This design comes from an exercise in tuning for small area on the open sky130 flow, not from production work.
RTL that was checked went through simulation tests only; none was proved equivalent to the original.
The series may have gaps, and a smaller design here may also do less where the tests do not look.
Function not checked in runs 2 to 4 and 7 to 9: the RTL went through the layout flow alone.

### design/flow/run.sh
#!/bin/bash
# synth_recipe.tcl (not shown) runs the flow's synth.tcl, then flattens the netlist and writes it again
# the make line also repeats each setting of config.mk as NAME=value (left out here)
make -C /OpenROAD-flow-scripts/flow DESIGN_CONFIG=/design/flow/config.mk WORK_HOME=/design/flow/orfs CLKGATE_MAP_FILE= SYNTH_SCRIPT=/design/flow/synth_recipe.tcl finish
### design/flow/config.mk
export PLATFORM = sky130hd
export DESIGN_NAME = dvi_tx_parallel
export DESIGN_NICKNAME = dvi_tx_parallel
export VERILOG_FILES = /design/flow/design.v
export SDC_FILE = /design/flow/constraint.sdc
export NUM_CORES = 4
export LEC_CHECK = 0
export CAP_MARGIN = 20
export CORE_MARGIN = 2
export CORE_UTILIZATION = 40
export SLEW_MARGIN = 20
### design/flow/constraint.sdc
create_clock -name core_clock -period 6.0 [get_ports {clk}]
set_input_delay 1.2000 -clock core_clock [delete_from_list [all_inputs] [get_ports {clk}]]
set_output_delay 1.2000 -clock core_clock [all_outputs]
set_load 0.01 [all_outputs]
### design/flow/design.v
module popcount #(
	parameter W_IN = 8,
	parameter W_OUT = $clog2(W_IN + 1)  
) (
	input  wire [W_IN-1:0]  din,
	output wire [W_OUT-1:0] dout
);
reg [W_OUT-1:0] accum;
integer i;
always @ (*) begin
	accum = {W_OUT{1'b0}};
	for (i = 0; i < W_IN; i = i + 1)
		accum = accum + din[i];
end
assign dout = accum;
endmodule
module tmds_encode (
	input  wire       clk,    
	input  wire       rst_n,
	input  wire [1:0] c,
	input  wire [7:0] d,
	input  wire       den,
	output reg  [9:0] q
);
reg [8:0] q_m;
wire [3:0] d_count;
popcount #(
	.W_IN (8)
) popcount_d (
	.din  (d),
	.dout (d_count)
);
always @ (posedge clk or negedge rst_n) begin
	if (!rst_n) begin
		q_m <= 9'h0;
	end else if (d_count > 4'd4 || (d_count == 4'd4 && !d[0])) begin
		q_m <= {1'b0, ~^d[7:0],  ^d[6:0], ~^d[5:0],  ^d[4:0], ~^d[3:0],  ^d[2:0], ~^d[1:0], d[0]};
	end else begin
		q_m <= {1'b1,  ^d[7:0],  ^d[6:0],  ^d[5:0],  ^d[4:0],  ^d[3:0],  ^d[2:0],  ^d[1:0], d[0]};
	end
end
localparam W_IMBALANCE = 5;
reg [W_IMBALANCE-1:0] imbalance;
wire [3:0] q_m_count;
popcount #(
	.W_IN (8)
) popcount_q_m (
	.din  (q_m[7:0]),
	.dout (q_m_count)
);
reg [1:0] den_delayed;
always @ (posedge clk or negedge rst_n) begin
	if (!rst_n) begin
		den_delayed <= 2'h0;
	end else begin
		den_delayed <= {den_delayed[0], den};
	end
end
reg [9:0] q_m_inv;
always @ (posedge clk or negedge rst_n) begin
	if (!rst_n) begin
		imbalance <= {W_IMBALANCE{1'b0}};
		q_m_inv <= 10'h0;
	end else begin
		if (~|imbalance || q_m_count == 4'd4) begin
			q_m_inv <= {!q_m[8], q_m[8], q_m[8] ? q_m[7:0] : ~q_m[7:0]};
			if (!q_m[8])
				imbalance <= imbalance + 5'd4 - q_m_count;
			else
				imbalance <= imbalance + q_m_count - 5'd4;
		end else if ($signed(imbalance) > 5'sh0 && q_m_count > 4'd4
		          || $signed(imbalance) < 5'sh0 && q_m_count < 4'd4) begin
			q_m_inv <= {1'b1, q_m[8], ~q_m[7:0]};
			imbalance <= imbalance + {4'h0, q_m[8]} - q_m_count + 5'd4;
		end else begin
			q_m_inv <= {1'b0, q_m[8],  q_m[7:0]};
			imbalance <= imbalance - {4'h0, !q_m[8]} + q_m_count - 5'd4;
		end 
		if (!den_delayed[0])
			imbalance <= 5'd0;
	end
end
reg [1:0] c_delayed [0:1];
always @ (posedge clk or negedge rst_n) begin
	if (!rst_n) begin
		q <= 10'd0;
		c_delayed[0] <= 2'b00;
		c_delayed[1] <= 2'b00;
	end else begin
		{c_delayed[1], c_delayed[0]} <= {c_delayed[0], c};
		if (den_delayed[1]) begin
			q <= q_m_inv;
		end else begin
			case (c_delayed[1])
				2'b00: q <= 10'b1101010100;
				2'b01: q <= 10'b0010101011;
				2'b10: q <= 10'b0101010100;
				2'b11: q <= 10'b1010101011;
			endcase
		end
	end
end
endmodule
module smoldvi_tmds_encode (
	input  wire       clk,
	input  wire       rst_n,
	input  wire [1:0] c,
	input  wire [7:0] d,
	input  wire       den,
	output reg  [9:0] q
);
reg [2:0] popcount;
wire low_balance = !popcount[2];
always @ (*) begin: count_d_pop
	integer i;
	popcount = 3'd0;
	for (i = 1; i < 8; i = i + 1)
		popcount = popcount + {2'h0, d[i]};
end
reg [7:0] d_reduced;
reg symbol_is_second;
always @ (*) begin: reduce_d
	integer i;
	d_reduced = 8'h0;
	for (i = 1; i < 8; i = i + 1)
		d_reduced[i] = d_reduced[i - 1] ^ d[i];
end
wire [9:0] pixel_q = {
	!low_balance,
	low_balance,
	d_reduced ^ (8'h55 & {8{!low_balance}}) ^ {8{symbol_is_second}}
};
always @ (posedge clk or negedge rst_n) begin
	if (!rst_n) begin
		symbol_is_second <= 1'b0;
		q <= 10'd0;
	end else begin
		if (den) begin
			symbol_is_second <= !symbol_is_second;
			q <= pixel_q;
		end else begin
			symbol_is_second <= 1'b0;
			case (c)
				2'b00: q <= 10'b1101010100;
				2'b01: q <= 10'b0010101011;
				2'b10: q <= 10'b0101010100;
				2'b11: q <= 10'b1010101011;
			endcase
		end
	end
end
endmodule
module dvi_timing #(
	parameter H_SYNC_POLARITY   = 1'b0,  
	parameter H_FRONT_PORCH     = 16,
	parameter H_SYNC_WIDTH      = 96,
	parameter H_BACK_PORCH      = 48,
	parameter H_ACTIVE_PIXELS   = 640,
	parameter V_SYNC_POLARITY   = 1'b0,  
	parameter V_FRONT_PORCH     = 10,
	parameter V_SYNC_WIDTH      = 2,
	parameter V_BACK_PORCH      = 33,
	parameter V_ACTIVE_LINES    = 480
) (
	input wire clk,
	input wire rst_n,
	input wire en,
	output reg vsync,
	output reg hsync,
	output reg den
);
parameter W_H_CTR = $clog2(H_ACTIVE_PIXELS);
parameter W_V_CTR = $clog2(V_ACTIVE_LINES);
localparam W_STATE = 2;
localparam S_FRONT_PORCH = 2'h0;
localparam S_SYNC        = 2'h1;
localparam S_BACK_PORCH  = 2'h2;
localparam S_ACTIVE      = 2'h3;
reg [W_H_CTR-1:0] h_ctr;
reg [W_STATE-1:0] h_state;
reg in_active_vertical_period;
reg v_advance;
always @ (posedge clk or negedge rst_n) begin
	if (!rst_n) begin
		h_state <= S_FRONT_PORCH;
		h_ctr <= {W_H_CTR{1'b0}};
		hsync <= !H_SYNC_POLARITY;
		den <= 1'b0;
		v_advance <= 1'b0;
	end else if (!en) begin
		hsync <= !H_SYNC_POLARITY;
		den <= 1'b0;
		h_ctr <= {W_H_CTR{1'b0}};
		h_state <= S_FRONT_PORCH;
		v_advance <= 1'b0;
	end else begin
		h_ctr <= h_ctr - 1'b1;
		v_advance <= h_state == S_ACTIVE && h_ctr == 1;
		case (h_state)
		S_FRONT_PORCH: if (h_ctr == 0) begin
			h_ctr <= H_SYNC_WIDTH - 1;
			h_state <= S_SYNC;
			hsync <= H_SYNC_POLARITY;
		end
		S_SYNC: if (h_ctr == 0) begin
			h_ctr <= H_BACK_PORCH - 1;
			h_state <= S_BACK_PORCH;
			hsync <= !H_SYNC_POLARITY;
		end
		S_BACK_PORCH: if (h_ctr == 0) begin
			h_ctr <= H_ACTIVE_PIXELS - 1;
			h_state <= S_ACTIVE;
			den <= in_active_vertical_period;
		end
		S_ACTIVE: if (h_ctr == 0) begin
			h_ctr <= H_FRONT_PORCH - 1;
			h_state <= S_FRONT_PORCH;
			den <= 1'b0;
		end
		endcase
	end
end
reg [W_V_CTR-1:0] v_ctr;
reg [W_STATE-1:0] v_state;
always @ (posedge clk or negedge rst_n) begin
	if (!rst_n) begin
		v_state <= S_FRONT_PORCH;
		v_ctr <= {W_V_CTR{1'b0}};
		vsync <= !V_SYNC_POLARITY;
		in_active_vertical_period <= 1'b0;
	end else if (!en) begin
		vsync <= !V_SYNC_POLARITY;
		in_active_vertical_period <= 1'b0;
		v_ctr <= {W_V_CTR{1'b0}};
		v_state <= S_FRONT_PORCH;
	end else if (v_advance) begin
		v_ctr <= v_ctr - 1'b1;
		case (v_state)
		S_FRONT_PORCH: if (v_ctr == 0) begin
			v_ctr <= V_SYNC_WIDTH - 1;
			v_state <= S_SYNC;
			vsync <= V_SYNC_POLARITY;
		end
		S_SYNC: if (v_ctr == 0) begin
			v_ctr <= V_BACK_PORCH - 1;
			v_state <= S_BACK_PORCH;
			vsync <= !V_SYNC_POLARITY;
		end
		S_BACK_PORCH: if (v_ctr == 0) begin
			v_ctr <= V_ACTIVE_LINES - 1;
			v_state <= S_ACTIVE;
			in_active_vertical_period <= 1'b1;
		end
		S_ACTIVE: if (v_ctr == 0) begin
			v_ctr <= V_FRONT_PORCH - 1;
			v_state <= S_FRONT_PORCH;
			in_active_vertical_period <= 1'b0;
		end
		endcase
	end
end
endmodule
module dvi_tx_parallel #(
	parameter H_SYNC_POLARITY   = 1'b0,  
	parameter H_FRONT_PORCH     = 16,
	parameter H_SYNC_WIDTH      = 96,
	parameter H_BACK_PORCH      = 48,
	parameter H_ACTIVE_PIXELS   = 640,
	parameter V_SYNC_POLARITY   = 1'b0,  
	parameter V_FRONT_PORCH     = 10,
	parameter V_SYNC_WIDTH      = 2,
	parameter V_BACK_PORCH      = 33,
	parameter V_ACTIVE_LINES    = 480,
	parameter SMOL_TMDS_ENCODE  = 0
) (
	input wire clk,
	input wire rst_n,
	input wire en,  
	input  wire [7:0] r,
	input  wire [7:0] g,
	input  wire [7:0] b,
	output wire       rgb_rdy,
	output wire [9:0]  tmds2,
	output wire [9:0]  tmds1,
	output wire [9:0]  tmds0
);
wire hsync;
wire vsync;
wire den;
dvi_timing #(
	.H_SYNC_POLARITY (H_SYNC_POLARITY),
	.H_FRONT_PORCH   (H_FRONT_PORCH),
	.H_SYNC_WIDTH    (H_SYNC_WIDTH),
	.H_BACK_PORCH    (H_BACK_PORCH),
	.H_ACTIVE_PIXELS (H_ACTIVE_PIXELS),
	.V_SYNC_POLARITY (V_SYNC_POLARITY),
	.V_FRONT_PORCH   (V_FRONT_PORCH),
	.V_SYNC_WIDTH    (V_SYNC_WIDTH),
	.V_BACK_PORCH    (V_BACK_PORCH),
	.V_ACTIVE_LINES  (V_ACTIVE_LINES)
) inst_dvi_timing (
	.clk   (clk),
	.rst_n (rst_n),
	.en    (en),
	.vsync (vsync),
	.hsync (hsync),
	.den   (den)
);
generate
if (SMOL_TMDS_ENCODE) begin: smol_encode
	smoldvi_tmds_encode tmds2_encoder (
		.clk   (clk),
		.rst_n (rst_n),
		.c     (2'b00),
		.d     (r),
		.den   (den),
		.q     (tmds2)
	);
	smoldvi_tmds_encode tmds1_encoder (
		.clk   (clk),
		.rst_n (rst_n),
		.c     (2'b00),
		.d     (g),
		.den   (den),
		.q     (tmds1)
	);
	smoldvi_tmds_encode tmds0_encoder (
		.clk   (clk),
		.rst_n (rst_n),
		.c     ({vsync, hsync}),
		.d     (b),
		.den   (den),
		.q     (tmds0)
	);
end else begin: full_encode
	tmds_encode tmds2_encoder (
		.clk   (clk),
		.rst_n (rst_n),
		.c     (2'b00),
		.d     (r),
		.den   (den),
		.q     (tmds2)
	);
	tmds_encode tmds1_encoder (
		.clk   (clk),
		.rst_n (rst_n),
		.c     (2'b00),
		.d     (g),
		.den   (den),
		.q     (tmds1)
	);
	tmds_encode tmds0_encoder (
		.clk   (clk),
		.rst_n (rst_n),
		.c     ({vsync, hsync}),
		.d     (b),
		.den   (den),
		.q     (tmds0)
	);
end
endgenerate
assign rgb_rdy = den;
endmodule
==> run_1/sizing.png <==
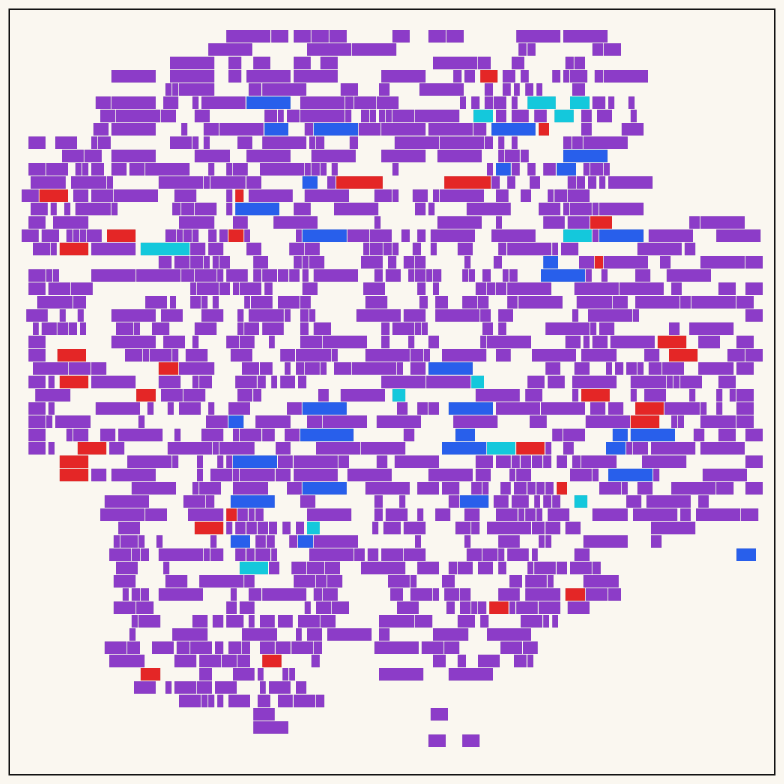
color	size	cells	share	most used
cyan	x3 and x4	12	1.3%	buf_4
blue	x6 and larger	31	3.2%	clkbuf_16
purple	x1 and smaller	880	92%	inv_1
red	x2	31	3.2%	xnor2_2
Area Overhead vs Synth: 15.74%
non-clock buffer count: 61
Setup WS post-layout: 1.059 ns
Post-Layout Inst Area: 10750 um2

==> run_1/closeup.png <==
Bar = 20 um. Window x 53 to 103, y 53 to 103 um. Cells in gray, sequential cells in the stronger gray; small squares are vias.
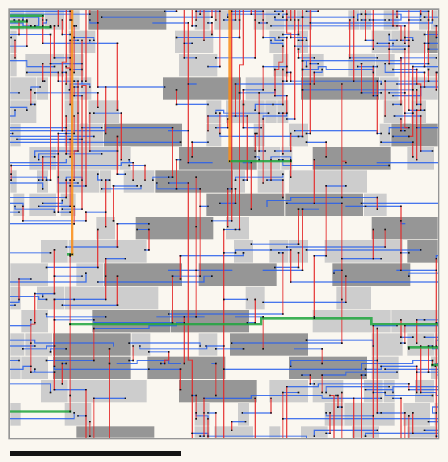
color	layer
red	M2
blue	M1
orange	M4
green	M3
sequential cells in the window	24
netlist names of flops here include	full_encode.tmds1_encoder.q_m_inv (8), inst_dvi_timing.h_ctr (6), full_encode.tmds1_encoder.q (5)
cells with their middle in the window	136
most frequent	dfrtp_1 (24), xnor2_1 (13), ha_1 (10)

==> flow_summary_export.csv, run 1 <==
group,metric,value,unit
timing,skew,0.01398,ns
final_layout,instances_no_fill,1239,
timing,maxSlewViolCount,0,
drt,drt_wl_total,17050,um
worst_setup_path,slowest_delay,0.51,ns
timing,rsz0062_at_grt,"no",
placed_design,dp.cells,1207,
worst_hold_path,hold_depth,0,
timing,post-route-period-util,82.35,%
timing,fin_setup_tns,0,ns
logic_synthesis,synth-xor-area-share,10.74,%
logic_synthesis,synth_top_family_by_area,"adder cells",
timing,setup_violations,0,
final_layout,drive_above_1_share,7.757,%
worst_setup_path,cp_top_family,"adder cells",
clock_tree,cts_resized,0,
global_route,grt_pass1_vias,6009,
worst_setup_path,rr_startpoint,"full_encode.tmds1_encoder.q_m[1]",
logic_synthesis,post-synth-top-count-cell,"inv_1",
drt,drtPass1Iterations,5,
clock_tree,cts_max_level,4,
global_route,grtUsageTotal,15.04,%
final_layout,finalNetCount,1117,
floorplanning,rows,55,
floorplanning,dieArea,24440,um2
worst_setup_path,cp-startpoint,"full_encode.tmds1_encoder.q_m[1]",
worst_setup_path,r2r_slack,1.06,ns
placed_design,place.gp.congestion,0.8107,
clock_tree,cts_buffers,17,
logic_synthesis,synth_area,9284,um2
drt,drtIter0Drc,269,
drt,met1_length,8475,um
clock_tree,cts_hold_buf,0,
worst_setup_path,r2r_end,"full_encode.tmds1_encoder.imbalance[4]",
worst_setup_path,crit_arrival,5.25,ns
logic_synthesis,synth_seq_area_share,36.68,%
job,max_cap_viol_count,0,
worst_hold_path,hold_start,"full_encode.tmds0_encoder.c_delayed[0][0]",
worst_hold_path,min_path_type,"reg -> reg",
logic_synthesis,synth-simple-area-share,9.515,%
logic_synthesis,synth-compound-area-share,11.47,%
logic_synthesis,synth-edff-count,0,
drt,drc,0,
outcome,status,"complete, no violations",
worst_setup_path,criticalPathCategory,"reg -> reg",
worst_setup_path,crit_slowest_cell,"fa_1",
drt,wl_met3,553,um
clock_tree,clockRootBuffer,"clkbuf_16",
logic_synthesis,syn_nets,1058,
clock_tree,clk_latency,0.42,ns
logic_synthesis,synth_commonest_cells,"inv_1, dfrtp_1, ha_1, xnor2_1, a21oi_1",
logic_synthesis,synth_area_leaders,"dfrtp_1, ha_1, fa_1",
drt,topRoutingLayerUsed,"met4",
logic_synthesis,avgSynthCellArea,10.53,um2
logic_synthesis,synthMuxAreaShare,2.129,%
logic_synthesis,synth_seq_cells,136,
global_route,use_met1,20.89,%
drt,via_per_inst,4.897,
drt,via_count,6068,
timing,finalHoldViolCount,0,
clock_tree,cts_buffer_depth,2,
clock_tree,cts_tree,"yes",
worst_setup_path,reg2reg_depth,17,
drt,met2WireLength,7861,um
timing,min_period,4.941,ns
worst_setup_path,cp_common_cell,"fa_1",
global_route,met3_usage,3.185,%
worst_setup_path,worstSetupEndpointType,"register",
clock_tree,cts.sinks,136,
logic_synthesis,ys_types,64,
==> run_1/congestion_map.png <==
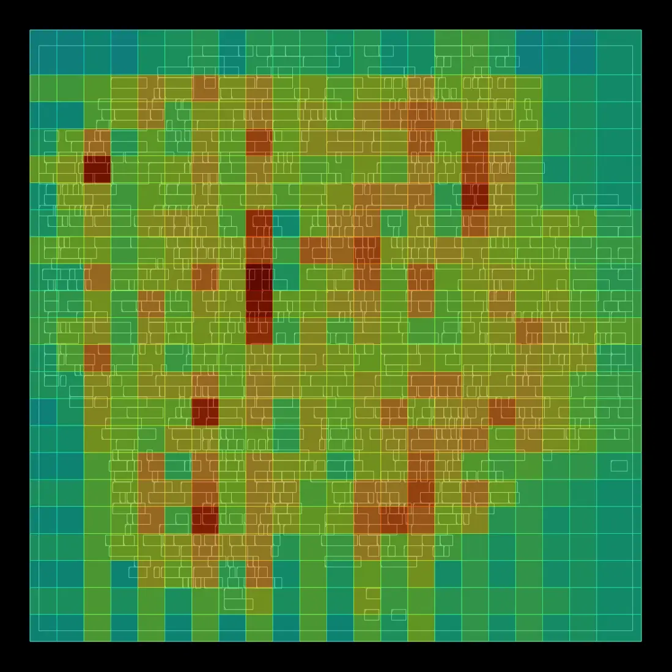
Wirelength per Cell: 13.76 um
met2 usage: 23.83%
fin util: 47.32%
global route hottest layer: met2

==> run_1/floorplan.png <==
Bar = 50 um. Pins as bars on the die edge.
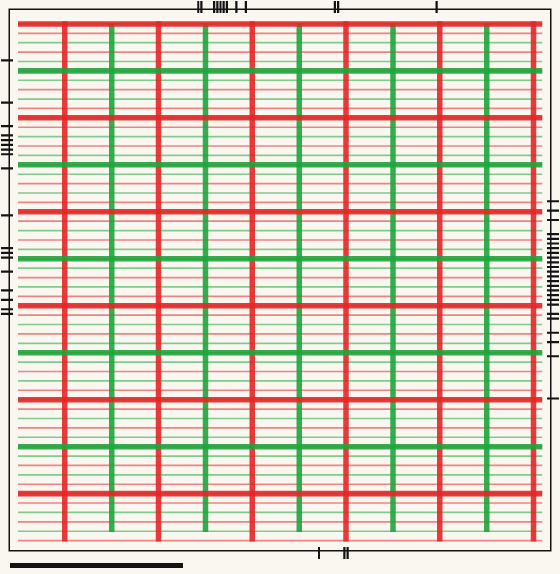
color	net
green	VDD
red	VSS
met1 rails	56
met4 straps	11
met5 straps	11
signal pins	58
die height: 156.3 um
area of the core: 22710 um2
die width: 156.3 um

run 1: worst max path at each step:
stage                                             end  slack [ns]  depth (start not counted)
2_1_floorplan  full_encode.tmds0_encoder.imbalance[4]        1.41                         18
6_report       full_encode.tmds1_encoder.imbalance[4]        1.06                         17
5_1_grt        full_encode.tmds1_encoder.imbalance[4]        0.76                         17
3_5_place_dp         full_encode.tmds0_encoder.q_m[7]        0.79                         14
3_3_place_gp         full_encode.tmds0_encoder.q_m[7]        0.80                         14
4_1_cts        full_encode.tmds1_encoder.imbalance[4]        1.04                         17
run 1: cell type report:
cell class,instances,area (um2)
clock buffer,18,439.2
clock inverter,14,153.9
fill,2100,11960
inverter,136,510.5
multi-input combinational,589,5278
sequential,136,3406
tap,285,356.6
timing repair buffer,61,601.8
run 1: metrics by stage:
step                util, %  setup WS, ns
floorplan                 -         1.412
global placement      44.71        0.8017
detailed placement    44.71        0.7928
CTS                   47.32         1.036
global route          47.32        0.7586
finish                47.32         1.059
--- run 2 (changed files replaced; the others as in run 1) ---
==> design/flow/design.v <==
module popcount #(
	parameter W_IN = 8,
	parameter W_OUT = $clog2(W_IN + 1)
) (
	input  wire [W_IN-1:0]  din,
	output wire [W_OUT-1:0] dout
);
reg [W_OUT-1:0] accum;
integer i;
always @ (*) begin
	accum = {W_OUT{1'b0}};
	for (i = 0; i < W_IN; i = i + 1)
		accum = accum + din[i];
end
assign dout = accum;
endmodule
module tmds_minimise (
	input  wire [7:0] d,
	output wire [8:0] q_m
);
wire [2:0] n_d;
popcount #(.W_IN(7)) pc_d (.din(d[7:1]), .dout(n_d));
wire x = n_d[2];
wire [7:0] pre = {^d[7:0], ^d[6:0], ^d[5:0], ^d[4:0], ^d[3:0], ^d[2:0], ^d[1:0], d[0]};
assign q_m = {!x, pre ^ {4{x, 1'b0}}};
endmodule
module tmds_balance (
	input  wire [8:0] q_m,
	input  wire [3:0] imb,
	output wire [9:0] q,
	output wire [3:0] imb_next
);
wire [3:0] n_q;
popcount #(.W_IN(8)) pc_q (.din(q_m[7:0]), .dout(n_q));
wire x = !q_m[8];
wire imb_zero = imb == 4'd0;
wire n_four = n_q == 4'd4;
wire inv = imb_zero || n_four ? x : (imb[3] == (n_q < 4'd4));
assign q = {inv, q_m[8], q_m[7:0] ^ {8{inv}}};
wire [3:0] d_q = n_q - 4'd4;
assign imb_next = inv ? imb + {3'b000, q_m[8]} - d_q : imb + d_q - {3'b000, x};
endmodule
module dvi_timing (
	input  wire clk,
	input  wire rst_n,
	input  wire en,
	output wire vsync,
	output wire hsync,
	output wire den
);
localparam S_FRONT_PORCH = 2'h0;
localparam S_SYNC        = 2'h1;
localparam S_BACK_PORCH  = 2'h2;
localparam S_ACTIVE      = 2'h3;
reg [9:0] h_ctr;
reg [1:0] h_state;
reg [8:0] v_ctr;
reg [1:0] v_state;
wire h_end = h_ctr == 10'd0;
wire v_advance = h_state == S_ACTIVE && h_end;
always @ (posedge clk or negedge rst_n) begin
	if (!rst_n) begin
		h_state <= S_FRONT_PORCH;
		h_ctr <= 10'd0;
	end else if (!en) begin
		h_ctr <= 10'd0;
		h_state <= S_FRONT_PORCH;
	end else begin
		h_ctr <= h_ctr - 1'b1;
		if (h_end) begin
			h_state <= h_state + 1'b1;
			case (h_state)
			S_FRONT_PORCH: h_ctr <= 10'd95;
			S_SYNC:        h_ctr <= 10'd47;
			S_BACK_PORCH:  h_ctr <= 10'd639;
			S_ACTIVE:      h_ctr <= 10'd15;
			endcase
		end
	end
end
always @ (posedge clk or negedge rst_n) begin
	if (!rst_n) begin
		v_state <= S_FRONT_PORCH;
		v_ctr <= 9'd0;
	end else if (!en) begin
		v_ctr <= 9'd0;
		v_state <= S_FRONT_PORCH;
	end else if (v_advance) begin
		v_ctr <= v_ctr - 1'b1;
		if (v_ctr == 9'd0) begin
			v_state <= v_state + 1'b1;
			case (v_state)
			S_FRONT_PORCH: v_ctr <= 9'd1;
			S_SYNC:        v_ctr <= 9'd32;
			S_BACK_PORCH:  v_ctr <= 9'd479;
			S_ACTIVE:      v_ctr <= 9'd9;
			endcase
		end
	end
end
assign hsync = h_state != S_SYNC;
assign vsync = v_state != S_SYNC;
assign den = h_state == S_ACTIVE && v_state == S_ACTIVE;
endmodule
module dvi_tx_parallel (
	input  wire       clk,
	input  wire       rst_n,
	input  wire       en,
	input  wire [7:0] r,
	input  wire [7:0] g,
	input  wire [7:0] b,
	output wire       rgb_rdy,
	output wire [9:0] tmds2,
	output wire [9:0] tmds1,
	output wire [9:0] tmds0
);
wire hsync, vsync, den;
dvi_timing inst_dvi_timing (
	.clk   (clk),
	.rst_n (rst_n),
	.en    (en),
	.vsync (vsync),
	.hsync (hsync),
	.den   (den)
);
assign rgb_rdy = den;
reg started;
reg den1, den2, den3;
reg [1:0] c1, c2;
always @ (posedge clk or negedge rst_n) begin
	if (!rst_n) begin
		started <= 1'b0;
		{den3, den2, den1} <= 3'b000;
		{c2, c1} <= 4'd0;
	end else begin
		started <= 1'b1;
		{den3, den2, den1} <= {den2, den1, den};
		{c2, c1} <= {c1, vsync, hsync};
	end
end
reg [1:0] c3;
always @ (posedge clk)
	c3 <= c2;
reg  [23:0] p1, p2;
reg  [8:0]  m2, m1, m0;
wire [8:0]  m2_nxt, m1_nxt, m0_nxt;
tmds_minimise min2 (.d(p2[23:16]), .q_m(m2_nxt));
tmds_minimise min1 (.d(p2[15:8]),  .q_m(m1_nxt));
tmds_minimise min0 (.d(p2[7:0]),   .q_m(m0_nxt));
always @ (posedge clk) begin
	p1 <= {r, g, b};
	p2 <= p1;
	m2 <= m2_nxt;
	m1 <= m1_nxt;
	m0 <= m0_nxt;
end
reg  [3:0] imb2, imb1, imb0;
wire [3:0] imb2_nxt, imb1_nxt, imb0_nxt;
wire [9:0] e2, e1, e0;
tmds_balance bal2 (.q_m(m2), .imb(imb2), .q(e2), .imb_next(imb2_nxt));
tmds_balance bal1 (.q_m(m1), .imb(imb1), .q(e1), .imb_next(imb1_nxt));
tmds_balance bal0 (.q_m(m0), .imb(imb0), .q(e0), .imb_next(imb0_nxt));
always @ (posedge clk) begin
	imb2 <= den3 ? imb2_nxt : 4'd0;
	imb1 <= den3 ? imb1_nxt : 4'd0;
	imb0 <= den3 ? imb0_nxt : 4'd0;
end
wire [9:0] ctl0 = {c3[1] ~^ c3[0], !c3[0], {3{c3[0], !c3[0]}}, c3[0], c3[0]};
wire [9:0] ctl00 = 10'b1101010100;
assign tmds2 = den3 ? e2 : ctl00 & {10{started}};
assign tmds1 = den3 ? e1 : ctl00 & {10{started}};
assign tmds0 = den3 ? e0 : ctl0  & {10{started}};
endmodule
==> design/flow/config.mk <==
export PLATFORM = sky130hd
export DESIGN_NAME = dvi_tx_parallel
export DESIGN_NICKNAME = dvi_tx_parallel
export VERILOG_FILES = /design/flow/design.v
export SDC_FILE = /design/flow/constraint.sdc
export NUM_CORES = 4
export LEC_CHECK = 0
export ABC_AREA = 1
export CAP_MARGIN = 20
export CORE_MARGIN = 2
export CORE_UTILIZATION = 40
export SLEW_MARGIN = 20
==> flow_summary_export.csv, run 2 <==
group,metric,value,unit
floorplanning,dieArea,18410,um2
clock_tree,cts_tree,"yes",
drt,via_count,5359,
timing,fin_setup_tns,0,ns
logic_synthesis,syn_nets,1002,
worst_hold_path,hold_depth,0,
floorplanning,coreArea,17120,um2
logic_synthesis,ys_types,30,
drt,drtPass1Iterations,4,
final_layout,drive_above_1_share,9.461,%
clock_tree,cts.sinks,120,
clock_tree,cts_max_level,4,
final_layout,finalNetCount,1083,
floorplanning,die_w,135.7,um
clock_tree,cts_buffer_depth,2,
final_layout,area_delta_synth_final,22.96,%
outcome,status,"complete, no violations",
worst_setup_path,reg2reg_depth,18,
global_route,grt_busiest_layer,"met2",
clock_tree,cts_hold_buf,0,
floorplanning,fp.dieH,135.7,um
placed_design,place.gp.congestion,0.8017,
drt,drc,0,
worst_setup_path,cp-startpoint,"m2[0]",
timing,setup_slack,0.05884,ns
timing,finalHoldViolCount,0,
worst_setup_path,crit_end,"tmds2[1]",
floorplanning,rows,48,
worst_setup_path,worstSetupEndpointType,"primary output",
worst_hold_path,hold_start,"p1[13]",
clock_tree,cts_buffers,17,
drt,antenna_left,0,
drt,met1_length,6758,um
logic_synthesis,synth-compound-area-share,4.923,%
job,max_cap_viol_count,0,
worst_setup_path,r2r_slack,1.97,ns
logic_synthesis,synth_seq_area_share,36.86,%
worst_setup_path,crit_arrival,4.74,ns
logic_synthesis,synth_area,6938,um2
timing,rsz0062_at_grt,"yes",
worst_hold_path,min_path_type,"reg -> reg",
logic_synthesis,synth_area_leaders,"dfxtp_1, nand2_1, dfrtp_1",
logic_synthesis,avgSynthCellArea,7.804,um2
drt,routedWlPerCell,11.10,um
logic_synthesis,synth_seq_cells,120,
timing,min_period,5.941,ns
timing,setup_violations,0,
logic_synthesis,post-synth-top-count-cell,"nand2_1",
global_route,met3_usage,2.993,%
clock_tree,clkSlewWorstSetupHoldPaths,0.06,ns
final_layout,nFillCells,1663,
final_layout,final_util,49.84,%
global_route,grt_pass1_vias,4885,
logic_synthesis,synth-simple-area-share,24.56,%
worst_setup_path,rr_startpoint,"m1[0]",
drt,wl_met3,414,um
timing,maxSlewViolCount,0,
logic_synthesis,synth_top_family_by_area,"simple AND/OR/NAND/NOR gates",
timing,post-route-period-util,99.02,%
timing,max-slew-margin-rel,27.97,%
logic_synthesis,synthMuxAreaShare,0.1623,%
logic_synthesis,synth_commonest_cells,"nand2_1, inv_1, dfxtp_1, nand3_1, ha_1",
drt,drt_wl_total,13410,um
worst_setup_path,criticalPathCategory,"reg -> out",
final_layout,stdcell_area,8531,um2
global_route,grtUsageMet2,24.38,%
drt,topRoutingLayerUsed,"met4",
logic_synthesis,synth-xor-area-share,5.645,%
placed_design,place_ws,0.4069,ns
logic_synthesis,synth_cells,889,
global_route,overflow,0,
drt,via_per_inst,4.436,
global_route,antenna_found_initial,0,
drt,met2WireLength,6028,um
global_route,grtUsageTotal,15.11,%
final_layout,instances_no_fill,1208,
worst_setup_path,r2r_end,"imb1[3]",
timing,skew,0.006300,ns
run 2: area by class of cell:
class / count / area [um2] / area share (%)
multi-input cells: 600 / 3806 / 44.62
repair buffers: 69 / 713.2 / 8.360
inverters: 162 / 608.1 / 7.128
clock inverters: 10 / 68.82 / 0.8067
flip-flops and latches: 120 / 2557 / 29.98
clock buffers: 22 / 495.5 / 5.808
well taps: 225 / 281.5 / 3.300
run 2: timing repair:
item,4_1_cts,5_1_grt
resized for setup,3,36
endpoints found under the setup margin,4,27
pin swaps,0,4
buffers inserted,0,10
gates cloned,0,3
run 2: worst max-delay path, cell delays in order (launching register included):
cell and delay, ns:
dfxtp_1 0.33, fa_1 0.54, inv_1 0.05, fa_1 0.45
fa_1 0.49, inv_1 0.04, ha_1 0.20, fa_1 0.41
xnor2_2 0.16, inv_1 0.11, ha_1 0.22, nand2_1 0.12
nand2_1 0.10, nand2_2 0.14, nand2_2 0.18, a21oi_2 0.23
clkdlybuf4s50_1 0.56
==> run_2/closeup.png <==
Bar = 20 um. Window x 43 to 93, y 43 to 93 um. Cells in gray, sequential cells in the stronger gray; small squares are vias.
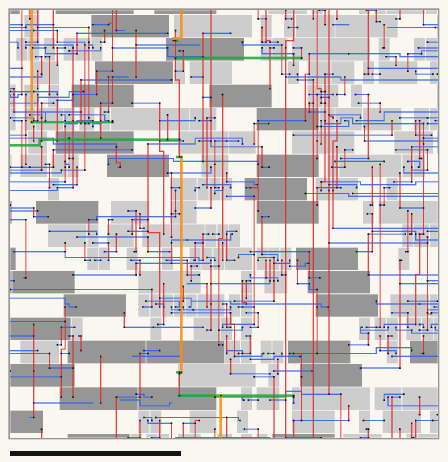

==> run_2/ff_map.png <==
Other sequential cells in the stronger gray, the rest of the logic in the fainter gray.
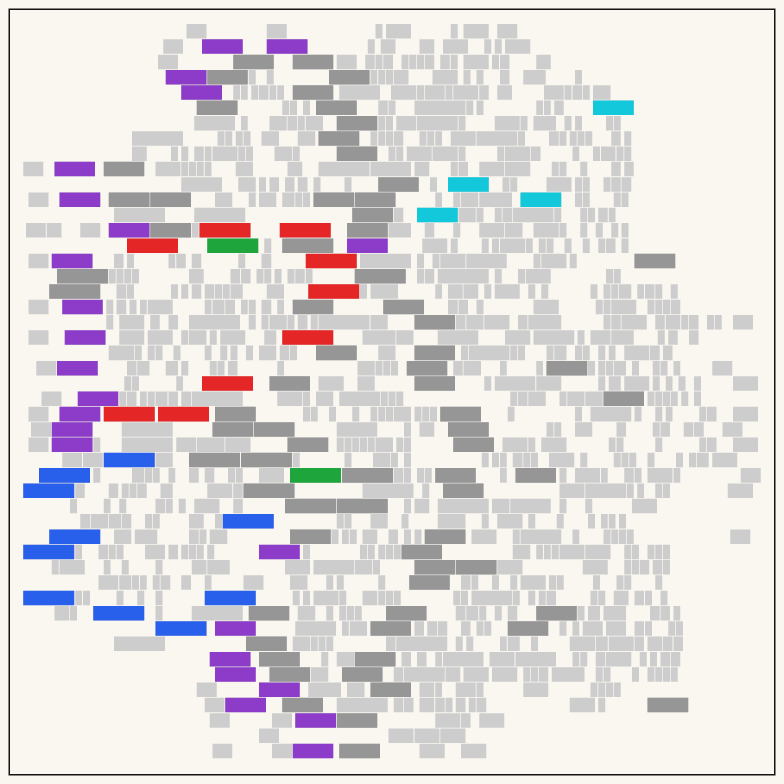
color	signal	placed flops
blue	inst_dvi_timing.h_ctr	10
cyan	imb0	4
green	c1	2
purple	p1	24
red	inst_dvi_timing.v_ctr	9
not colored	71

==> run 3, diff against run 2 <==
--- a/design/flow/config.mk
+++ b/design/flow/config.mk
@@ -9,4 +9,6 @@
 export CAP_MARGIN = 20
 export CORE_MARGIN = 2
 export CORE_UTILIZATION = 40
+export CTS_BUF_LIST = sky130_fd_sc_hd__clkbuf_4
+export CTS_CLUSTER_SIZE = 20
 export SLEW_MARGIN = 20
==> run_3/m1.png <==
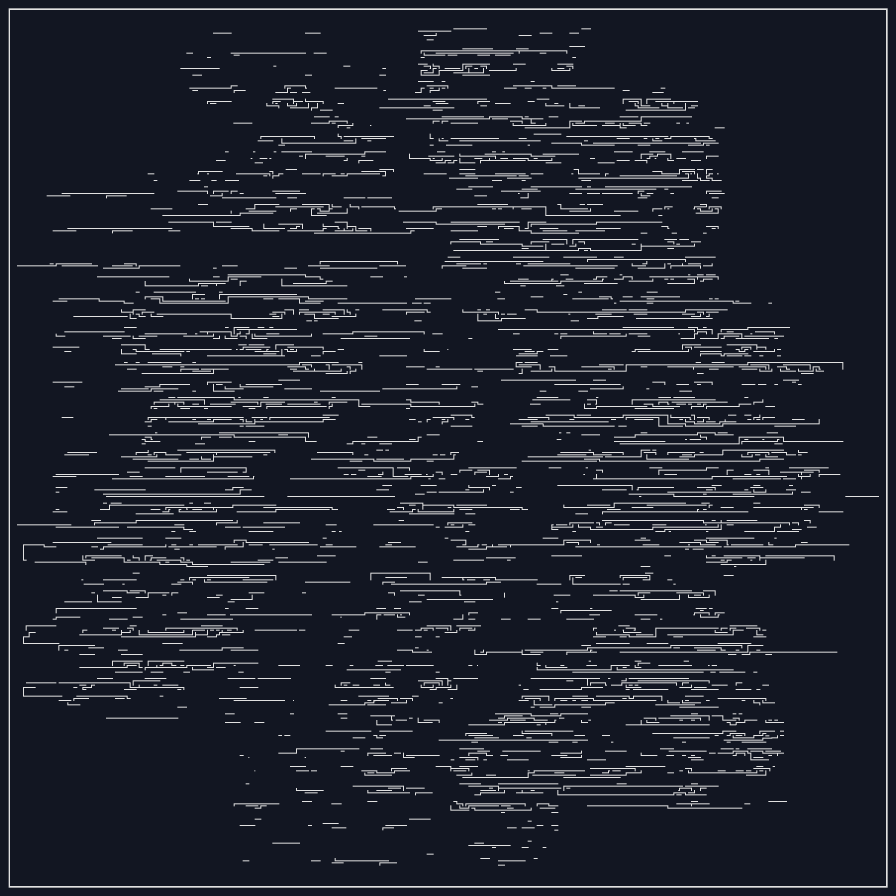
longest straight run	30.4 um
wire length on this layer	6780 um

==> run_3/sizing.png <==
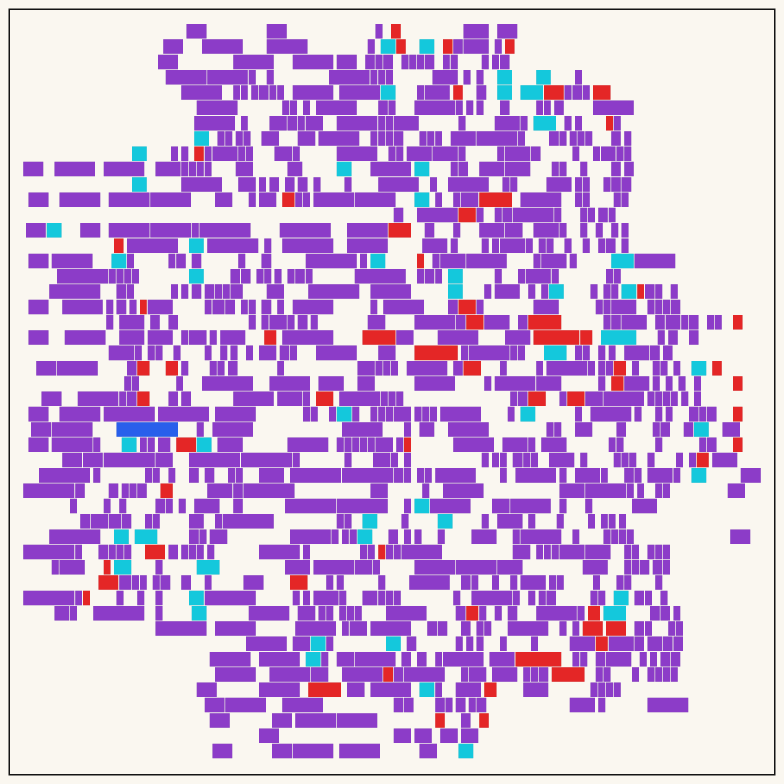
color	size	cells	share
red	x2	61	6.2%
cyan	x3 and x4	50	5.1%
blue	x6 and larger	1	0.10%
purple	x1 and smaller	875	89%
Setup WS post-layout: 0.2930 ns
non-clock buffer count: 74
Post-Layout Inst Area: 8165 um2
Area Overhead vs Synth: 17.69%

==> flow_summary_export.csv, run 3 <==
group,metric,value,unit
worst_setup_path,crit_slowest_cell,"fa_1",
worst_setup_path,worstSetupEndpointType,"primary output",
drt,antenna_left,0,
final_layout,clk_share,3.003,%
worst_hold_path,min_path_type,"reg -> reg",
timing,fin_setup_tns,0,ns
job,max_cap_viol_count,0,
worst_setup_path,reg2reg_depth,18,
global_route,antenna_found_initial,1,
floorplanning,io-pin-count,58,
logic_synthesis,synth_commonest_cells,"nand2_1, inv_1, dfxtp_1, nand3_1, ha_1",
final_layout,multi_input_area_share,46.83,%
placed_design,place_ws,0.4069,ns
worst_setup_path,crit_arrival,4.51,ns
timing,min_period,5.707,ns
logic_synthesis,ys_types,30,
drt,drtPass1Iterations,4,
global_route,grt_busiest_layer,"met2",
clock_tree,cts_tree,"yes",
floorplanning,rows,48,
global_route,grtUsageTotal,15.28,%
worst_hold_path,hold_depth,0,
global_route,grtUsageMet2,24.83,%
final_layout,multi_input_gates,599,
logic_synthesis,synth_area_leaders,"dfxtp_1, nand2_1, dfrtp_1",
final_layout,finalNetCount,1087,
drt,met1_length,6778,um
worst_setup_path,r2r_end,"imb1[3]",
logic_synthesis,synth_seq_area_share,36.86,%
timing,finalHoldViolCount,0,
worst_hold_path,hold_start,"p1[8]",
timing,maxSlewViolCount,0,
final_layout,seq_share,31.34,%
final_layout,seq_area,2559,um2
timing,skew,0.01820,ns
final_layout,final_util,47.70,%
final_layout,multi_input_area,3824,um2
global_route,overflow,0,
logic_synthesis,synth_area,6938,um2
floorplanning,taps,225,
logic_synthesis,avgSynthCellArea,7.804,um2
floorplanning,coreArea,17120,um2
worst_setup_path,r2r_slack,1.92,ns
drt,topRoutingLayerUsed,"met4",
final_layout,largest_cell_class,"multi-input combinational cells",
final_layout,seq_cell_count,120,
outcome,status,"complete, no violations",
timing,worst_pin_slew,1.081,ns
final_layout,clock_buffers,18,
final_layout,nFillCells,1726,
timing,post-route-period-util,95.12,%
clock_tree,cts_buffers,17,
final_layout,buf_share,7.907,%
drt,met2WireLength,6025,um
drt,via_count,5375,
global_route,met3_usage,3.554,%
logic_synthesis,post-synth-top-count-cell,"nand2_1",
global_route,grt_pass1_vias,4956,
clock_tree,cts_max_level,4,
drt,drt_wl_total,13290,um
final_layout,non_clock_inverter_count,162,
worst_setup_path,slowest_delay,0.53,ns
timing,max-slew-margin-rel,27.90,%
worst_setup_path,criticalPathCategory,"reg -> out",
floorplanning,fp.dieH,135.7,um
final_layout,drive_above_1_share,11.35,%
timing,setup_violations,0,
drt,via_per_inst,4.431,
drt,routedWlPerCell,10.96,um
worst_setup_path,rr_startpoint,"m1[0]",
logic_synthesis,synth_cells,889,
placed_design,placed_cell_area,7741,um2
logic_synthesis,synth_seq_cells,120,
[run 3: repair_timing]
item | CTS | global route
resized for setup | 33 | 44
buffers inserted | 6 | 9
pin swaps | 3 | 6
setup endpoints to repair | 25 | 25
hold buffers | 0 | 0
gates cloned | 1 | 1
[run 3: worst max-delay path, delay by kind of cell, from the launching register on]
family | cells | cell delay, ns
and+or+nand+nor | 4 | 0.43
xor gates and xnor gates | 1 | 0.15
adders and majority gates | 6 | 2.26
buffers and inverters | 5 | 0.65
DFF | 1 | 0.35
AOI/OAI and AO/OA | 1 | 0.16
[run 3: cells by family after synthesis]
kind of cell	count (synthesis)	synth area share [%]
buffers and inverters	172	9.684
flip-flops	120	36.86
other	1	0.05405
adder cells (fa/ha/maj)	86	18.11
XOR/XNOR	43	5.645
multiplexers	1	0.1623
AO/OA/AOI/OAI	64	4.923
AND/OR/NAND/NOR	402	24.56
[run 3: worst max-delay path by stage]
| stage | startpoint | endpoint |
|---|---|---|
| floorplan | m1[0] | tmds1[0] |
| global placement | m1[0] | tmds1[6] |
| detailed placement | m1[0] | tmds1[6] |
| CTS | m0[0] | tmds0[6] |
| global route | m2[0] | tmds2[2] |
| finish | m1[0] | tmds1[0] |
==> run 4, diff against run 3 <==
--- a/design/flow/config.mk
+++ b/design/flow/config.mk
@@ -9,6 +9,7 @@
 export CAP_MARGIN = 20
 export CORE_MARGIN = 2
 export CORE_UTILIZATION = 40
-export CTS_BUF_LIST = sky130_fd_sc_hd__clkbuf_4
-export CTS_CLUSTER_SIZE = 20
+export CTS_BUF_LIST = sky130_fd_sc_hd__clkbuf_2 sky130_fd_sc_hd__clkbuf_4 sky130_fd_sc_hd__clkbuf_8
+export CTS_CLUSTER_DIAMETER = 100
+export CTS_CLUSTER_SIZE = 30
 export SLEW_MARGIN = 20
==> flow_summary_export.csv, run 4 <==
group,metric,value,unit
outcome,status,"complete, no violations",
final_layout,drive_above_1_share,9.369,%
timing,worst_pin_slew,1.056,ns
placed_design,place.gp.congestion,0.8017,
worst_setup_path,cp-startpoint,"m0[0]",
logic_synthesis,synth-xor-area-share,5.645,%
clock_tree,cts_hold_buf,0,
floorplanning,io-pin-count,58,
drt,antenna_left,0,
logic_synthesis,post-synth-top-count-cell,"nand2_1",
final_layout,seq_area,2557,um2
drt,drtPass1Iterations,4,
logic_synthesis,synthAdderAreaFrac,18.11,%
logic_synthesis,synth_seq_cells,120,
drt,drt_wl_total,13210,um
logic_synthesis,synth_area_leaders,"dfxtp_1, nand2_1, dfrtp_1",
drt,via_count,5367,
job,max_cap_viol_count,0,
timing,skew,0.01079,ns
floorplanning,coreArea,17120,um2
final_layout,area_delta_synth_final,20.27,%
final_layout,clock_buffers,21,
logic_synthesis,synthMuxAreaShare,0.1623,%
timing,setup_violations,0,
final_layout,multi_input_area_share,45.42,%
worst_setup_path,rr_startpoint,"m1[0]",
worst_setup_path,criticalPathCategory,"reg -> out",
final_layout,finalNetCount,1082,
timing,min_period,5.768,ns
final_layout,largest_cell_class,"multi-input combinational cells",
final_layout,buf_share,8.697,%
logic_synthesis,synth-compound-area-share,4.923,%
logic_synthesis,avgSynthCellArea,7.804,um2
clock_tree,post_cts_buffers,4,
final_layout,seq_cell_count,120,
placed_design,place_ws,0.4069,ns
timing,fin_setup_tns,0,ns
global_route,grt_busiest_layer,"met2",
final_layout,multi_input_gates,598,
logic_synthesis,synth_seq_area_share,36.86,%
clock_tree,cts_tree,"yes",
logic_synthesis,synth_commonest_cells,"nand2_1, inv_1, dfxtp_1, nand3_1, ha_1",
drt,topRoutingLayerUsed,"met4",
logic_synthesis,synth-edff-count,0,
logic_synthesis,synth_cells,889,
drt,via_per_inst,4.447,
drt,wl_met3,433,um
timing,finalHoldViolCount,0,
global_route,grt_start_max_net_pins,34,
global_route,antenna_found_initial,0,
final_layout,nFillCells,1689,
placed_design,place.port_buffers,57,
logic_synthesis,synth-simple-area-share,24.56,%
clock_tree,cts_resized,7,
drt,met2WireLength,5978,um
timing,post-route-period-util,96.13,%
timing,max_clock_freq,173.4,MHz
final_layout,seq_share,30.65,%
logic_synthesis,ys_types,30,
floorplanning,fp.dieH,135.7,um
worst_setup_path,worstSetupEndpointType,"primary output",
logic_synthesis,synth_area,6938,um2
global_route,use_met1,19.87,%
global_route,overflow,0,
drt,met1_length,6656,um
timing,max-slew-margin-rel,29.62,%
floorplanning,taps,225,
global_route,grt_pass1_vias,4888,
final_layout,n_all_buffers,70,
clock_tree,cts.sinks,120,
global_route,grtUsageMet2,24.21,%
final_layout,multi_input_area,3790,um2
final_layout,non_clock_inverter_count,162,
floorplanning,rows,48,
worst_setup_path,crit_slowest_cell,"clkdlybuf4s50_1",
drt,drtIter0Drc,192,
timing,maxSlewViolCount,0,
logic_synthesis,syn_nets,1002,
final_layout,clk_share,4.573,%
worst_hold_path,hold_start,"p1[12]",
worst_hold_path,min_path_type,"reg -> reg",
timing,setup_slack,0.2321,ns
clock_tree,cts_buffers,17,
worst_setup_path,crit_arrival,4.57,ns
logic_synthesis,synth_top_family_by_area,"simple AND/OR/NAND/NOR gates",
global_route,met3_usage,3.554,%
clock_tree,cts_max_level,4,
worst_setup_path,slowest_delay,0.59,ns
-- run 4: cell counts after synthesis --
Identical to the previous run, type by type.
-- run 4: worst paths after layout --
| path | end | slack (ns) | cells after the start |
|---|---|---|---|
| worst max-delay path | tmds0[9] | 0.23 | 16 |
| worst min-delay path | p2[12] | 0.32 | 0 |
| worst max register to register | imb1[3] | 1.97 | 18 |
| worst min register to register | p2[12] | 0.32 | 0 |
| max in group asynchronous | inst_dvi_timing.h_ctr[7] | 4.55 | 2 |
| min in group asynchronous | inst_dvi_timing.v_ctr[3] | 1.16 | 2 |
-- run 4: metrics by stage --
step                      std cells  cell area [um2]  hold slack (ns)  utilization, %
after floorplan                 889             6938           0.3096               -
after global placement         1163             7741           0.3110           45.23
after detailed placement       1163             7741           0.3121           45.23
after CTS                      1199             8170           0.3223           47.73
after global routing           1207             8344           0.3247           48.75
final                          1207             8344           0.3199           48.75
-- run 4: critical path, delay by kind of cell, from the launching register on --
family                   cells  cell delay, ns
AND/OR/NAND/NOR              4            0.39
buffers and inverters        4            0.78
adder cells (fa/ha/maj)      6            2.29
XOR/XNOR                     1            0.17
AO/OA/AOI/OAI                1            0.18
flip-flops                   1            0.34
==> run_4/congestion_map.png <==
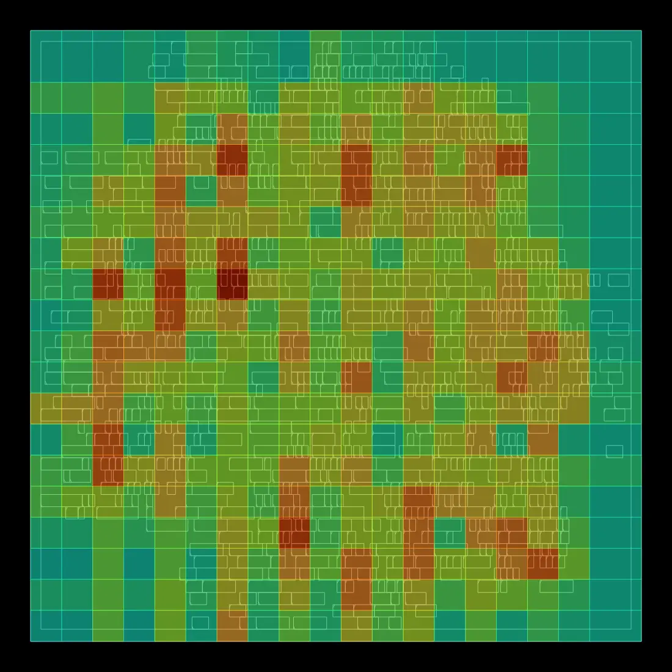
Wirelength per Cell: 10.94 um
GRT Total Usage: 14.93%
fin util: 48.75%

==> run_4/closeup.png <==
Bar = 20 um. Window x 43 to 93, y 43 to 93 um. Cells in gray, sequential cells in the stronger gray; small squares are vias.
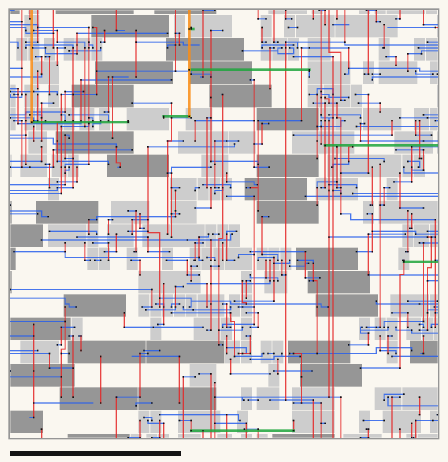
color	layer
blue	M1
orange	M4
red	M2
green	M3
sequential cells in the window	26
most frequent	nand2_1 (38), inv_1 (29), dfxtp_1 (16)
cells with their middle in the window	158
netlist names of flops here include	m2 (9), p2 (6), inst_dvi_timing.v_ctr (3)

==> run_4/m1.png <==
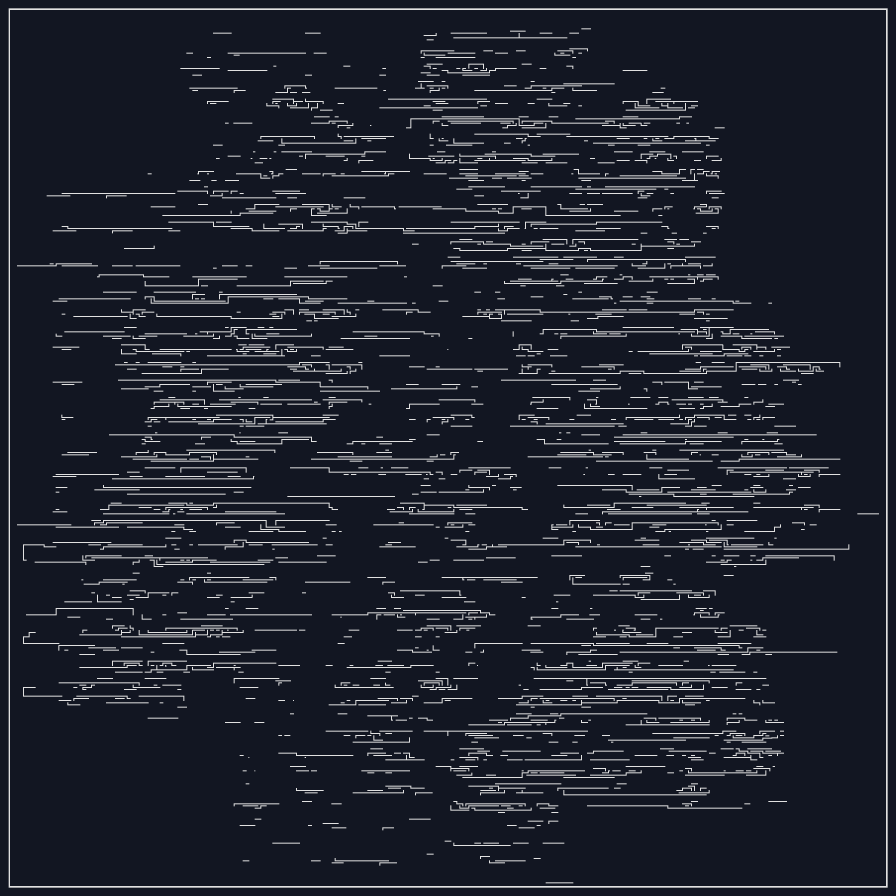

## Run 5: files that changed since run 4, shown whole
==> design/flow/design.v <==
module popcount #(
	parameter W_IN = 8,
	parameter W_OUT = $clog2(W_IN + 1)
) (
	input  wire [W_IN-1:0]  din,
	output wire [W_OUT-1:0] dout
);
reg [W_OUT-1:0] accum;
integer i;
always @ (*) begin
	accum = {W_OUT{1'b0}};
	for (i = 0; i < W_IN; i = i + 1)
		accum = accum + din[i];
end
assign dout = accum;
endmodule
module tmds_encode (
	input  wire [7:0] d,
	input  wire [3:0] imb,
	output wire [9:0] q,
	output wire [3:0] imb_next
);
wire [3:0] n_d;
popcount #(.W_IN(8)) pc_d (.din(d), .dout(n_d));
wire x = n_d > 4'd4 || (n_d == 4'd4 && !d[0]);
wire [7:0] pre = {^d[7:0], ^d[6:0], ^d[5:0], ^d[4:0], ^d[3:0], ^d[2:0], ^d[1:0], d[0]};
wire [7:0] q_m = pre ^ {4{x, 1'b0}};
wire [3:0] n_q;
popcount #(.W_IN(8)) pc_q (.din(q_m), .dout(n_q));
wire imb_zero = imb == 4'd0;
wire n_four = n_q == 4'd4;
wire inv = imb_zero || n_four ? x : (imb[3] == (n_q < 4'd4));
assign q = {inv, !x, q_m ^ {8{inv}}};
wire [3:0] d_q = n_q - 4'd4;
assign imb_next = inv ? imb + {3'b000, !x} - d_q : imb + d_q - {3'b000, x};
endmodule
module dvi_timing (
	input  wire clk,
	input  wire rst_n,
	input  wire en,
	output wire vsync,
	output wire hsync,
	output wire den
);
localparam S_FRONT_PORCH = 2'h0;
localparam S_SYNC        = 2'h1;
localparam S_BACK_PORCH  = 2'h2;
localparam S_ACTIVE      = 2'h3;
reg [9:0] h_ctr;
reg [1:0] h_state;
reg [8:0] v_ctr;
reg [1:0] v_state;
wire h_end = h_ctr == 10'd0;
wire v_advance = h_state == S_ACTIVE && h_end;
always @ (posedge clk or negedge rst_n) begin
	if (!rst_n) begin
		h_state <= S_FRONT_PORCH;
		h_ctr <= 10'd0;
	end else if (!en) begin
		h_ctr <= 10'd0;
		h_state <= S_FRONT_PORCH;
	end else begin
		h_ctr <= h_ctr - 1'b1;
		if (h_end) begin
			h_state <= h_state + 1'b1;
			case (h_state)
			S_FRONT_PORCH: h_ctr <= 10'd95;
			S_SYNC:        h_ctr <= 10'd47;
			S_BACK_PORCH:  h_ctr <= 10'd639;
			S_ACTIVE:      h_ctr <= 10'd15;
			endcase
		end
	end
end
always @ (posedge clk or negedge rst_n) begin
	if (!rst_n) begin
		v_state <= S_FRONT_PORCH;
		v_ctr <= 9'd0;
	end else if (!en) begin
		v_ctr <= 9'd0;
		v_state <= S_FRONT_PORCH;
	end else if (v_advance) begin
		v_ctr <= v_ctr - 1'b1;
		if (v_ctr == 9'd0) begin
			v_state <= v_state + 1'b1;
			case (v_state)
			S_FRONT_PORCH: v_ctr <= 9'd1;
			S_SYNC:        v_ctr <= 9'd32;
			S_BACK_PORCH:  v_ctr <= 9'd479;
			S_ACTIVE:      v_ctr <= 9'd9;
			endcase
		end
	end
end
assign hsync = h_state != S_SYNC;
assign vsync = v_state != S_SYNC;
assign den = h_state == S_ACTIVE && v_state == S_ACTIVE;
endmodule
module dvi_tx_parallel (
	input  wire       clk,
	input  wire       rst_n,
	input  wire       en,
	input  wire [7:0] r,
	input  wire [7:0] g,
	input  wire [7:0] b,
	output wire       rgb_rdy,
	output wire [9:0] tmds2,
	output wire [9:0] tmds1,
	output wire [9:0] tmds0
);
wire hsync, vsync, den;
dvi_timing inst_dvi_timing (
	.clk   (clk),
	.rst_n (rst_n),
	.en    (en),
	.vsync (vsync),
	.hsync (hsync),
	.den   (den)
);
assign rgb_rdy = den;
reg started;
reg den1, den2, den3;
reg [1:0] c1, c2, c3;
always @ (posedge clk or negedge rst_n) begin
	if (!rst_n) begin
		started <= 1'b0;
		{den3, den2, den1} <= 3'b000;
		{c3, c2, c1} <= 6'd0;
	end else begin
		started <= 1'b1;
		{den3, den2, den1} <= {den2, den1, den};
		{c3, c2, c1} <= {c2, c1, vsync, hsync};
	end
end
reg [23:0] p1, p2, p3;
always @ (posedge clk) begin
	p1 <= {r, g, b};
	p2 <= p1;
	p3 <= p2;
end
reg  [3:0] imb2, imb1, imb0;
wire [3:0] imb2_nxt, imb1_nxt, imb0_nxt;
wire [9:0] e2, e1, e0;
tmds_encode enc2 (.d(p3[23:16]), .imb(imb2), .q(e2), .imb_next(imb2_nxt));
tmds_encode enc1 (.d(p3[15:8]),  .imb(imb1), .q(e1), .imb_next(imb1_nxt));
tmds_encode enc0 (.d(p3[7:0]),   .imb(imb0), .q(e0), .imb_next(imb0_nxt));
always @ (posedge clk or negedge rst_n) begin
	if (!rst_n) begin
		imb2 <= 4'd0;
		imb1 <= 4'd0;
		imb0 <= 4'd0;
	end else if (den3) begin
		imb2 <= imb2_nxt;
		imb1 <= imb1_nxt;
		imb0 <= imb0_nxt;
	end else begin
		imb2 <= 4'd0;
		imb1 <= 4'd0;
		imb0 <= 4'd0;
	end
end
wire [9:0] ctl0 = {c3[1] ~^ c3[0], !c3[0], {3{c3[0], !c3[0]}}, c3[0], c3[0]};
wire [9:0] ctl00 = 10'b1101010100;
assign tmds2 = den3 ? e2 : ctl00 & {10{started}};
assign tmds1 = den3 ? e1 : ctl00 & {10{started}};
assign tmds0 = den3 ? e0 : ctl0  & {10{started}};
endmodule
==> design/flow/config.mk <==
export PLATFORM = sky130hd
export DESIGN_NAME = dvi_tx_parallel
export DESIGN_NICKNAME = dvi_tx_parallel
export VERILOG_FILES = /design/flow/design.v
export SDC_FILE = /design/flow/constraint.sdc
export NUM_CORES = 4
export LEC_CHECK = 0
export CAP_MARGIN = 20
export CORE_MARGIN = 2
export CORE_UTILIZATION = 40
export SLEW_MARGIN = 20
==> run_5/m1.png <==
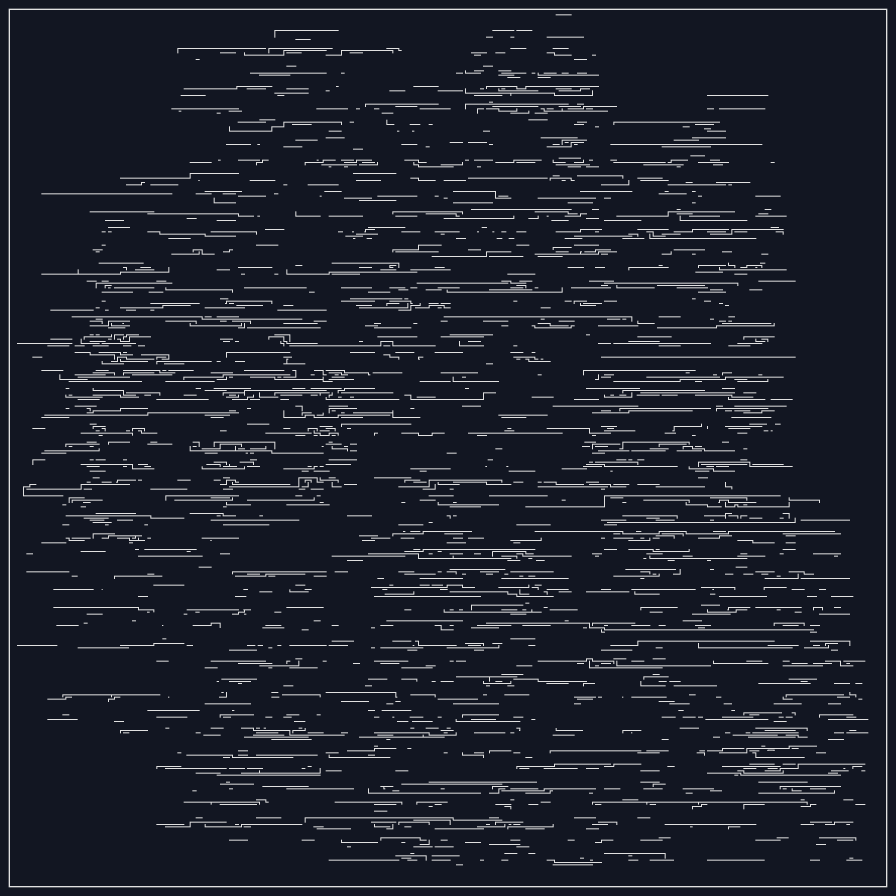
share of all routed wire	43%
longest straight run	32.7 um
main direction	horizontal
wire length on this layer	6070 um
nets with wire on the layer	879

==> run_5/sizing.png <==
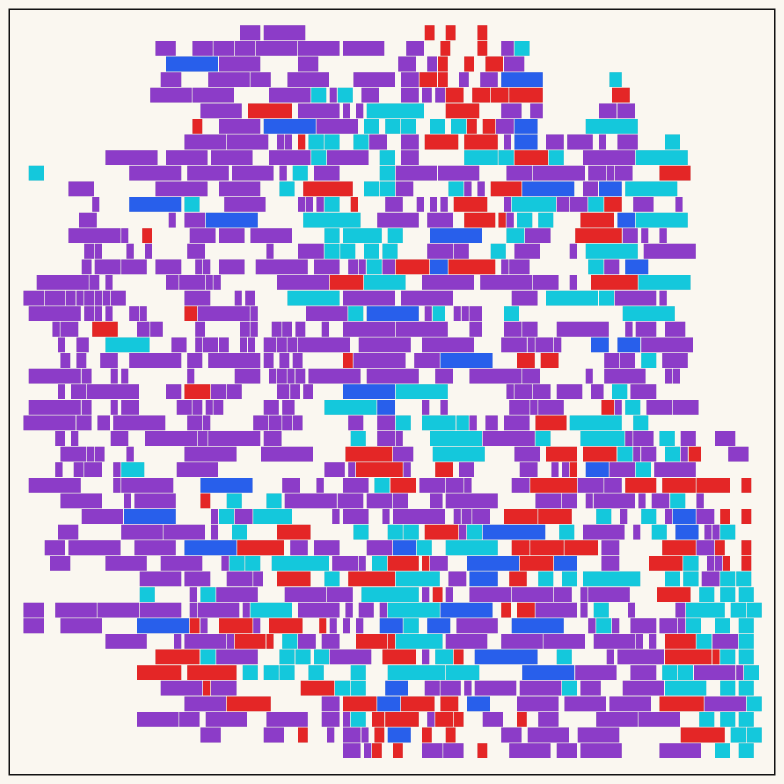
Setup WS post-layout: -2.379 ns
Post-Layout Inst Area: 9739 um2
Area Overhead vs Synth: 45.93%
non-clock buffer count: 194

==> flow_summary_export.csv, run 5 <==
group,metric,value,unit
final_layout,clock_buffers,19,
worst_setup_path,slowest_delay,0.48,ns
placed_design,place_ws,-2.435,ns
drt,met1_length,6066,um
floorplanning,rows,47,
logic_synthesis,syn_nets,759,
global_route,grtUsageTotal,17.19,%
final_layout,drive_above_1_share,39.03,%
logic_synthesis,synth-edff-count,0,
final_layout,multi_input_gates,404,
global_route,grt_start_max_net_pins,46,
drt,topRoutingLayerUsed,"met4",
worst_setup_path,worstSetupEndpointType,"primary output",
logic_synthesis,synth_top_family_by_area,"adder cells",
global_route,use_met1,20.17,%
worst_setup_path,crit_arrival,7.18,ns
timing,maxSlewViolCount,0,
global_route,grt_pass1_vias,5182,
drt,via_per_inst,4.490,
timing,skew,0.007190,ns
job,max_cap_viol_count,0,
final_layout,seq_share,26.44,%
drt,met2WireLength,7352,um
floorplanning,coreArea,16470,um2
timing,setup_violations,39,
outcome,check.faults,"negative setup slack",
timing,finalHoldViolCount,0,
clock_tree,cts_tree,"yes",
logic_synthesis,avgSynthCellArea,10.66,um2
final_layout,largest_cell_class,"multi-input combinational cells",
logic_synthesis,synth-xor-area-share,14.94,%
logic_synthesis,synth-simple-area-share,7.930,%
drt,via_count,4773,
logic_synthesis,synth_seq_area_share,38.47,%
clock_tree,cts.sinks,117,
drt,wl_met3,322,um
logic_synthesis,synth_commonest_cells,"inv_1, ha_1, dfxtp_1, xnor2_1, nor2_1",
logic_synthesis,synth_area,6674,um2
drt,drtPass1Iterations,4,
worst_setup_path,cp_top_family,"buffers and inverters",
drt,antenna_left,0,
outcome,status,"finished with violations",
drt,drtIter0Drc,145,
clock_tree,cts_max_level,4,
worst_hold_path,min_path_type,"reg -> reg",
logic_synthesis,post-synth-top-count-cell,"inv_1",
floorplanning,io-pin-count,58,
final_layout,multi_input_area,4399,um2
timing,setup_slack,-2.379,ns
logic_synthesis,synth_cells,626,
final_layout,clk_share,5.910,%
timing,max_clock_freq,119.3,MHz
final_layout,final_util,59.15,%
logic_synthesis,synthMuxAreaShare,1.800,%
timing,worst_pin_slew,0.9967,ns
logic_synthesis,synth_area_leaders,"dfxtp_1, dfrtp_1, ha_1",
final_layout,buf_share,15.75,%
global_route,grtUsageMet2,30.45,%
timing,min_period,8.379,ns
drt,drt_wl_total,13970,um
worst_setup_path,criticalPathCategory,"reg -> out",
floorplanning,taps,220,
logic_synthesis,synth_seq_cells,117,
clock_tree,cts_buffers,17,
placed_design,placed_cell_area,8508,um2
final_layout,seq_area,2575,um2
final_layout,instances_no_fill,1063,
timing,max-slew-margin-rel,33.31,%
final_layout,multi_input_area_share,45.17,%
final_layout,non_clock_inverter_count,96,
global_route,met3_usage,4.262,%
final_layout,finalNetCount,963,
logic_synthesis,ys_types,46,
worst_setup_path,crit_slowest_cell,"fa_1",
final_layout,nFillCells,1362,
timing,fin_hold_ws,0.3195,ns
global_route,grt_busiest_layer,"met2",
-- run 5: cell count changes in the layout (fill, tap and decap cells not counted), sizes merged, moves of 10 or more --
cell / before / now
dlymetal6s2s: 24 / 0
mux2i: 0 / 12
nand3: 73 / 3
dfxtp: 89 / 72
nand2: 275 / 20
dfrtp: 31 / 45
o21ai: 40 / 20
xnor2: 14 / 58
a21o: 0 / 10
nor3: 0 / 10
buf: 13 / 165
inv: 162 / 98
ha: 62 / 76
-- run 5: timing repair --
item                                    4_1_cts  5_1_grt
endpoints found under the setup margin       39       39
pin swaps                                    62       37
endpoints found under the hold margin         0        0
buffers inserted                             66       13
gates resized for setup                     149       34
-- run 5: final timing paths --
| check | startpoint | end | cells past startpoint |
|---|---|---|---|
| setup reg to reg | p3[16] | imb2[2] | 41 |
| setup / recovery | p3[16] | tmds2[1] | 44 |
| max in group asynchronous | rst_n | imb0[2] | 1 |
| min in group asynchronous | rst_n | inst_dvi_timing.h_state[1] | 1 |
| hold / removal | p2[2] | p3[2] | 0 |
| hold reg to reg | p2[2] | p3[2] | 0 |
==> run_5/ff_map.png <==
Other sequential cells in the stronger gray, the rest of the logic in the fainter gray.
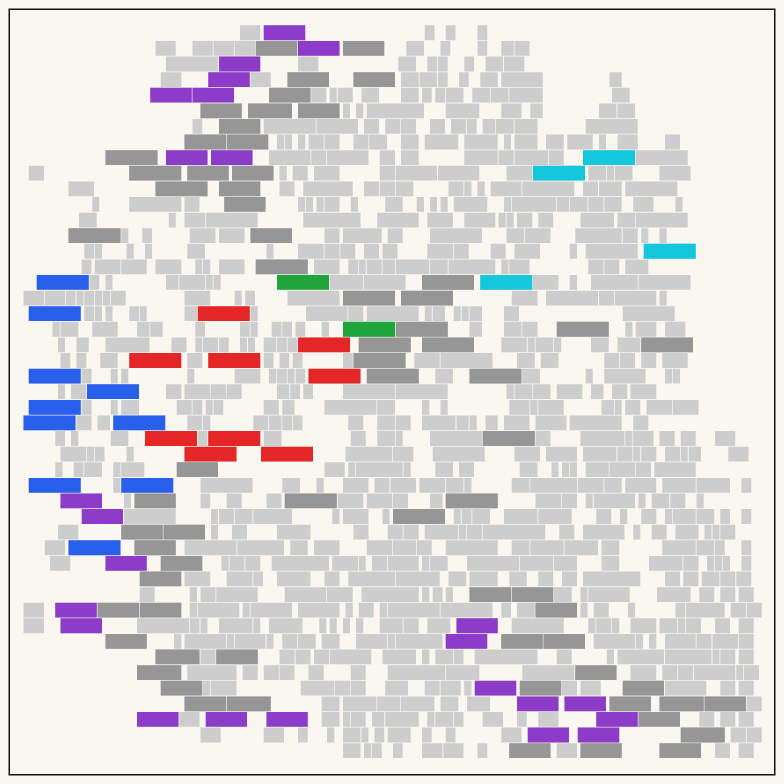

## Run 6: files that changed since run 5, shown whole
removed: design/flow/run.sh
==> design/flow/design.v <==
module popcount #(
	parameter W_IN = 8,
	parameter W_OUT = $clog2(W_IN + 1)
) (
	input  wire [W_IN-1:0]  din,
	output wire [W_OUT-1:0] dout
);
reg [W_OUT-1:0] accum;
integer i;
always @ (*) begin
	accum = {W_OUT{1'b0}};
	for (i = 0; i < W_IN; i = i + 1)
		accum = accum + din[i];
end
assign dout = accum;
endmodule
module tmds_minimise (
	input  wire [7:0] d,
	output wire [8:0] q_m
);
wire s1 = d[1] ^ d[2] ^ d[3];
wire c1 = d[1] & d[2] | d[1] & d[3] | d[2] & d[3];
wire s2 = d[4] ^ d[5] ^ d[6];
wire c2 = d[4] & d[5] | d[4] & d[6] | d[5] & d[6];
wire c3 = s1 & s2 | s1 & d[7] | s2 & d[7];
wire x = c1 & c2 | c1 & c3 | c2 & c3;
wire [7:0] pre;
assign pre[0] = d[0];
genvar i;
generate for (i = 1; i < 8; i = i + 1) begin: chain
	assign pre[i] = pre[i - 1] ^ d[i];
end endgenerate
assign q_m = {!x, pre ^ {4{x, 1'b0}}};
endmodule
module tmds_balance (
	input  wire [8:0] q_m,
	input  wire [3:0] imb,
	output wire [9:0] q,
	output wire [3:0] imb_next
);
wire [7:0] m = q_m[7:0];
wire s1 = m[0] ^ m[1] ^ m[2];
wire c1 = m[0] & m[1] | m[0] & m[2] | m[1] & m[2];
wire s2 = m[3] ^ m[4] ^ m[5];
wire c2 = m[3] & m[4] | m[3] & m[5] | m[4] & m[5];
wire s3 = s1 ^ s2 ^ m[6];
wire c3 = s1 & s2 | s1 & m[6] | s2 & m[6];
wire b0 = s3 ^ m[7];
wire c4 = s3 & m[7];
wire s5 = c1 ^ c2 ^ c3;
wire c5 = c1 & c2 | c1 & c3 | c2 & c3;
wire b1 = s5 ^ c4;
wire c6 = s5 & c4;
wire b2 = c5 ^ c6;
wire b3 = c5 & c6;
wire [3:0] n_q = {b3, b2, b1, b0};
wire x = !q_m[8];
wire imb_zero = imb == 4'd0;
wire n_four = n_q == 4'd4;
wire n_low = !b3 && !b2;
wire inv = imb_zero || n_four ? x : (imb[3] == n_low);
assign q = {inv, q_m[8], q_m[7:0] ^ {8{inv}}};
wire [3:0] d_q = n_q - 4'd4;
assign imb_next = inv ? imb + {3'b000, q_m[8]} - d_q : imb + d_q - {3'b000, x};
endmodule
module dvi_timing (
	input  wire clk,
	input  wire rst_n,
	input  wire en,
	output wire vsync,
	output wire hsync,
	output wire den
);
localparam S_FRONT_PORCH = 2'b00;
localparam S_SYNC        = 2'b01;
localparam S_BACK_PORCH  = 2'b11;
localparam S_ACTIVE      = 2'b10;
reg [9:0] h_pos;
reg [1:0] h_state;
reg [8:0] v_ctr;
reg [1:0] v_state;
wire h_fp_end  = !h_pos[9];
wire h_wrap    = &h_pos[3:0];
wire h_syn_end = h_pos[6] && h_pos[5];
wire h_bp_end  = h_pos[7] && h_pos[4];
wire h_act_end = h_pos[9] && h_pos[8] && h_pos[4];
wire v_advance = h_state == S_ACTIVE && h_act_end;
always @ (posedge clk or negedge rst_n) begin
	if (!rst_n) begin
		h_state <= S_FRONT_PORCH;
		h_pos <= 10'd0;
	end else if (!en) begin
		h_state <= S_FRONT_PORCH;
		h_pos <= 10'd0;
	end else begin
		h_pos <= h_pos + 1'b1;
		case (h_state)
		S_FRONT_PORCH: begin
			if (h_fp_end)
				h_state <= S_SYNC;
			if (h_wrap)
				h_pos <= 10'd0;
		end
		S_SYNC:       if (h_syn_end) h_state <= S_BACK_PORCH;
		S_BACK_PORCH: if (h_bp_end)  h_state <= S_ACTIVE;
		S_ACTIVE:     if (h_act_end) h_state <= S_FRONT_PORCH;
		endcase
	end
end
reg v_end;
always @ (*) begin
	case (v_state)
	S_FRONT_PORCH: v_end = v_ctr[3] && v_ctr[0];
	S_SYNC:        v_end = v_ctr[0];
	S_BACK_PORCH:  v_end = v_ctr[5];
	default:       v_end = &v_ctr[8:6] && &v_ctr[4:0];
	endcase
end
always @ (posedge clk or negedge rst_n) begin
	if (!rst_n) begin
		v_state <= S_FRONT_PORCH;
		v_ctr <= 9'd9;
	end else if (!en) begin
		v_state <= S_FRONT_PORCH;
		v_ctr <= 9'd9;
	end else if (v_advance) begin
		if (v_end) begin
			v_ctr <= 9'd0;
			case (v_state)
			S_FRONT_PORCH: v_state <= S_SYNC;
			S_SYNC:        v_state <= S_BACK_PORCH;
			S_BACK_PORCH:  v_state <= S_ACTIVE;
			default:       v_state <= S_FRONT_PORCH;
			endcase
		end else begin
			v_ctr <= v_ctr + 1'b1;
		end
	end
end
assign hsync = h_state != S_SYNC;
assign vsync = v_state != S_SYNC;
assign den = h_state == S_ACTIVE && v_state == S_ACTIVE;
endmodule
module dvi_tx_parallel (
	input  wire       clk,
	input  wire       rst_n,
	input  wire       en,
	input  wire [7:0] r,
	input  wire [7:0] g,
	input  wire [7:0] b,
	output wire       rgb_rdy,
	output wire [9:0] tmds2,
	output wire [9:0] tmds1,
	output wire [9:0] tmds0
);
wire hsync, vsync, den;
dvi_timing inst_dvi_timing (
	.clk   (clk),
	.rst_n (rst_n),
	.en    (en),
	.vsync (vsync),
	.hsync (hsync),
	.den   (den)
);
assign rgb_rdy = den;
reg started;
reg den1, den2, den3;
reg [1:0] c1, c2;
always @ (posedge clk or negedge rst_n) begin
	if (!rst_n) begin
		started <= 1'b0;
		{den3, den2, den1} <= 3'b000;
		{c2, c1} <= 4'd0;
	end else begin
		started <= 1'b1;
		{den3, den2, den1} <= {den2, den1, den};
		{c2, c1} <= {c1, vsync, hsync};
	end
end
reg [1:0] c3;
always @ (posedge clk)
	c3 <= c2;
reg  [23:0] p1, p2;
reg  [8:0]  m2, m1, m0;
wire [8:0]  m2_nxt, m1_nxt, m0_nxt;
tmds_minimise min2 (.d(p2[23:16]), .q_m(m2_nxt));
tmds_minimise min1 (.d(p2[15:8]),  .q_m(m1_nxt));
tmds_minimise min0 (.d(p2[7:0]),   .q_m(m0_nxt));
always @ (posedge clk) begin
	p1 <= {r, g, b};
	p2 <= p1;
	m2 <= m2_nxt;
	m1 <= m1_nxt;
	m0 <= m0_nxt;
end
reg  [3:0] imb2, imb1, imb0;
wire [3:0] imb2_nxt, imb1_nxt, imb0_nxt;
wire [9:0] e2, e1, e0;
tmds_balance bal2 (.q_m(m2), .imb(imb2), .q(e2), .imb_next(imb2_nxt));
tmds_balance bal1 (.q_m(m1), .imb(imb1), .q(e1), .imb_next(imb1_nxt));
tmds_balance bal0 (.q_m(m0), .imb(imb0), .q(e0), .imb_next(imb0_nxt));
always @ (posedge clk) begin
	imb2 <= den3 ? imb2_nxt : 4'd0;
	imb1 <= den3 ? imb1_nxt : 4'd0;
	imb0 <= den3 ? imb0_nxt : 4'd0;
end
wire [9:0] ctl0 = {c3[1] ~^ c3[0], !c3[0], {3{c3[0], !c3[0]}}, c3[0], c3[0]};
wire [9:0] ctl00 = 10'b1101010100;
assign tmds2 = den3 ? e2 : ctl00 & {10{started}};
assign tmds1 = den3 ? e1 : ctl00 & {10{started}};
assign tmds0 = den3 ? e0 : ctl0  & {10{started}};
endmodule
==> design/flow/flow/run.sh <==
#!/bin/bash
# Layout flow: the standard flow, with an area-oriented synthesis (ABC's
# area mapper, no separate full/half-adder mapping), unit-size port buffers and
# a clock tree of small buffers without dummy loads.
set -euo pipefail
W=$(pwd)

# A private copy of ORFS's scripts that differs only in the ABC script used
# when ABC_AREA is 1.
rm -rf "$W/scripts_area"
cp -r "$FLOW_HOME/scripts" "$W/scripts_area"
cp "$W/flow/abc_area.script" "$W/scripts_area/abc_area.script"

bash standard.sh SCRIPTS_DIR="$W/scripts_area" ABC_AREA=1 ADDER_MAP_FILE= synth > "$W/synth.log" 2>&1

bash standard.sh \
	BUFFER_PORTS_ARGS="-buffer_cell sky130_fd_sc_hd__buf_1" \
	CTS_ARGS="-sink_clustering_enable -repair_clock_nets -buf_list sky130_fd_sc_hd__clkbuf_4 -dont_use_dummy_load" \
	finish > "$W/layout.log" 2>&1
==> design/flow/flow/abc_area.script <==
strash
dch -f
amap
topo
stime -c
==> design/flow/standard.sh <==
#!/bin/bash
# synth_recipe.tcl (not shown) runs the flow's synth.tcl, then flattens the netlist and writes it again
# the make line also repeats each setting of config.mk as NAME=value (left out here)
make -C /OpenROAD-flow-scripts/flow DESIGN_CONFIG=/design/flow/config.mk WORK_HOME=/design/flow/orfs CLKGATE_MAP_FILE= SYNTH_SCRIPT=/design/flow/synth_recipe.tcl "${@:-finish}"
==> run_6/ff_map.png <==
Other sequential cells in the stronger gray, the rest of the logic in the fainter gray.
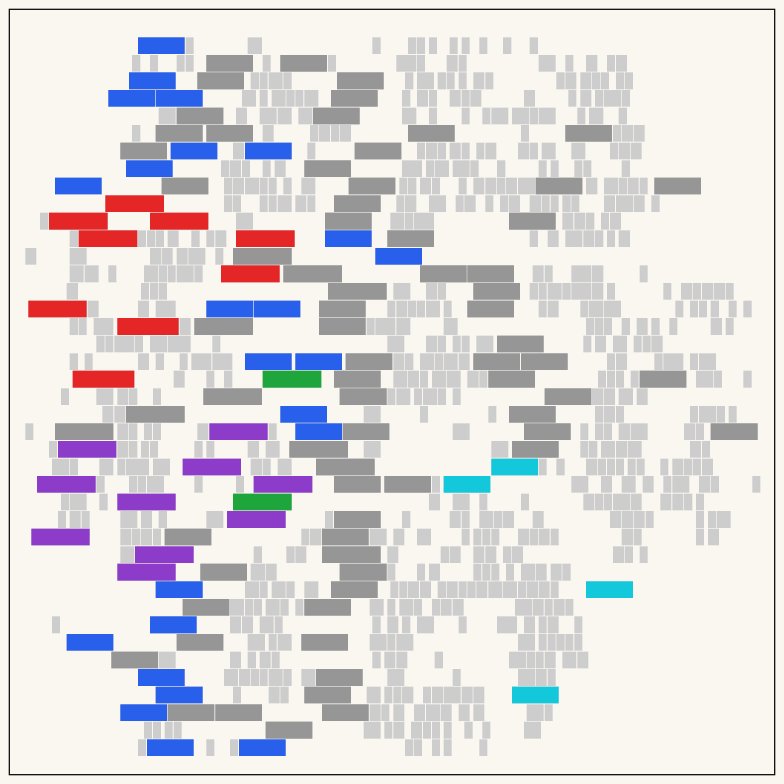
color	signal	placed flops
blue	p1	24
cyan	imb0	4
red	inst_dvi_timing.v_ctr	9
green	c1	2
purple	inst_dvi_timing.h_pos	10
not colored	71
register share of the cell area: 43.81%
fin util: 45.93%
Reg area: 2560 um2

==> flow_summary_export.csv, run 6 <==
group,metric,value,unit
drt,antenna_left,0,
clock_tree,cts_buffers,17,
worst_hold_path,min_path_type,"reg -> reg",
logic_synthesis,synth_area,5236,um2
global_route,grt_busiest_layer,"met2",
clock_tree,cts_max_level,4,
worst_setup_path,crit_arrival,4.11,ns
timing,max-slew-margin-rel,48.17,%
logic_synthesis,avgSynthCellArea,7.667,um2
final_layout,non_clock_inverter_count,86,
timing,finalHoldViolCount,0,
drt,drtPass1Iterations,5,
timing,max_clock_freq,188.5,MHz
global_route,grtUsageMet2,25.43,%
worst_hold_path,worstHoldEndpoint,"p2[10]",
clock_tree,post_cts_buffers,0,
logic_synthesis,synthFlopType,"dfxtp_1",
worst_setup_path,r2r_end,"imb0[3]",
logic_synthesis,syn_nets,710,
worst_setup_path,path_depth,20,
worst_setup_path,crit_slowest_cell,"o21ai_1",
logic_synthesis,synth_cells,683,
logic_synthesis,post-synth-top-count-cell,"nor2_1",
final_layout,clk_share,2.184,%
drt,via_count,4715,
clock_tree,cts_tree,"yes",
clock_tree,cts.sinks,120,
final_layout,buf_share,4.454,%
global_route,use_met1,19.82,%
worst_setup_path,worstPathRequired,4.80,ns
logic_synthesis,synth-edff-count,0,
timing,maxSlewViolCount,0,
final_layout,nFillCells,1300,
timing,skew,0.03575,ns
job,max_cap_viol_count,0,
outcome,status,"complete, no violations",
clock_tree,cts_resized,0,
timing,worst_pin_slew,0.7723,ns
logic_synthesis,synth_seq_cells,120,
final_layout,multi_input_gates,477,
timing,fin_hold_ws,0.3169,ns
floorplanning,taps,172,
placed_design,place_ws,0.7576,ns
worst_hold_path,hold_start,"p1[10]",
logic_synthesis,synth_seq_area_share,48.89,%
final_layout,largest_cell_class,"sequential cells",
final_layout,multi_input_area_share,40.28,%
floorplanning,coreArea,12720,um2
worst_setup_path,worstSetupEndpointType,"primary output",
logic_synthesis,synth-xor-area-share,0,%
global_route,grt_pass1_vias,4171,
logic_synthesis,synthMuxAreaShare,0,%
final_layout,finalNetCount,792,
logic_synthesis,synth_area_leaders,"dfxtp_1, dfrtp_1, nor2_1",
placed_design,placed_cell_area,5697,um2
floorplanning,rows,41,
logic_synthesis,synth_commonest_cells,"nor2_1, dfxtp_1, clkinv_1, a21oi_1, o21ai_0",
drt,via_per_inst,5.043,
drt,drtIter0Drc,263,
==> run_6/sizing.png <==
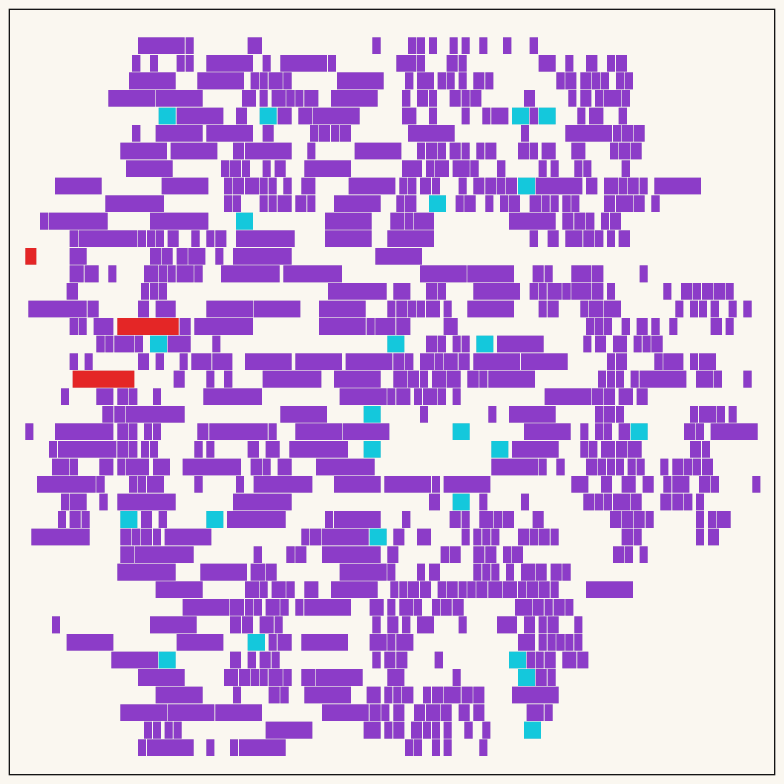
Post-Layout Inst Area: 5843 um2
non-clock buffer count: 63
Setup WS post-layout: 0.6944 ns
Area Overhead vs Synth: 11.59%

-- run 6: cell types whose count changed after synthesis, moves of 17 or more --
cell,previous run,this run
inv_1,96,0
clkinv_1,0,86
nor2_1,46,132
ha_1,76,0
o21ai_0,19,71
a21oi_1,28,79
xnor2_1,50,0
nand2_1,20,68
o22ai_1,1,37
xor2_1,34,0
fa_1,30,0
dfxtp_1,72,89
-- run 6: how the worst max path moves through the flow --
stage	startpoint	slack, ns	end
6_report	m0[4]	0.69	tmds0[5]
5_1_grt	m2[3]	0.02	tmds2[4]
4_1_cts	m0[4]	0.15	tmds0[5]
3_5_place_dp	m0[4]	0.76	tmds0[5]
3_3_place_gp	m0[0]	0.97	tmds0[4]
2_1_floorplan	m2[0]	0.91	tmds2[4]
-- run 6: layer usage --
layer / vias to the layer above / wire (um)
li1: 2553 / -
met1: 2060 / 5220
met2: 88 / 4933
met3: 14 / 419
met4: 0 / 170
met5: - / 0
==> run 7, diff against run 6 <==
--- a/design/flow/design.v
+++ b/design/flow/design.v
@@ -65,81 +65,44 @@
 endmodule
 module dvi_timing (
 	input  wire clk,
-	input  wire rst_n,
+	input  wire started,
 	input  wire en,
 	output wire vsync,
 	output wire hsync,
 	output wire den
 );
-localparam S_FRONT_PORCH = 2'b00;
-localparam S_SYNC        = 2'b01;
-localparam S_BACK_PORCH  = 2'b11;
-localparam S_ACTIVE      = 2'b10;
-reg [9:0] h_pos;
-reg [1:0] h_state;
-reg [8:0] v_ctr;
-reg [1:0] v_state;
-wire h_fp_end  = !h_pos[9];
-wire h_wrap    = &h_pos[3:0];
-wire h_syn_end = h_pos[6] && h_pos[5];
-wire h_bp_end  = h_pos[7] && h_pos[4];
-wire h_act_end = h_pos[9] && h_pos[8] && h_pos[4];
-wire v_advance = h_state == S_ACTIVE && h_act_end;
-always @ (posedge clk or negedge rst_n) begin
-	if (!rst_n) begin
-		h_state <= S_FRONT_PORCH;
-		h_pos <= 10'd0;
-	end else if (!en) begin
-		h_state <= S_FRONT_PORCH;
-		h_pos <= 10'd0;
+reg [3:0] h_lo;
+reg [5:0] h_hi;
+reg [9:0] v_pos;
+wire h_lo_end  = &h_lo;
+wire h_last    = h_hi[5] && h_hi[4] && h_hi[0];    
+wire h_act_end = h_hi[5] && h_hi[4] && !h_hi[0];   
+wire v_advance = h_act_end && h_lo_end;
+wire v_last    = &v_pos[9:5] && v_pos[3] && v_pos[0];  
+always @ (posedge clk) begin
+	if (!en) begin
+		h_lo <= 4'd15;
+		h_hi <= 6'd49;
+		v_pos <= 10'd1001;
+	end else if (!started) begin
+		h_lo <= 4'd0;
+		h_hi <= 6'd0;
+		v_pos <= 10'd1001;
 	end else begin
-		h_pos <= h_pos + 1'b1;
-		case (h_state)
-		S_FRONT_PORCH: begin
-			if (h_fp_end)
-				h_state <= S_SYNC;
-			if (h_wrap)
-				h_pos <= 10'd0;
-		end
-		S_SYNC:       if (h_syn_end) h_state <= S_BACK_PORCH;
-		S_BACK_PORCH: if (h_bp_end)  h_state <= S_ACTIVE;
-		S_ACTIVE:     if (h_act_end) h_state <= S_FRONT_PORCH;
-		endcase
+		h_lo <= h_lo + 1'b1;
+		if (h_lo_end)
+			h_hi <= h_last ? 6'd0 : h_hi + 1'b1;
+		if (v_advance)
+			v_pos <= v_last ? 10'd477 : v_pos + 1'b1;
 	end
 end
-reg v_end;
-always @ (*) begin
-	case (v_state)
-	S_FRONT_PORCH: v_end = v_ctr[3] && v_ctr[0];
-	S_SYNC:        v_end = v_ctr[0];
-	S_BACK_PORCH:  v_end = v_ctr[5];
-	default:       v_end = &v_ctr[8:6] && &v_ctr[4:0];
-	endcase
-end
-always @ (posedge clk or negedge rst_n) begin
-	if (!rst_n) begin
-		v_state <= S_FRONT_PORCH;
-		v_ctr <= 9'd9;
-	end else if (!en) begin
-		v_state <= S_FRONT_PORCH;
-		v_ctr <= 9'd9;
-	end else if (v_advance) begin
-		if (v_end) begin
-			v_ctr <= 9'd0;
-			case (v_state)
-			S_FRONT_PORCH: v_state <= S_SYNC;
-			S_SYNC:        v_state <= S_BACK_PORCH;
-			S_BACK_PORCH:  v_state <= S_ACTIVE;
-			default:       v_state <= S_FRONT_PORCH;
-			endcase
-		end else begin
-			v_ctr <= v_ctr + 1'b1;
-		end
-	end
-end
-assign hsync = h_state != S_SYNC;
-assign vsync = v_state != S_SYNC;
-assign den = h_state == S_ACTIVE && v_state == S_ACTIVE;
+wire h_sync   = !(h_hi[5] || h_hi[4] || h_hi[3]) && !(h_hi[2] && h_hi[1]);  
+wire h_active = (h_hi[5] || h_hi[4] || h_hi[3] && (h_hi[2] || h_hi[1] || h_hi[0])) && !h_last;  
+wire v_sync   = !v_pos[9] && !v_pos[5] && !(&v_pos[4:0]);  
+wire v_active = v_pos[9] && !(&v_pos[8:5]);                
+assign hsync = !(started && h_sync);
+assign vsync = !(started && v_sync);
+assign den = started && h_active && v_active;
 endmodule
 module dvi_tx_parallel (
 	input  wire       clk,
@@ -154,16 +117,16 @@
 	output wire [9:0] tmds0
 );
 wire hsync, vsync, den;
+reg started;
 dvi_timing inst_dvi_timing (
-	.clk   (clk),
-	.rst_n (rst_n),
-	.en    (en),
+	.clk     (clk),
+	.started (started),
+	.en      (en),
 	.vsync (vsync),
 	.hsync (hsync),
 	.den   (den)
 );
 assign rgb_rdy = den;
-reg started;
 reg den1, den2, den3;
 reg [1:0] c1, c2;
 always @ (posedge clk or negedge rst_n) begin
==> run_7/congestion_map.png <==
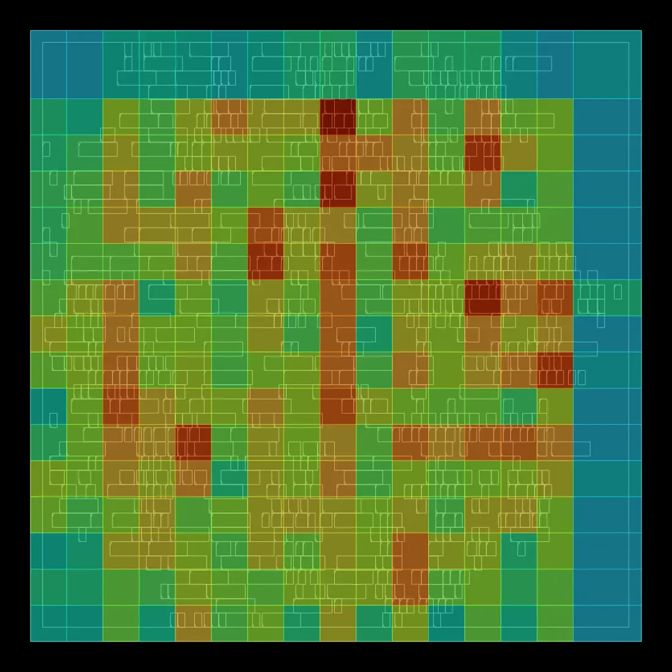
fin util: 45.52%
M1 GR Usage: 21.52%

==> flow_summary_export.csv, run 7 <==
group,metric,value,unit
outcome,status,"complete, no violations",
logic_synthesis,synth_seq_cells,117,
timing,skew,0.02438,ns
global_route,grt_start_max_net_pins,39,
worst_hold_path,hold_depth,0,
logic_synthesis,synth_top_area_share,43.10,%
timing,setup_slack,0.6894,ns
worst_setup_path,cp_common_cell,"a21oi_1",
global_route,grt_pass1_wl,17950,um
final_layout,instances_no_fill,936,
global_route,grtUsageMet2,26.51,%
worst_hold_path,min_path_type,"reg -> reg",
final_layout,stdcell_area,5674,um2
final_layout,area_delta_synth_final,12.09,%
final_layout,drive_above_1_share,3.145,%
placed_design,place.port_buffers,57,
worst_setup_path,crit_fanout,10,
timing,min_period,5.311,ns
logic_synthesis,avgSynthCellArea,7.423,um2
worst_setup_path,worstSetupEndpointType,"primary output",
final_layout,final_common_cell,"nor2_1",
clock_tree,post_cts_buffers,0,
timing,max_clock_freq,188.3,MHz
clock_tree,cts.sinks,117,
global_route,antenna_found_initial,1,
clock_tree,cts_max_level,4,
logic_synthesis,synth-edff-count,0,
final_layout,top_regs,"p1: 24 flops, p2: 24 flops, inst_dvi_timing.v_pos: 10 flops",
worst_setup_path,reg2reg_depth,23,
logic_synthesis,synth_seq_area_share,47.06,%
timing,worst_pin_slew,0.5416,ns
timing,fin_hold_ws,0.3100,ns
clock_tree,cts_buffer_depth,2,
final_layout,layout_common_cells,"nor2_1, dfxtp_1, clkinv_1, a21oi_1, o21ai_0",
floorplanning,dieArea,13570,um2
placed_design,place_ws,1.077,ns
logic_synthesis,syn_nets,709,
worst_setup_path,startpoint_type,"register",
timing,setup_violations,0,
worst_setup_path,cp_top_family,"compound AO/OA/AOI/OAI gates",
clock_tree,cts_buffers,17,
drt,topRoutingLayerUsed,"met4",
global_route,grtUsageTotal,16.78,%
logic_synthesis,synth_commonest_cells,"nor2_1, dfxtp_1, clkinv_1, a21oi_1, o21ai_0",
final_layout,nFillCells,1270,
clock_tree,clkSlewWorstSetupHoldPaths,0.10,ns
global_route,grt_pass1_vias,4194,
timing,fin_setup_tns,0,ns
drt,via_per_inst,4.980,
floorplanning,io-pin-count,58,
drt,drtIter0Drc,352,
timing,post-route-period-util,88.51,%
logic_synthesis,synth_area,5062,um2
drt,drtPass1Iterations,4,
placed_design,dpl.hpwl,8061,um
drt,drc,0,
floorplanning,die_w,116.5,um
clock_tree,cts_tree,"yes",
drt,routedWlPerCell,11.26,um
final_layout,finalNetCount,792,
worst_setup_path,path_depth,19,
timing,finalHoldViolCount,0,
drt,met2WireLength,4749,um
floorplanning,coreArea,12470,um2
clock_tree,clockRootBuffer,"clkbuf_4",
drt,wl_met3,475,um
global_route,met3_usage,5.241,%
worst_setup_path,criticalPathCategory,"reg -> out",
worst_setup_path,worstPathRequired,4.80,ns
worst_setup_path,slowest_delay,0.42,ns
logic_synthesis,post-synth-top-count-cell,"nor2_1",
clock_tree,clk_latency,0.51,ns
worst_setup_path,crit_chain,"clkinv_1 -> nor2_1 -> a21oi_1 -> nor2_1 -> a21oi_1 -> and2_0 -> a221o_1 -> a21oi_1 -> nand2_1 -> o21ai_0 -> clkinv_1 -> a31oi_1 -> nand2_1 -> o21ai_0 -> clkinv_1 -> o21ai_1 -> a21oi_1 -> a21oi_1 -> buf_1",
job,max_cap_viol_count,0,
logic_synthesis,synth_cells,682,
placed_design,dp.cells,918,
floorplanning,rows,41,
drt,met1_length,5154,um
global_route,grt_busiest_layer,"met2",
worst_setup_path,crit_arrival,4.11,ns
worst_setup_path,crit_slowest_cell,"o21ai_1",
timing,maxSlewViolCount,0,
placed_design,placed_cell_area,5544,um2
logic_synthesis,synthFlopType,"dfxtp_1",
logic_synthesis,synth_area_leaders,"dfxtp_1, nor2_1, a21oi_1",
logic_synthesis,yosys_warnings,2,
logic_synthesis,synth_top_area_cell,"dfxtp_1",
floorplanning,fp.dieH,116.5,um
timing,max-slew-margin-rel,63.51,%
drt,antenna_left,0,
==> run_7/m1.png <==
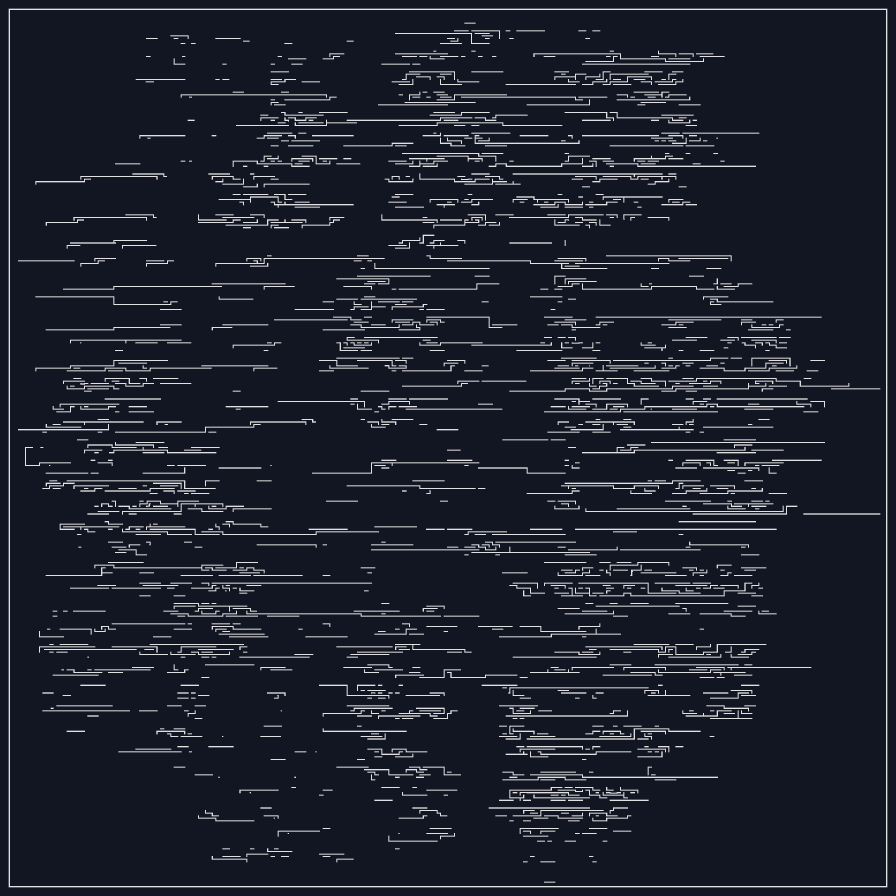
total number of vias: 4661
drt total wl: 10540 um

==> run 7: cell count changes after synthesis, sizes merged, moves of 5 or more <==
cell / change
a211oi: -5
dfrtp: -21
dfxtp: +20
nand2: -13
clkinv: +7
a21oi: +8
==> run 7: repair_timing <==
action / 4_1_cts / 5_1_grt
gates resized for setup: 0 / 1
hold buffers: 0 / 0
endpoints found under the setup margin: 0 / 1
==> run 7: layout make-up <==
class                   instances  area, um2  share of cell area, %
diodes                          1      2.502                0.04410
inverters                      93      349.1                  6.152
clock buffers                  17      127.6                  2.249
flip-flops and latches        117       2382                  41.98
repair buffers                 64      266.5                  4.697
multi-input cells             472       2331                  41.08
well taps                     172      215.2                  3.793
==> run 7: worst paths after layout <==
path	end	slack, ns	startpoint
max	tmds2[4]	0.69	m2[1]
min	p2[7]	0.31	p1[7]
max reg2reg	imb1[3]	2.33	m1[4]
min reg2reg	p2[7]	0.31	p1[7]
max in group asynchronous	c2[1]	5.11	rst_n
min in group asynchronous	started	0.59	rst_n
==> run 7: kinds of logic after synthesis <==
logic type	synth area share (%)
compound gates	27.19
buf+inv	6.896
flops	47.06
other cells	0.07408
simple gates	18.78
==> run 8, diff against run 7 <==
--- a/design/flow/flow/run.sh
+++ b/design/flow/flow/run.sh
@@ -15,5 +15,5 @@
 
 bash standard.sh \
 	BUFFER_PORTS_ARGS="-buffer_cell sky130_fd_sc_hd__buf_1" \
-	CTS_ARGS="-sink_clustering_enable -repair_clock_nets -buf_list sky130_fd_sc_hd__clkbuf_4 -dont_use_dummy_load" \
+	CTS_ARGS="-sink_clustering_enable -repair_clock_nets -buf_list \"sky130_fd_sc_hd__clkbuf_8 sky130_fd_sc_hd__clkbuf_2\" -dont_use_dummy_load -sink_clustering_size 24 -sink_clustering_max_diameter 80" \
 	finish > "$W/layout.log" 2>&1
==> flow_summary_export.csv, run 8 <==
group,metric,value,unit
logic_synthesis,syn_nets,709,
logic_synthesis,ys_types,27,
logic_synthesis,synth_area,5062,um2
placed_design,dpl.hpwl,8061,um
logic_synthesis,synth_seq_cells,117,
logic_synthesis,synthFlopType,"dfxtp_1",
logic_synthesis,synth_top_area_share,43.10,%
outcome,error,"[ERROR STA-0564] clock_tree_synthesis positional arguments not supported.",
logic_synthesis,synth_area_leaders,"dfxtp_1, nor2_1, a21oi_1",
floorplanning,rows,41,
placed_design,place.gp.congestion,0.8370,
logic_synthesis,synth_commonest_cells,"nor2_1, dfxtp_1, clkinv_1, a21oi_1, o21ai_0",
floorplanning,fp.dieH,116.5,um
logic_synthesis,synth_seq_area_share,47.06,%
placed_design,placed_cell_area,5544,um2
logic_synthesis,yosys_warnings,2,
logic_synthesis,synth_top_area_cell,"dfxtp_1",
logic_synthesis,post-synth-top-count-cell,"nor2_1",
outcome,lastStage,"clock tree synthesis (4_1_cts)",
logic_synthesis,synth_cells,682,
logic_synthesis,synth-edff-count,0,
placed_design,place.port_buffers,57,
logic_synthesis,async_reset_ff_share,6.838,%
logic_synthesis,avgSynthCellArea,7.423,um2
floorplanning,io-pin-count,58,
floorplanning,die_w,116.5,um
outcome,status,"aborted with a tool error",
floorplanning,start_util,40.61,%
run 8: cells by family after synthesis:
kind of cell / Yosys count / share of synthesized area, %
AOI/OAI and AO/OA: 241 / 27.19
and+or+nand+nor: 230 / 18.78
DFF: 117 / 47.06
buffers and inverters: 93 / 6.896
other: 1 / 0.07408
run 8: per-stage QoR:
stage               util (%)  std cells  hold WS, ns  worst slack (ns)
floorplan                  -        682       0.3096             1.060
global placement       44.47        918       0.3111             1.248
detailed placement     44.47        918       0.3121             1.077
run 8: worst max-delay path by stage:
stage / to / slack [ns]
after detailed placement: tmds2[4] / 1.08
after global placement: tmds2[4] / 1.25
after floorplan: tmds1[2] / 1.06
==> run 9, diff against run 8 <==
--- a/design/flow/flow/run.sh
+++ b/design/flow/flow/run.sh
@@ -15,5 +15,5 @@
 
 bash standard.sh \
 	BUFFER_PORTS_ARGS="-buffer_cell sky130_fd_sc_hd__buf_1" \
-	CTS_ARGS="-sink_clustering_enable -repair_clock_nets -buf_list \"sky130_fd_sc_hd__clkbuf_8 sky130_fd_sc_hd__clkbuf_2\" -dont_use_dummy_load -sink_clustering_size 24 -sink_clustering_max_diameter 80" \
+	CTS_ARGS="-sink_clustering_enable -repair_clock_nets -buf_list {sky130_fd_sc_hd__clkbuf_8 sky130_fd_sc_hd__clkbuf_2} -dont_use_dummy_load -sink_clustering_size 24 -sink_clustering_max_diameter 80" \
 	finish > "$W/layout.log" 2>&1
==> run_9/sizing.png <==
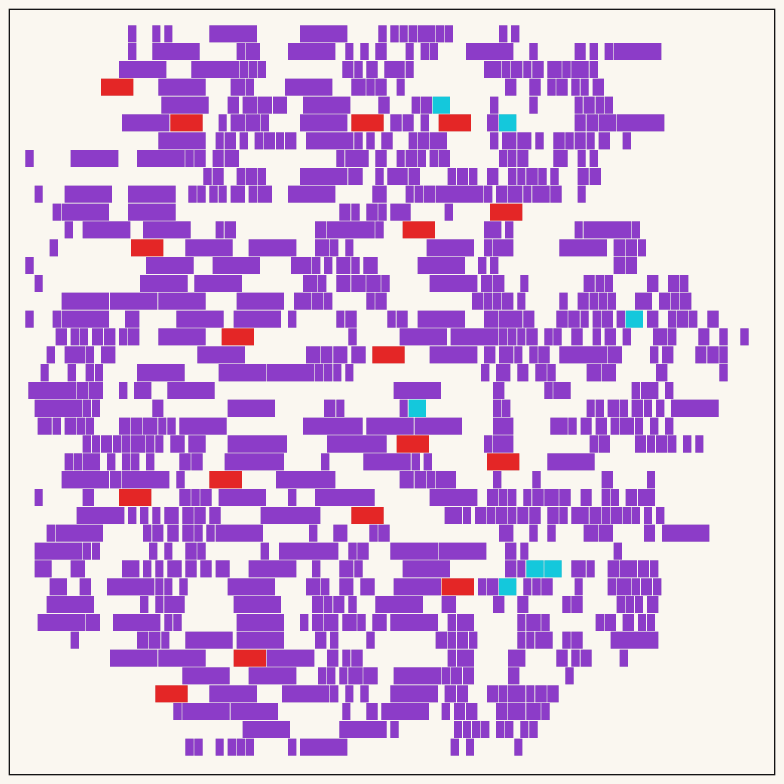
color	size	cells	share	most used
red	x6 and larger	17	2.2%	clkbuf_8
cyan	x3 and x4	7	0.92%	buf_4
purple	x1 and smaller	739	97%	nor2_1

==> run_9/ff_map.png <==
Other sequential cells in the stronger gray, the rest of the logic in the fainter gray.
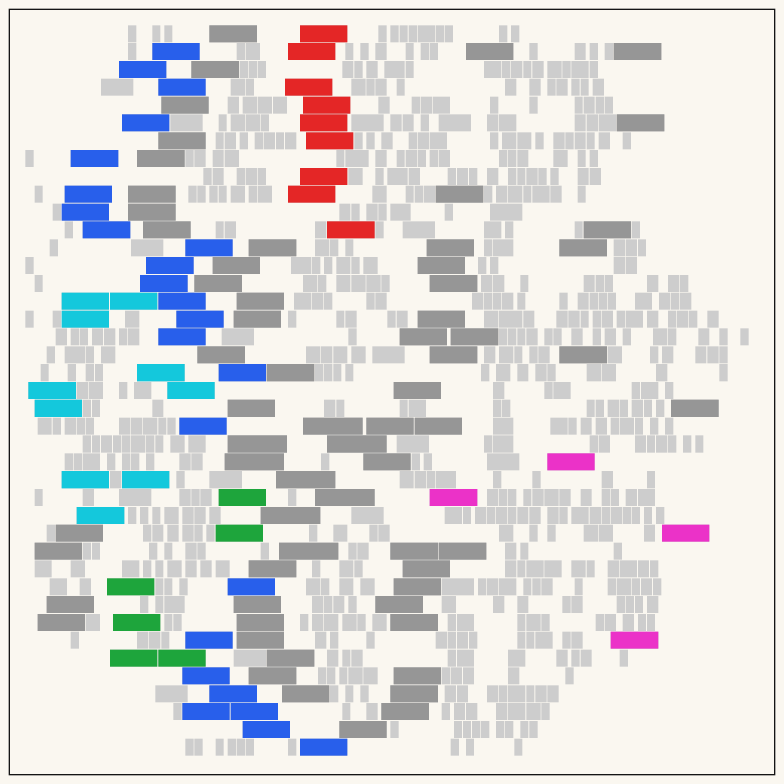
Reg area: 2382 um2
fin util: 46.35%
register share of the cell area: 41.23%

==> flow_summary_export.csv, run 9 <==
group,metric,value,unit
worst_hold_path,hold_depth,0,
final_layout,area_delta_synth_final,14.14,%
clock_tree,cts_max_level,4,
final_layout,final_common_cell,"nor2_1",
logic_synthesis,synth_area,5062,um2
clock_tree,cts_buffer_depth,2,
floorplanning,coreArea,12470,um2
global_route,grt_pass1_wl,18040,um
floorplanning,start_util,40.61,%
logic_synthesis,synthAdderAreaFrac,0,%
timing,max_clock_freq,185.2,MHz
logic_synthesis,synthFlopType,"dfxtp_1",
global_route,antenna_found_initial,0,
timing,min_period,5.400,ns
drt,drtIter0Drc,343,
drt,antenna_left,0,
timing,worst_pin_slew,0.5902,ns
worst_setup_path,worstSetupEndpointType,"primary output",
clock_tree,cts_buffers,17,
job,max_cap_viol_count,0,
clock_tree,cts.sinks,117,
worst_hold_path,worstHoldEndpoint,"p2[4]",
placed_design,place.port_buffers,57,
global_route,overflow,0,
global_route,grt_start_max_net_pins,39,
floorplanning,rows,41,
logic_synthesis,ys_types,27,
worst_setup_path,r2r_end,"imb1[3]",
logic_synthesis,synth-xor-area-share,0,%
logic_synthesis,synthMuxAreaShare,0,%
clock_tree,clk_latency,0.42,ns
logic_synthesis,synth_seq_cells,117,
clock_tree,clockRootBuffer,"clkbuf_8",
logic_synthesis,synth_top_family_by_area,"compound AO/OA/AOI/OAI gates",
final_layout,drive_above_1_share,3.145,%
worst_setup_path,crit_arrival,4.20,ns
floorplanning,die_w,116.5,um
logic_synthesis,async_reset_ff_share,6.838,%
timing,finalHoldViolCount,0,
worst_setup_path,cp_num_buf_inv,4,
floorplanning,dieArea,13570,um2
logic_synthesis,synth-simple-area-share,18.78,%
global_route,grt_pass1_vias,4190,
floorplanning,io-pin-count,58,
timing,fin_setup_tns,0,ns
worst_setup_path,reg2reg_depth,23,
logic_synthesis,synth_top_area_share,43.10,%
clock_tree,cts_tree,"yes",
logic_synthesis,syn_nets,709,
logic_synthesis,post-synth-top-count-cell,"nor2_1",
worst_setup_path,rr_startpoint,"m1[4]",
timing,fin_hold_ws,0.3156,ns
outcome,status,"complete, no violations",
floorplanning,fp.dieH,116.5,um
logic_synthesis,synth-compound-area-share,27.19,%
drt,drt_wl_total,10650,um
drt,drc,0,
placed_design,dpl.hpwl,8061,um
logic_synthesis,synth-edff-count,0,
timing,rsz0062_at_grt,"no",
logic_synthesis,synth_area_leaders,"dfxtp_1, nor2_1, a21oi_1",
logic_synthesis,synth_cells,682,
clock_tree,post_cts_buffers,0,
logic_synthesis,yosys_warnings,2,
global_route,grtUsageTotal,16.87,%
timing,max-slew-margin-rel,60.24,%
clock_tree,clkSlewWorstSetupHoldPaths,0.07,ns
logic_synthesis,synth_seq_area_share,47.06,%
logic_synthesis,avgSynthCellArea,7.423,um2
worst_setup_path,startpoint_type,"register",
worst_setup_path,worstPathRequired,4.80,ns
worst_setup_path,path_depth,19,
placed_design,dp.cells,918,
worst_setup_path,slowest_delay,0.58,ns
drt,drtPass1Iterations,4,
worst_hold_path,min_path_type,"reg -> reg",
logic_synthesis,synth_top_area_cell,"dfxtp_1",
drt,via_per_inst,4.984,
timing,maxSlewViolCount,0,
timing,setup_violations,0,
logic_synthesis,synth_commonest_cells,"nor2_1, dfxtp_1, clkinv_1, a21oi_1, o21ai_0",
placed_design,place.gp.congestion,0.8370,
final_layout,instances_no_fill,935,
worst_setup_path,crit_slowest_cell,"o21ai_0",
drt,via_count,4660,
run 9: area by class of cell:
cell class / instances / area, um2
well taps: 172 / 215.2
inverters: 93 / 349.1
repair buffers: 64 / 266.5
clock buffers: 17 / 234.0
multi-input cells: 472 / 2331
fillers: 1260 / 6688
flip-flops and latches: 117 / 2382
run 9: routing by layer:
metal  wire length [um]  GRT usage [%]  vias to the layer above
met1               5283          21.62                     2018
met4                195          7.698                        0
met2               4774          26.71                       82
li1                   -              -                     2542
met5                  0              0                        -
met3                392          4.463                       18
run 9: how the worst max path moves through the flow:
stage	start	endpoint	slack (ns)
after CTS	m2[1]	tmds2[4]	0.59
after floorplan	m1[0]	tmds1[2]	1.06
after detailed placement	m2[1]	tmds2[4]	1.08
final	m2[1]	tmds2[4]	0.60
after global placement	m2[0]	tmds2[4]	1.25
after global routing	m2[0]	tmds2[4]	0.08
run 9: per-stage QoR:
stage               cell area (um2)  util (%)  worst slack, ns
floorplan                      5062         -            1.060
CTS                            5778     46.35           0.5872
detailed placement             5544     44.47            1.077
global placement               5544     44.47            1.248
global route                   5778     46.35          0.07838
finish                         5778     46.35           0.5997
==> run_9/congestion_map.png <==
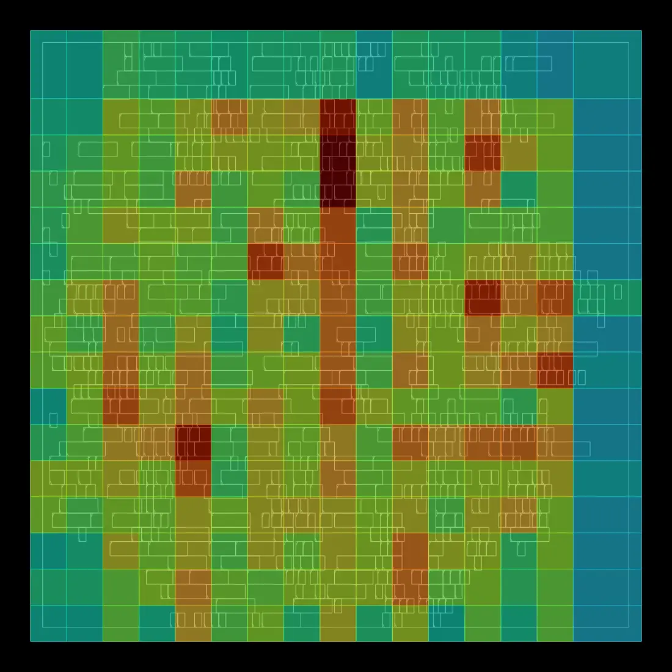

==> run 10, diff against run 9 <==
--- a/design/flow/design.v
+++ b/design/flow/design.v
@@ -38,30 +38,17 @@
 	output wire [9:0] q,
 	output wire [3:0] imb_next
 );
-wire [7:0] m = q_m[7:0];
-wire s1 = m[0] ^ m[1] ^ m[2];
-wire c1 = m[0] & m[1] | m[0] & m[2] | m[1] & m[2];
-wire s2 = m[3] ^ m[4] ^ m[5];
-wire c2 = m[3] & m[4] | m[3] & m[5] | m[4] & m[5];
-wire s3 = s1 ^ s2 ^ m[6];
-wire c3 = s1 & s2 | s1 & m[6] | s2 & m[6];
-wire b0 = s3 ^ m[7];
-wire c4 = s3 & m[7];
-wire s5 = c1 ^ c2 ^ c3;
-wire c5 = c1 & c2 | c1 & c3 | c2 & c3;
-wire b1 = s5 ^ c4;
-wire c6 = s5 & c4;
-wire b2 = c5 ^ c6;
-wire b3 = c5 & c6;
-wire [3:0] n_q = {b3, b2, b1, b0};
+wire [3:0] n_q;
+popcount #(.W_IN(8)) pc_q (.din(q_m[7:0]), .dout(n_q));
+wire b3 = n_q[3], b2 = n_q[2];
 wire x = !q_m[8];
 wire imb_zero = imb == 4'd0;
 wire n_four = n_q == 4'd4;
 wire n_low = !b3 && !b2;
 wire inv = imb_zero || n_four ? x : (imb[3] == n_low);
 assign q = {inv, q_m[8], q_m[7:0] ^ {8{inv}}};
-wire [3:0] d_q = n_q - 4'd4;
-assign imb_next = inv ? imb + {3'b000, q_m[8]} - d_q : imb + d_q - {3'b000, x};
+wire [3:0] k = inv ? 4'd5 : 4'd11;
+assign imb_next = imb + (n_q ^ {4{inv}}) + k + {3'b000, q_m[8]};
 endmodule
 module dvi_timing (
 	input  wire clk,
--- a/design/flow/flow/run.sh
+++ b/design/flow/flow/run.sh
@@ -15,5 +15,5 @@
 
 bash standard.sh \
 	BUFFER_PORTS_ARGS="-buffer_cell sky130_fd_sc_hd__buf_1" \
-	CTS_ARGS="-sink_clustering_enable -repair_clock_nets -buf_list {sky130_fd_sc_hd__clkbuf_8 sky130_fd_sc_hd__clkbuf_2} -dont_use_dummy_load -sink_clustering_size 24 -sink_clustering_max_diameter 80" \
+	CTS_ARGS="-sink_clustering_enable -repair_clock_nets -buf_list sky130_fd_sc_hd__clkbuf_4 -dont_use_dummy_load" \
 	finish > "$W/layout.log" 2>&1
--- a/design/flow/config.mk
+++ b/design/flow/config.mk
@@ -7,5 +7,5 @@
 export LEC_CHECK = 0
 export CAP_MARGIN = 20
 export CORE_MARGIN = 2
-export CORE_UTILIZATION = 40
+export CORE_UTILIZATION = 65
 export SLEW_MARGIN = 20
==> run_10/congestion_map.png <==
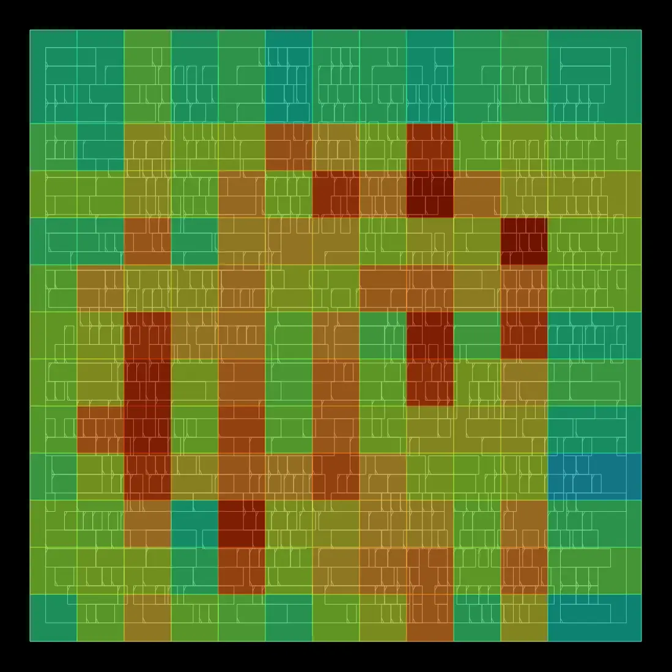
Wirelength per Cell: 11.75 um
GRT Total Usage: 23.93%
fin util: 73.79%

==> flow_summary_export.csv, run 10 <==
group,metric,value,unit
outcome,status,"complete, no violations",
timing,worst_pin_slew,0.8500,ns
clock_tree,cts_max_level,4,
timing,finalHoldViolCount,0,
final_layout,stdcell_area,5295,um2
placed_design,place.gp.congestion,0.8916,
floorplanning,start_util,66.40,%
global_route,grt_pass1_wl,14920,um
worst_setup_path,rr_startpoint,"m1[1]",
logic_synthesis,syn_nets,632,
final_layout,clk_share,2.410,%
worst_hold_path,min_path_type,"reg -> reg",
clock_tree,cts_buffers,17,
final_layout,seq_share,44.99,%
global_route,overflow,0,
logic_synthesis,synthMuxAreaShare,0,%
logic_synthesis,synthAdderAreaFrac,0,%
timing,maxSlewViolCount,0,
drt,drtPass1Iterations,4,
logic_synthesis,synth_seq_area_share,50.00,%
global_route,grtUsageMet2,41.31,%
drt,drc,0,
final_layout,seq_area,2382,um2
timing,setup_violations,0,
placed_design,dpl.hpwl,6831,um
final_layout,n_all_buffers,62,
worst_setup_path,r2r_end,"imb1[3]",
logic_synthesis,synth_top_area_cell,"dfxtp_1",
floorplanning,rows,31,
timing,fin_setup_tns,0,ns
logic_synthesis,synth-compound-area-share,26.37,%
worst_setup_path,worstPathRequired,4.80,ns
drt,antenna_left,0,
worst_setup_path,startpoint_type,"register",
floorplanning,taps,99,
clock_tree,cts_tree,"yes",
worst_hold_path,worstHoldEndpoint,"p2[20]",
final_layout,drive_above_1_share,4.386,%
logic_synthesis,synth_area_leaders,"dfxtp_1, o21ai_0, nor2_1",
drt,met1_length,4178,um
clock_tree,clockRootBuffer,"clkbuf_4",
logic_synthesis,ys_types,29,
logic_synthesis,yosys_warnings,3,
logic_synthesis,synth-edff-count,0,
logic_synthesis,avgSynthCellArea,7.875,um2
final_layout,final_common_cell,"dfxtp_1",
final_layout,multi_input_area,2090,um2
worst_setup_path,cp-startpoint,"m1[1]",
timing,max_clock_freq,180.1,MHz
final_layout,instances_no_fill,783,
logic_synthesis,synth-simple-area-share,16.86,%
worst_setup_path,worstSetupEndpointType,"primary output",
logic_synthesis,synthFlopType,"dfxtp_1",
job,max_cap_viol_count,0,
floorplanning,dieArea,8031,um2
final_layout,nFillCells,592,
global_route,use_met1,27.82,%
drt,drt_wl_total,9200,um
logic_synthesis,async_reset_ff_share,6.838,%
placed_design,placed_cell_area,5125,um2
final_layout,clock_buffers,17,
worst_setup_path,crit_arrival,4.35,ns
logic_synthesis,synth_area,4765,um2
clock_tree,clkSlewWorstSetupHoldPaths,0.10,ns
logic_synthesis,synth_top_area_share,45.80,%
drt,topRoutingLayerUsed,"met4",
final_layout,buf_share,4.773,%
clock_tree,cts_buffer_depth,2,
clock_tree,post_cts_buffers,0,
==> run_10/closeup.png <==
Bar = 20 um. Window x 20 to 70, y 20 to 70 um. Cells in gray, sequential cells in the stronger gray; small squares are vias.
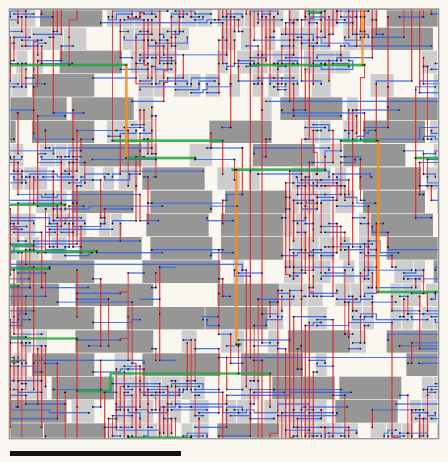
color	layer
red	M2
orange	M4
green	M3
blue	M1
netlist names of flops here include	p2 (10), m1 (7), inst_dvi_timing.v_pos (6)
most frequent	dfxtp_1 (44), clkinv_1 (33), nor2_1 (29)
sequential cells in the window	51
cells with their middle in the window	231

[run 10: changes by cell type after synthesis, moves of 3 or more]
| cell | previous run | this run |
|---|---|---|
| a211oi_1 | 10 | 3 |
| a21oi_1 | 87 | 51 |
| a221oi_1 | 7 | 12 |
| and2_0 | 7 | 4 |
| and3_1 | 4 | 7 |
| clkinv_1 | 93 | 85 |
| nand3_1 | 5 | 8 |
| nor2_1 | 131 | 86 |
| o211ai_1 | 0 | 4 |
| o21a_1 | 2 | 5 |
| o21ai_0 | 71 | 67 |
| o22ai_1 | 36 | 42 |
[run 10: worst max-delay path: stages (launching register included)]
cell	delay, ns
dfxtp_1	0.37
clkinv_1	0.12
o22ai_2	0.16
nor2_1	0.06
a21oi_1	0.15
nand2_1	0.09
o21ai_0	0.14
nor2_1	0.07
a21oi_1	0.15
nand2_1	0.09
o21ai_0	0.14
o21ai_0	0.16
o21ai_0	0.24
nor2_1	0.09
clkinv_1	0.09
nand3_1	0.14
o21ai_2	0.12
clkinv_1	0.14
a31oi_2	0.26
o211ai_1	0.15
o21ai_2	0.14
clkinv_1	0.12
buf_4	0.18
a221oi_1	0.32
buf_1	0.20

==> screenshots <==
The metal 1 layer.
picture 1
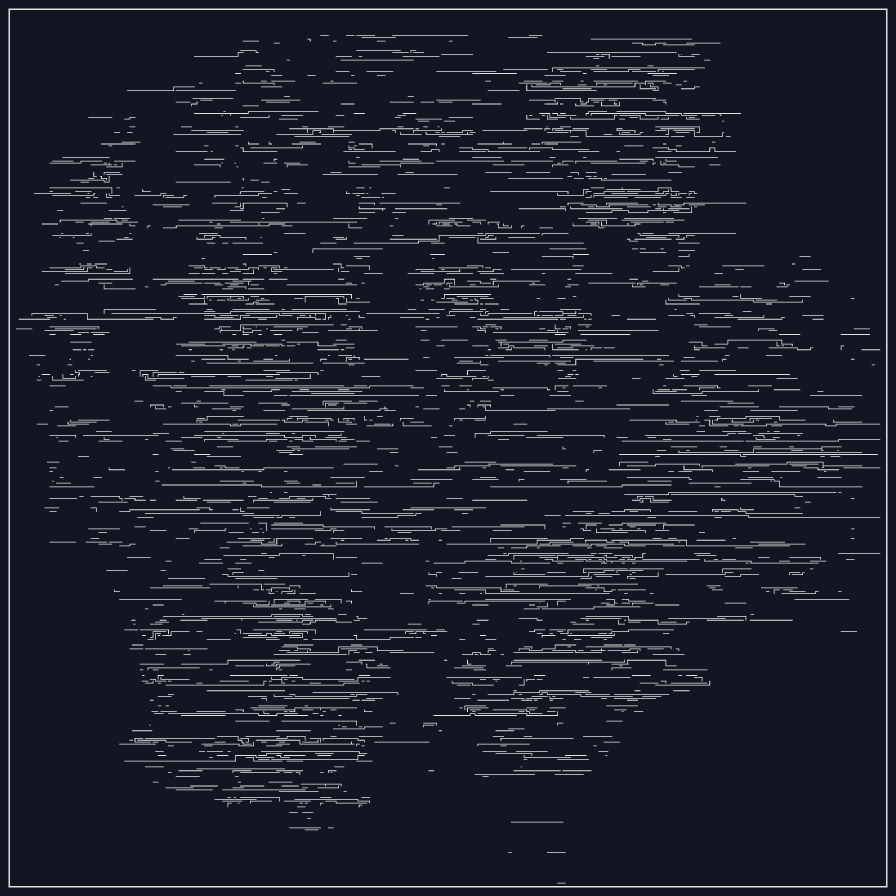
picture 2
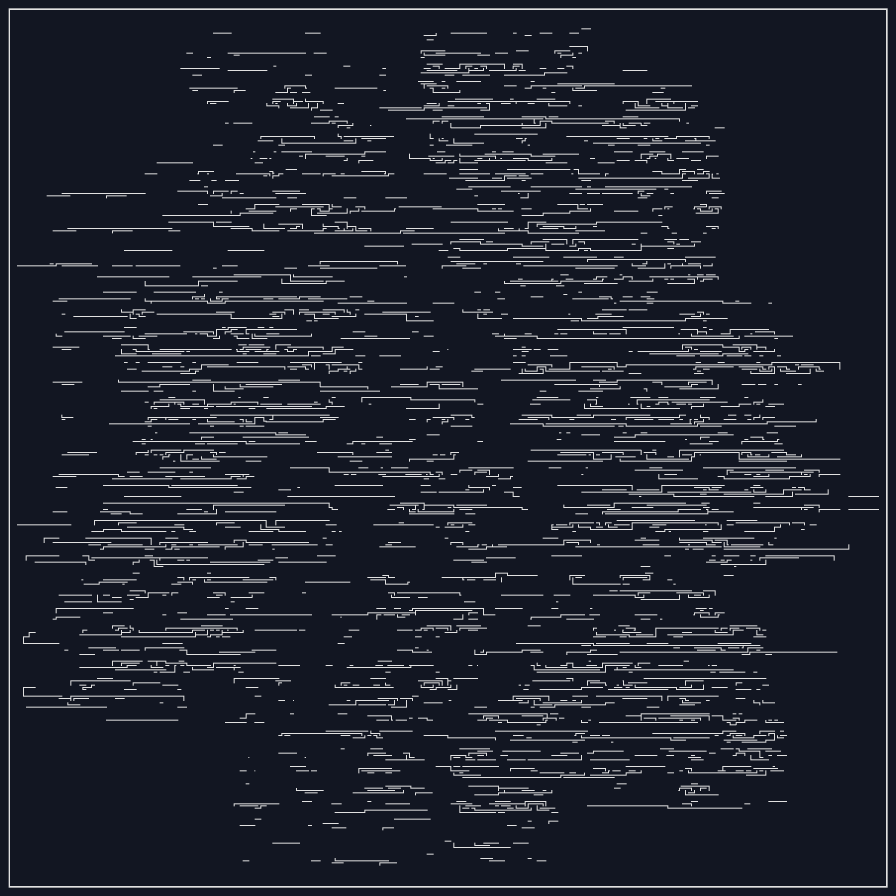
picture 3
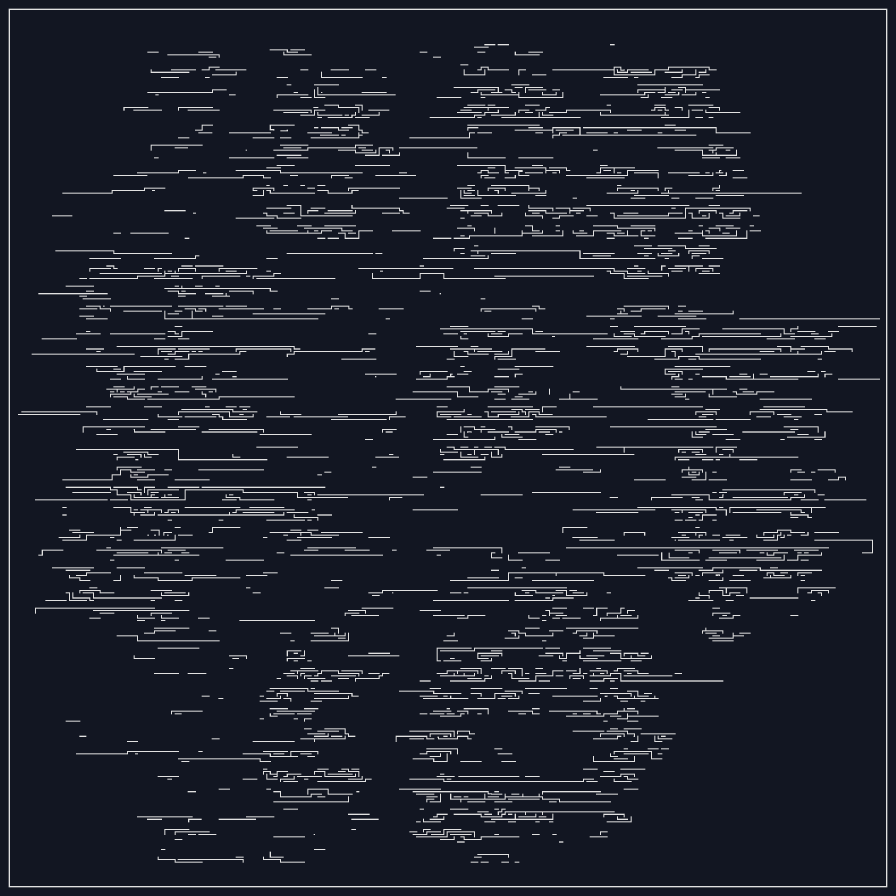
picture 2 -> run 2
picture 1 -> run 1
picture 3 -> run 6

Key to picture 2:
longest straight run	35.0 um
nets with wire on the layer	1006

-- re-timing with driven ports --
The flow's constraints put no driver on any port. The routed layouts listed below were extracted and timed again, unchanged, in two steps. Step 1 assumes that a clkbuf_16 drives the clock port and a buf_2 every other input. Step 2 moves the port delays by t, midway between the first and last clock arrival at a register: inputs arrive t later, outputs are due t later. That takes back most of the time a late clock gives input paths. Three values: no drivers, after step 1, after step 2; two values: the first two.
run | t (ns) | setup slack, ns | pins driven straight from the clock port
run 1 | 0.465 | 1.059 / 1.059 / 0.820 | 1
run 2 | 0.447 | 0.059 / 0.022 / 0.469 | 1
run 3 | 0.552 | 0.293 / 0.258 / 0.810 | 1
run 4 | 0.460 | 0.232 / 0.200 / 0.660 | 1
run 5 | 0.448 | -2.379 / -2.421 / -1.973 | 1
run 6 | 0.524 | 0.694 / 0.658 / 1.181 | 1
run 7 | 0.527 | 0.689 / 0.657 / 1.184 | 1
run 9 | 0.448 | 0.600 / 0.565 / 1.013 | 1
run 10 | 0.491 | 0.447 / 0.421 / 0.912 | 1
For run 1, which loses most, drivers alone change the setup slack by 0.000 ns; drivers and shift together by -0.239 ns.
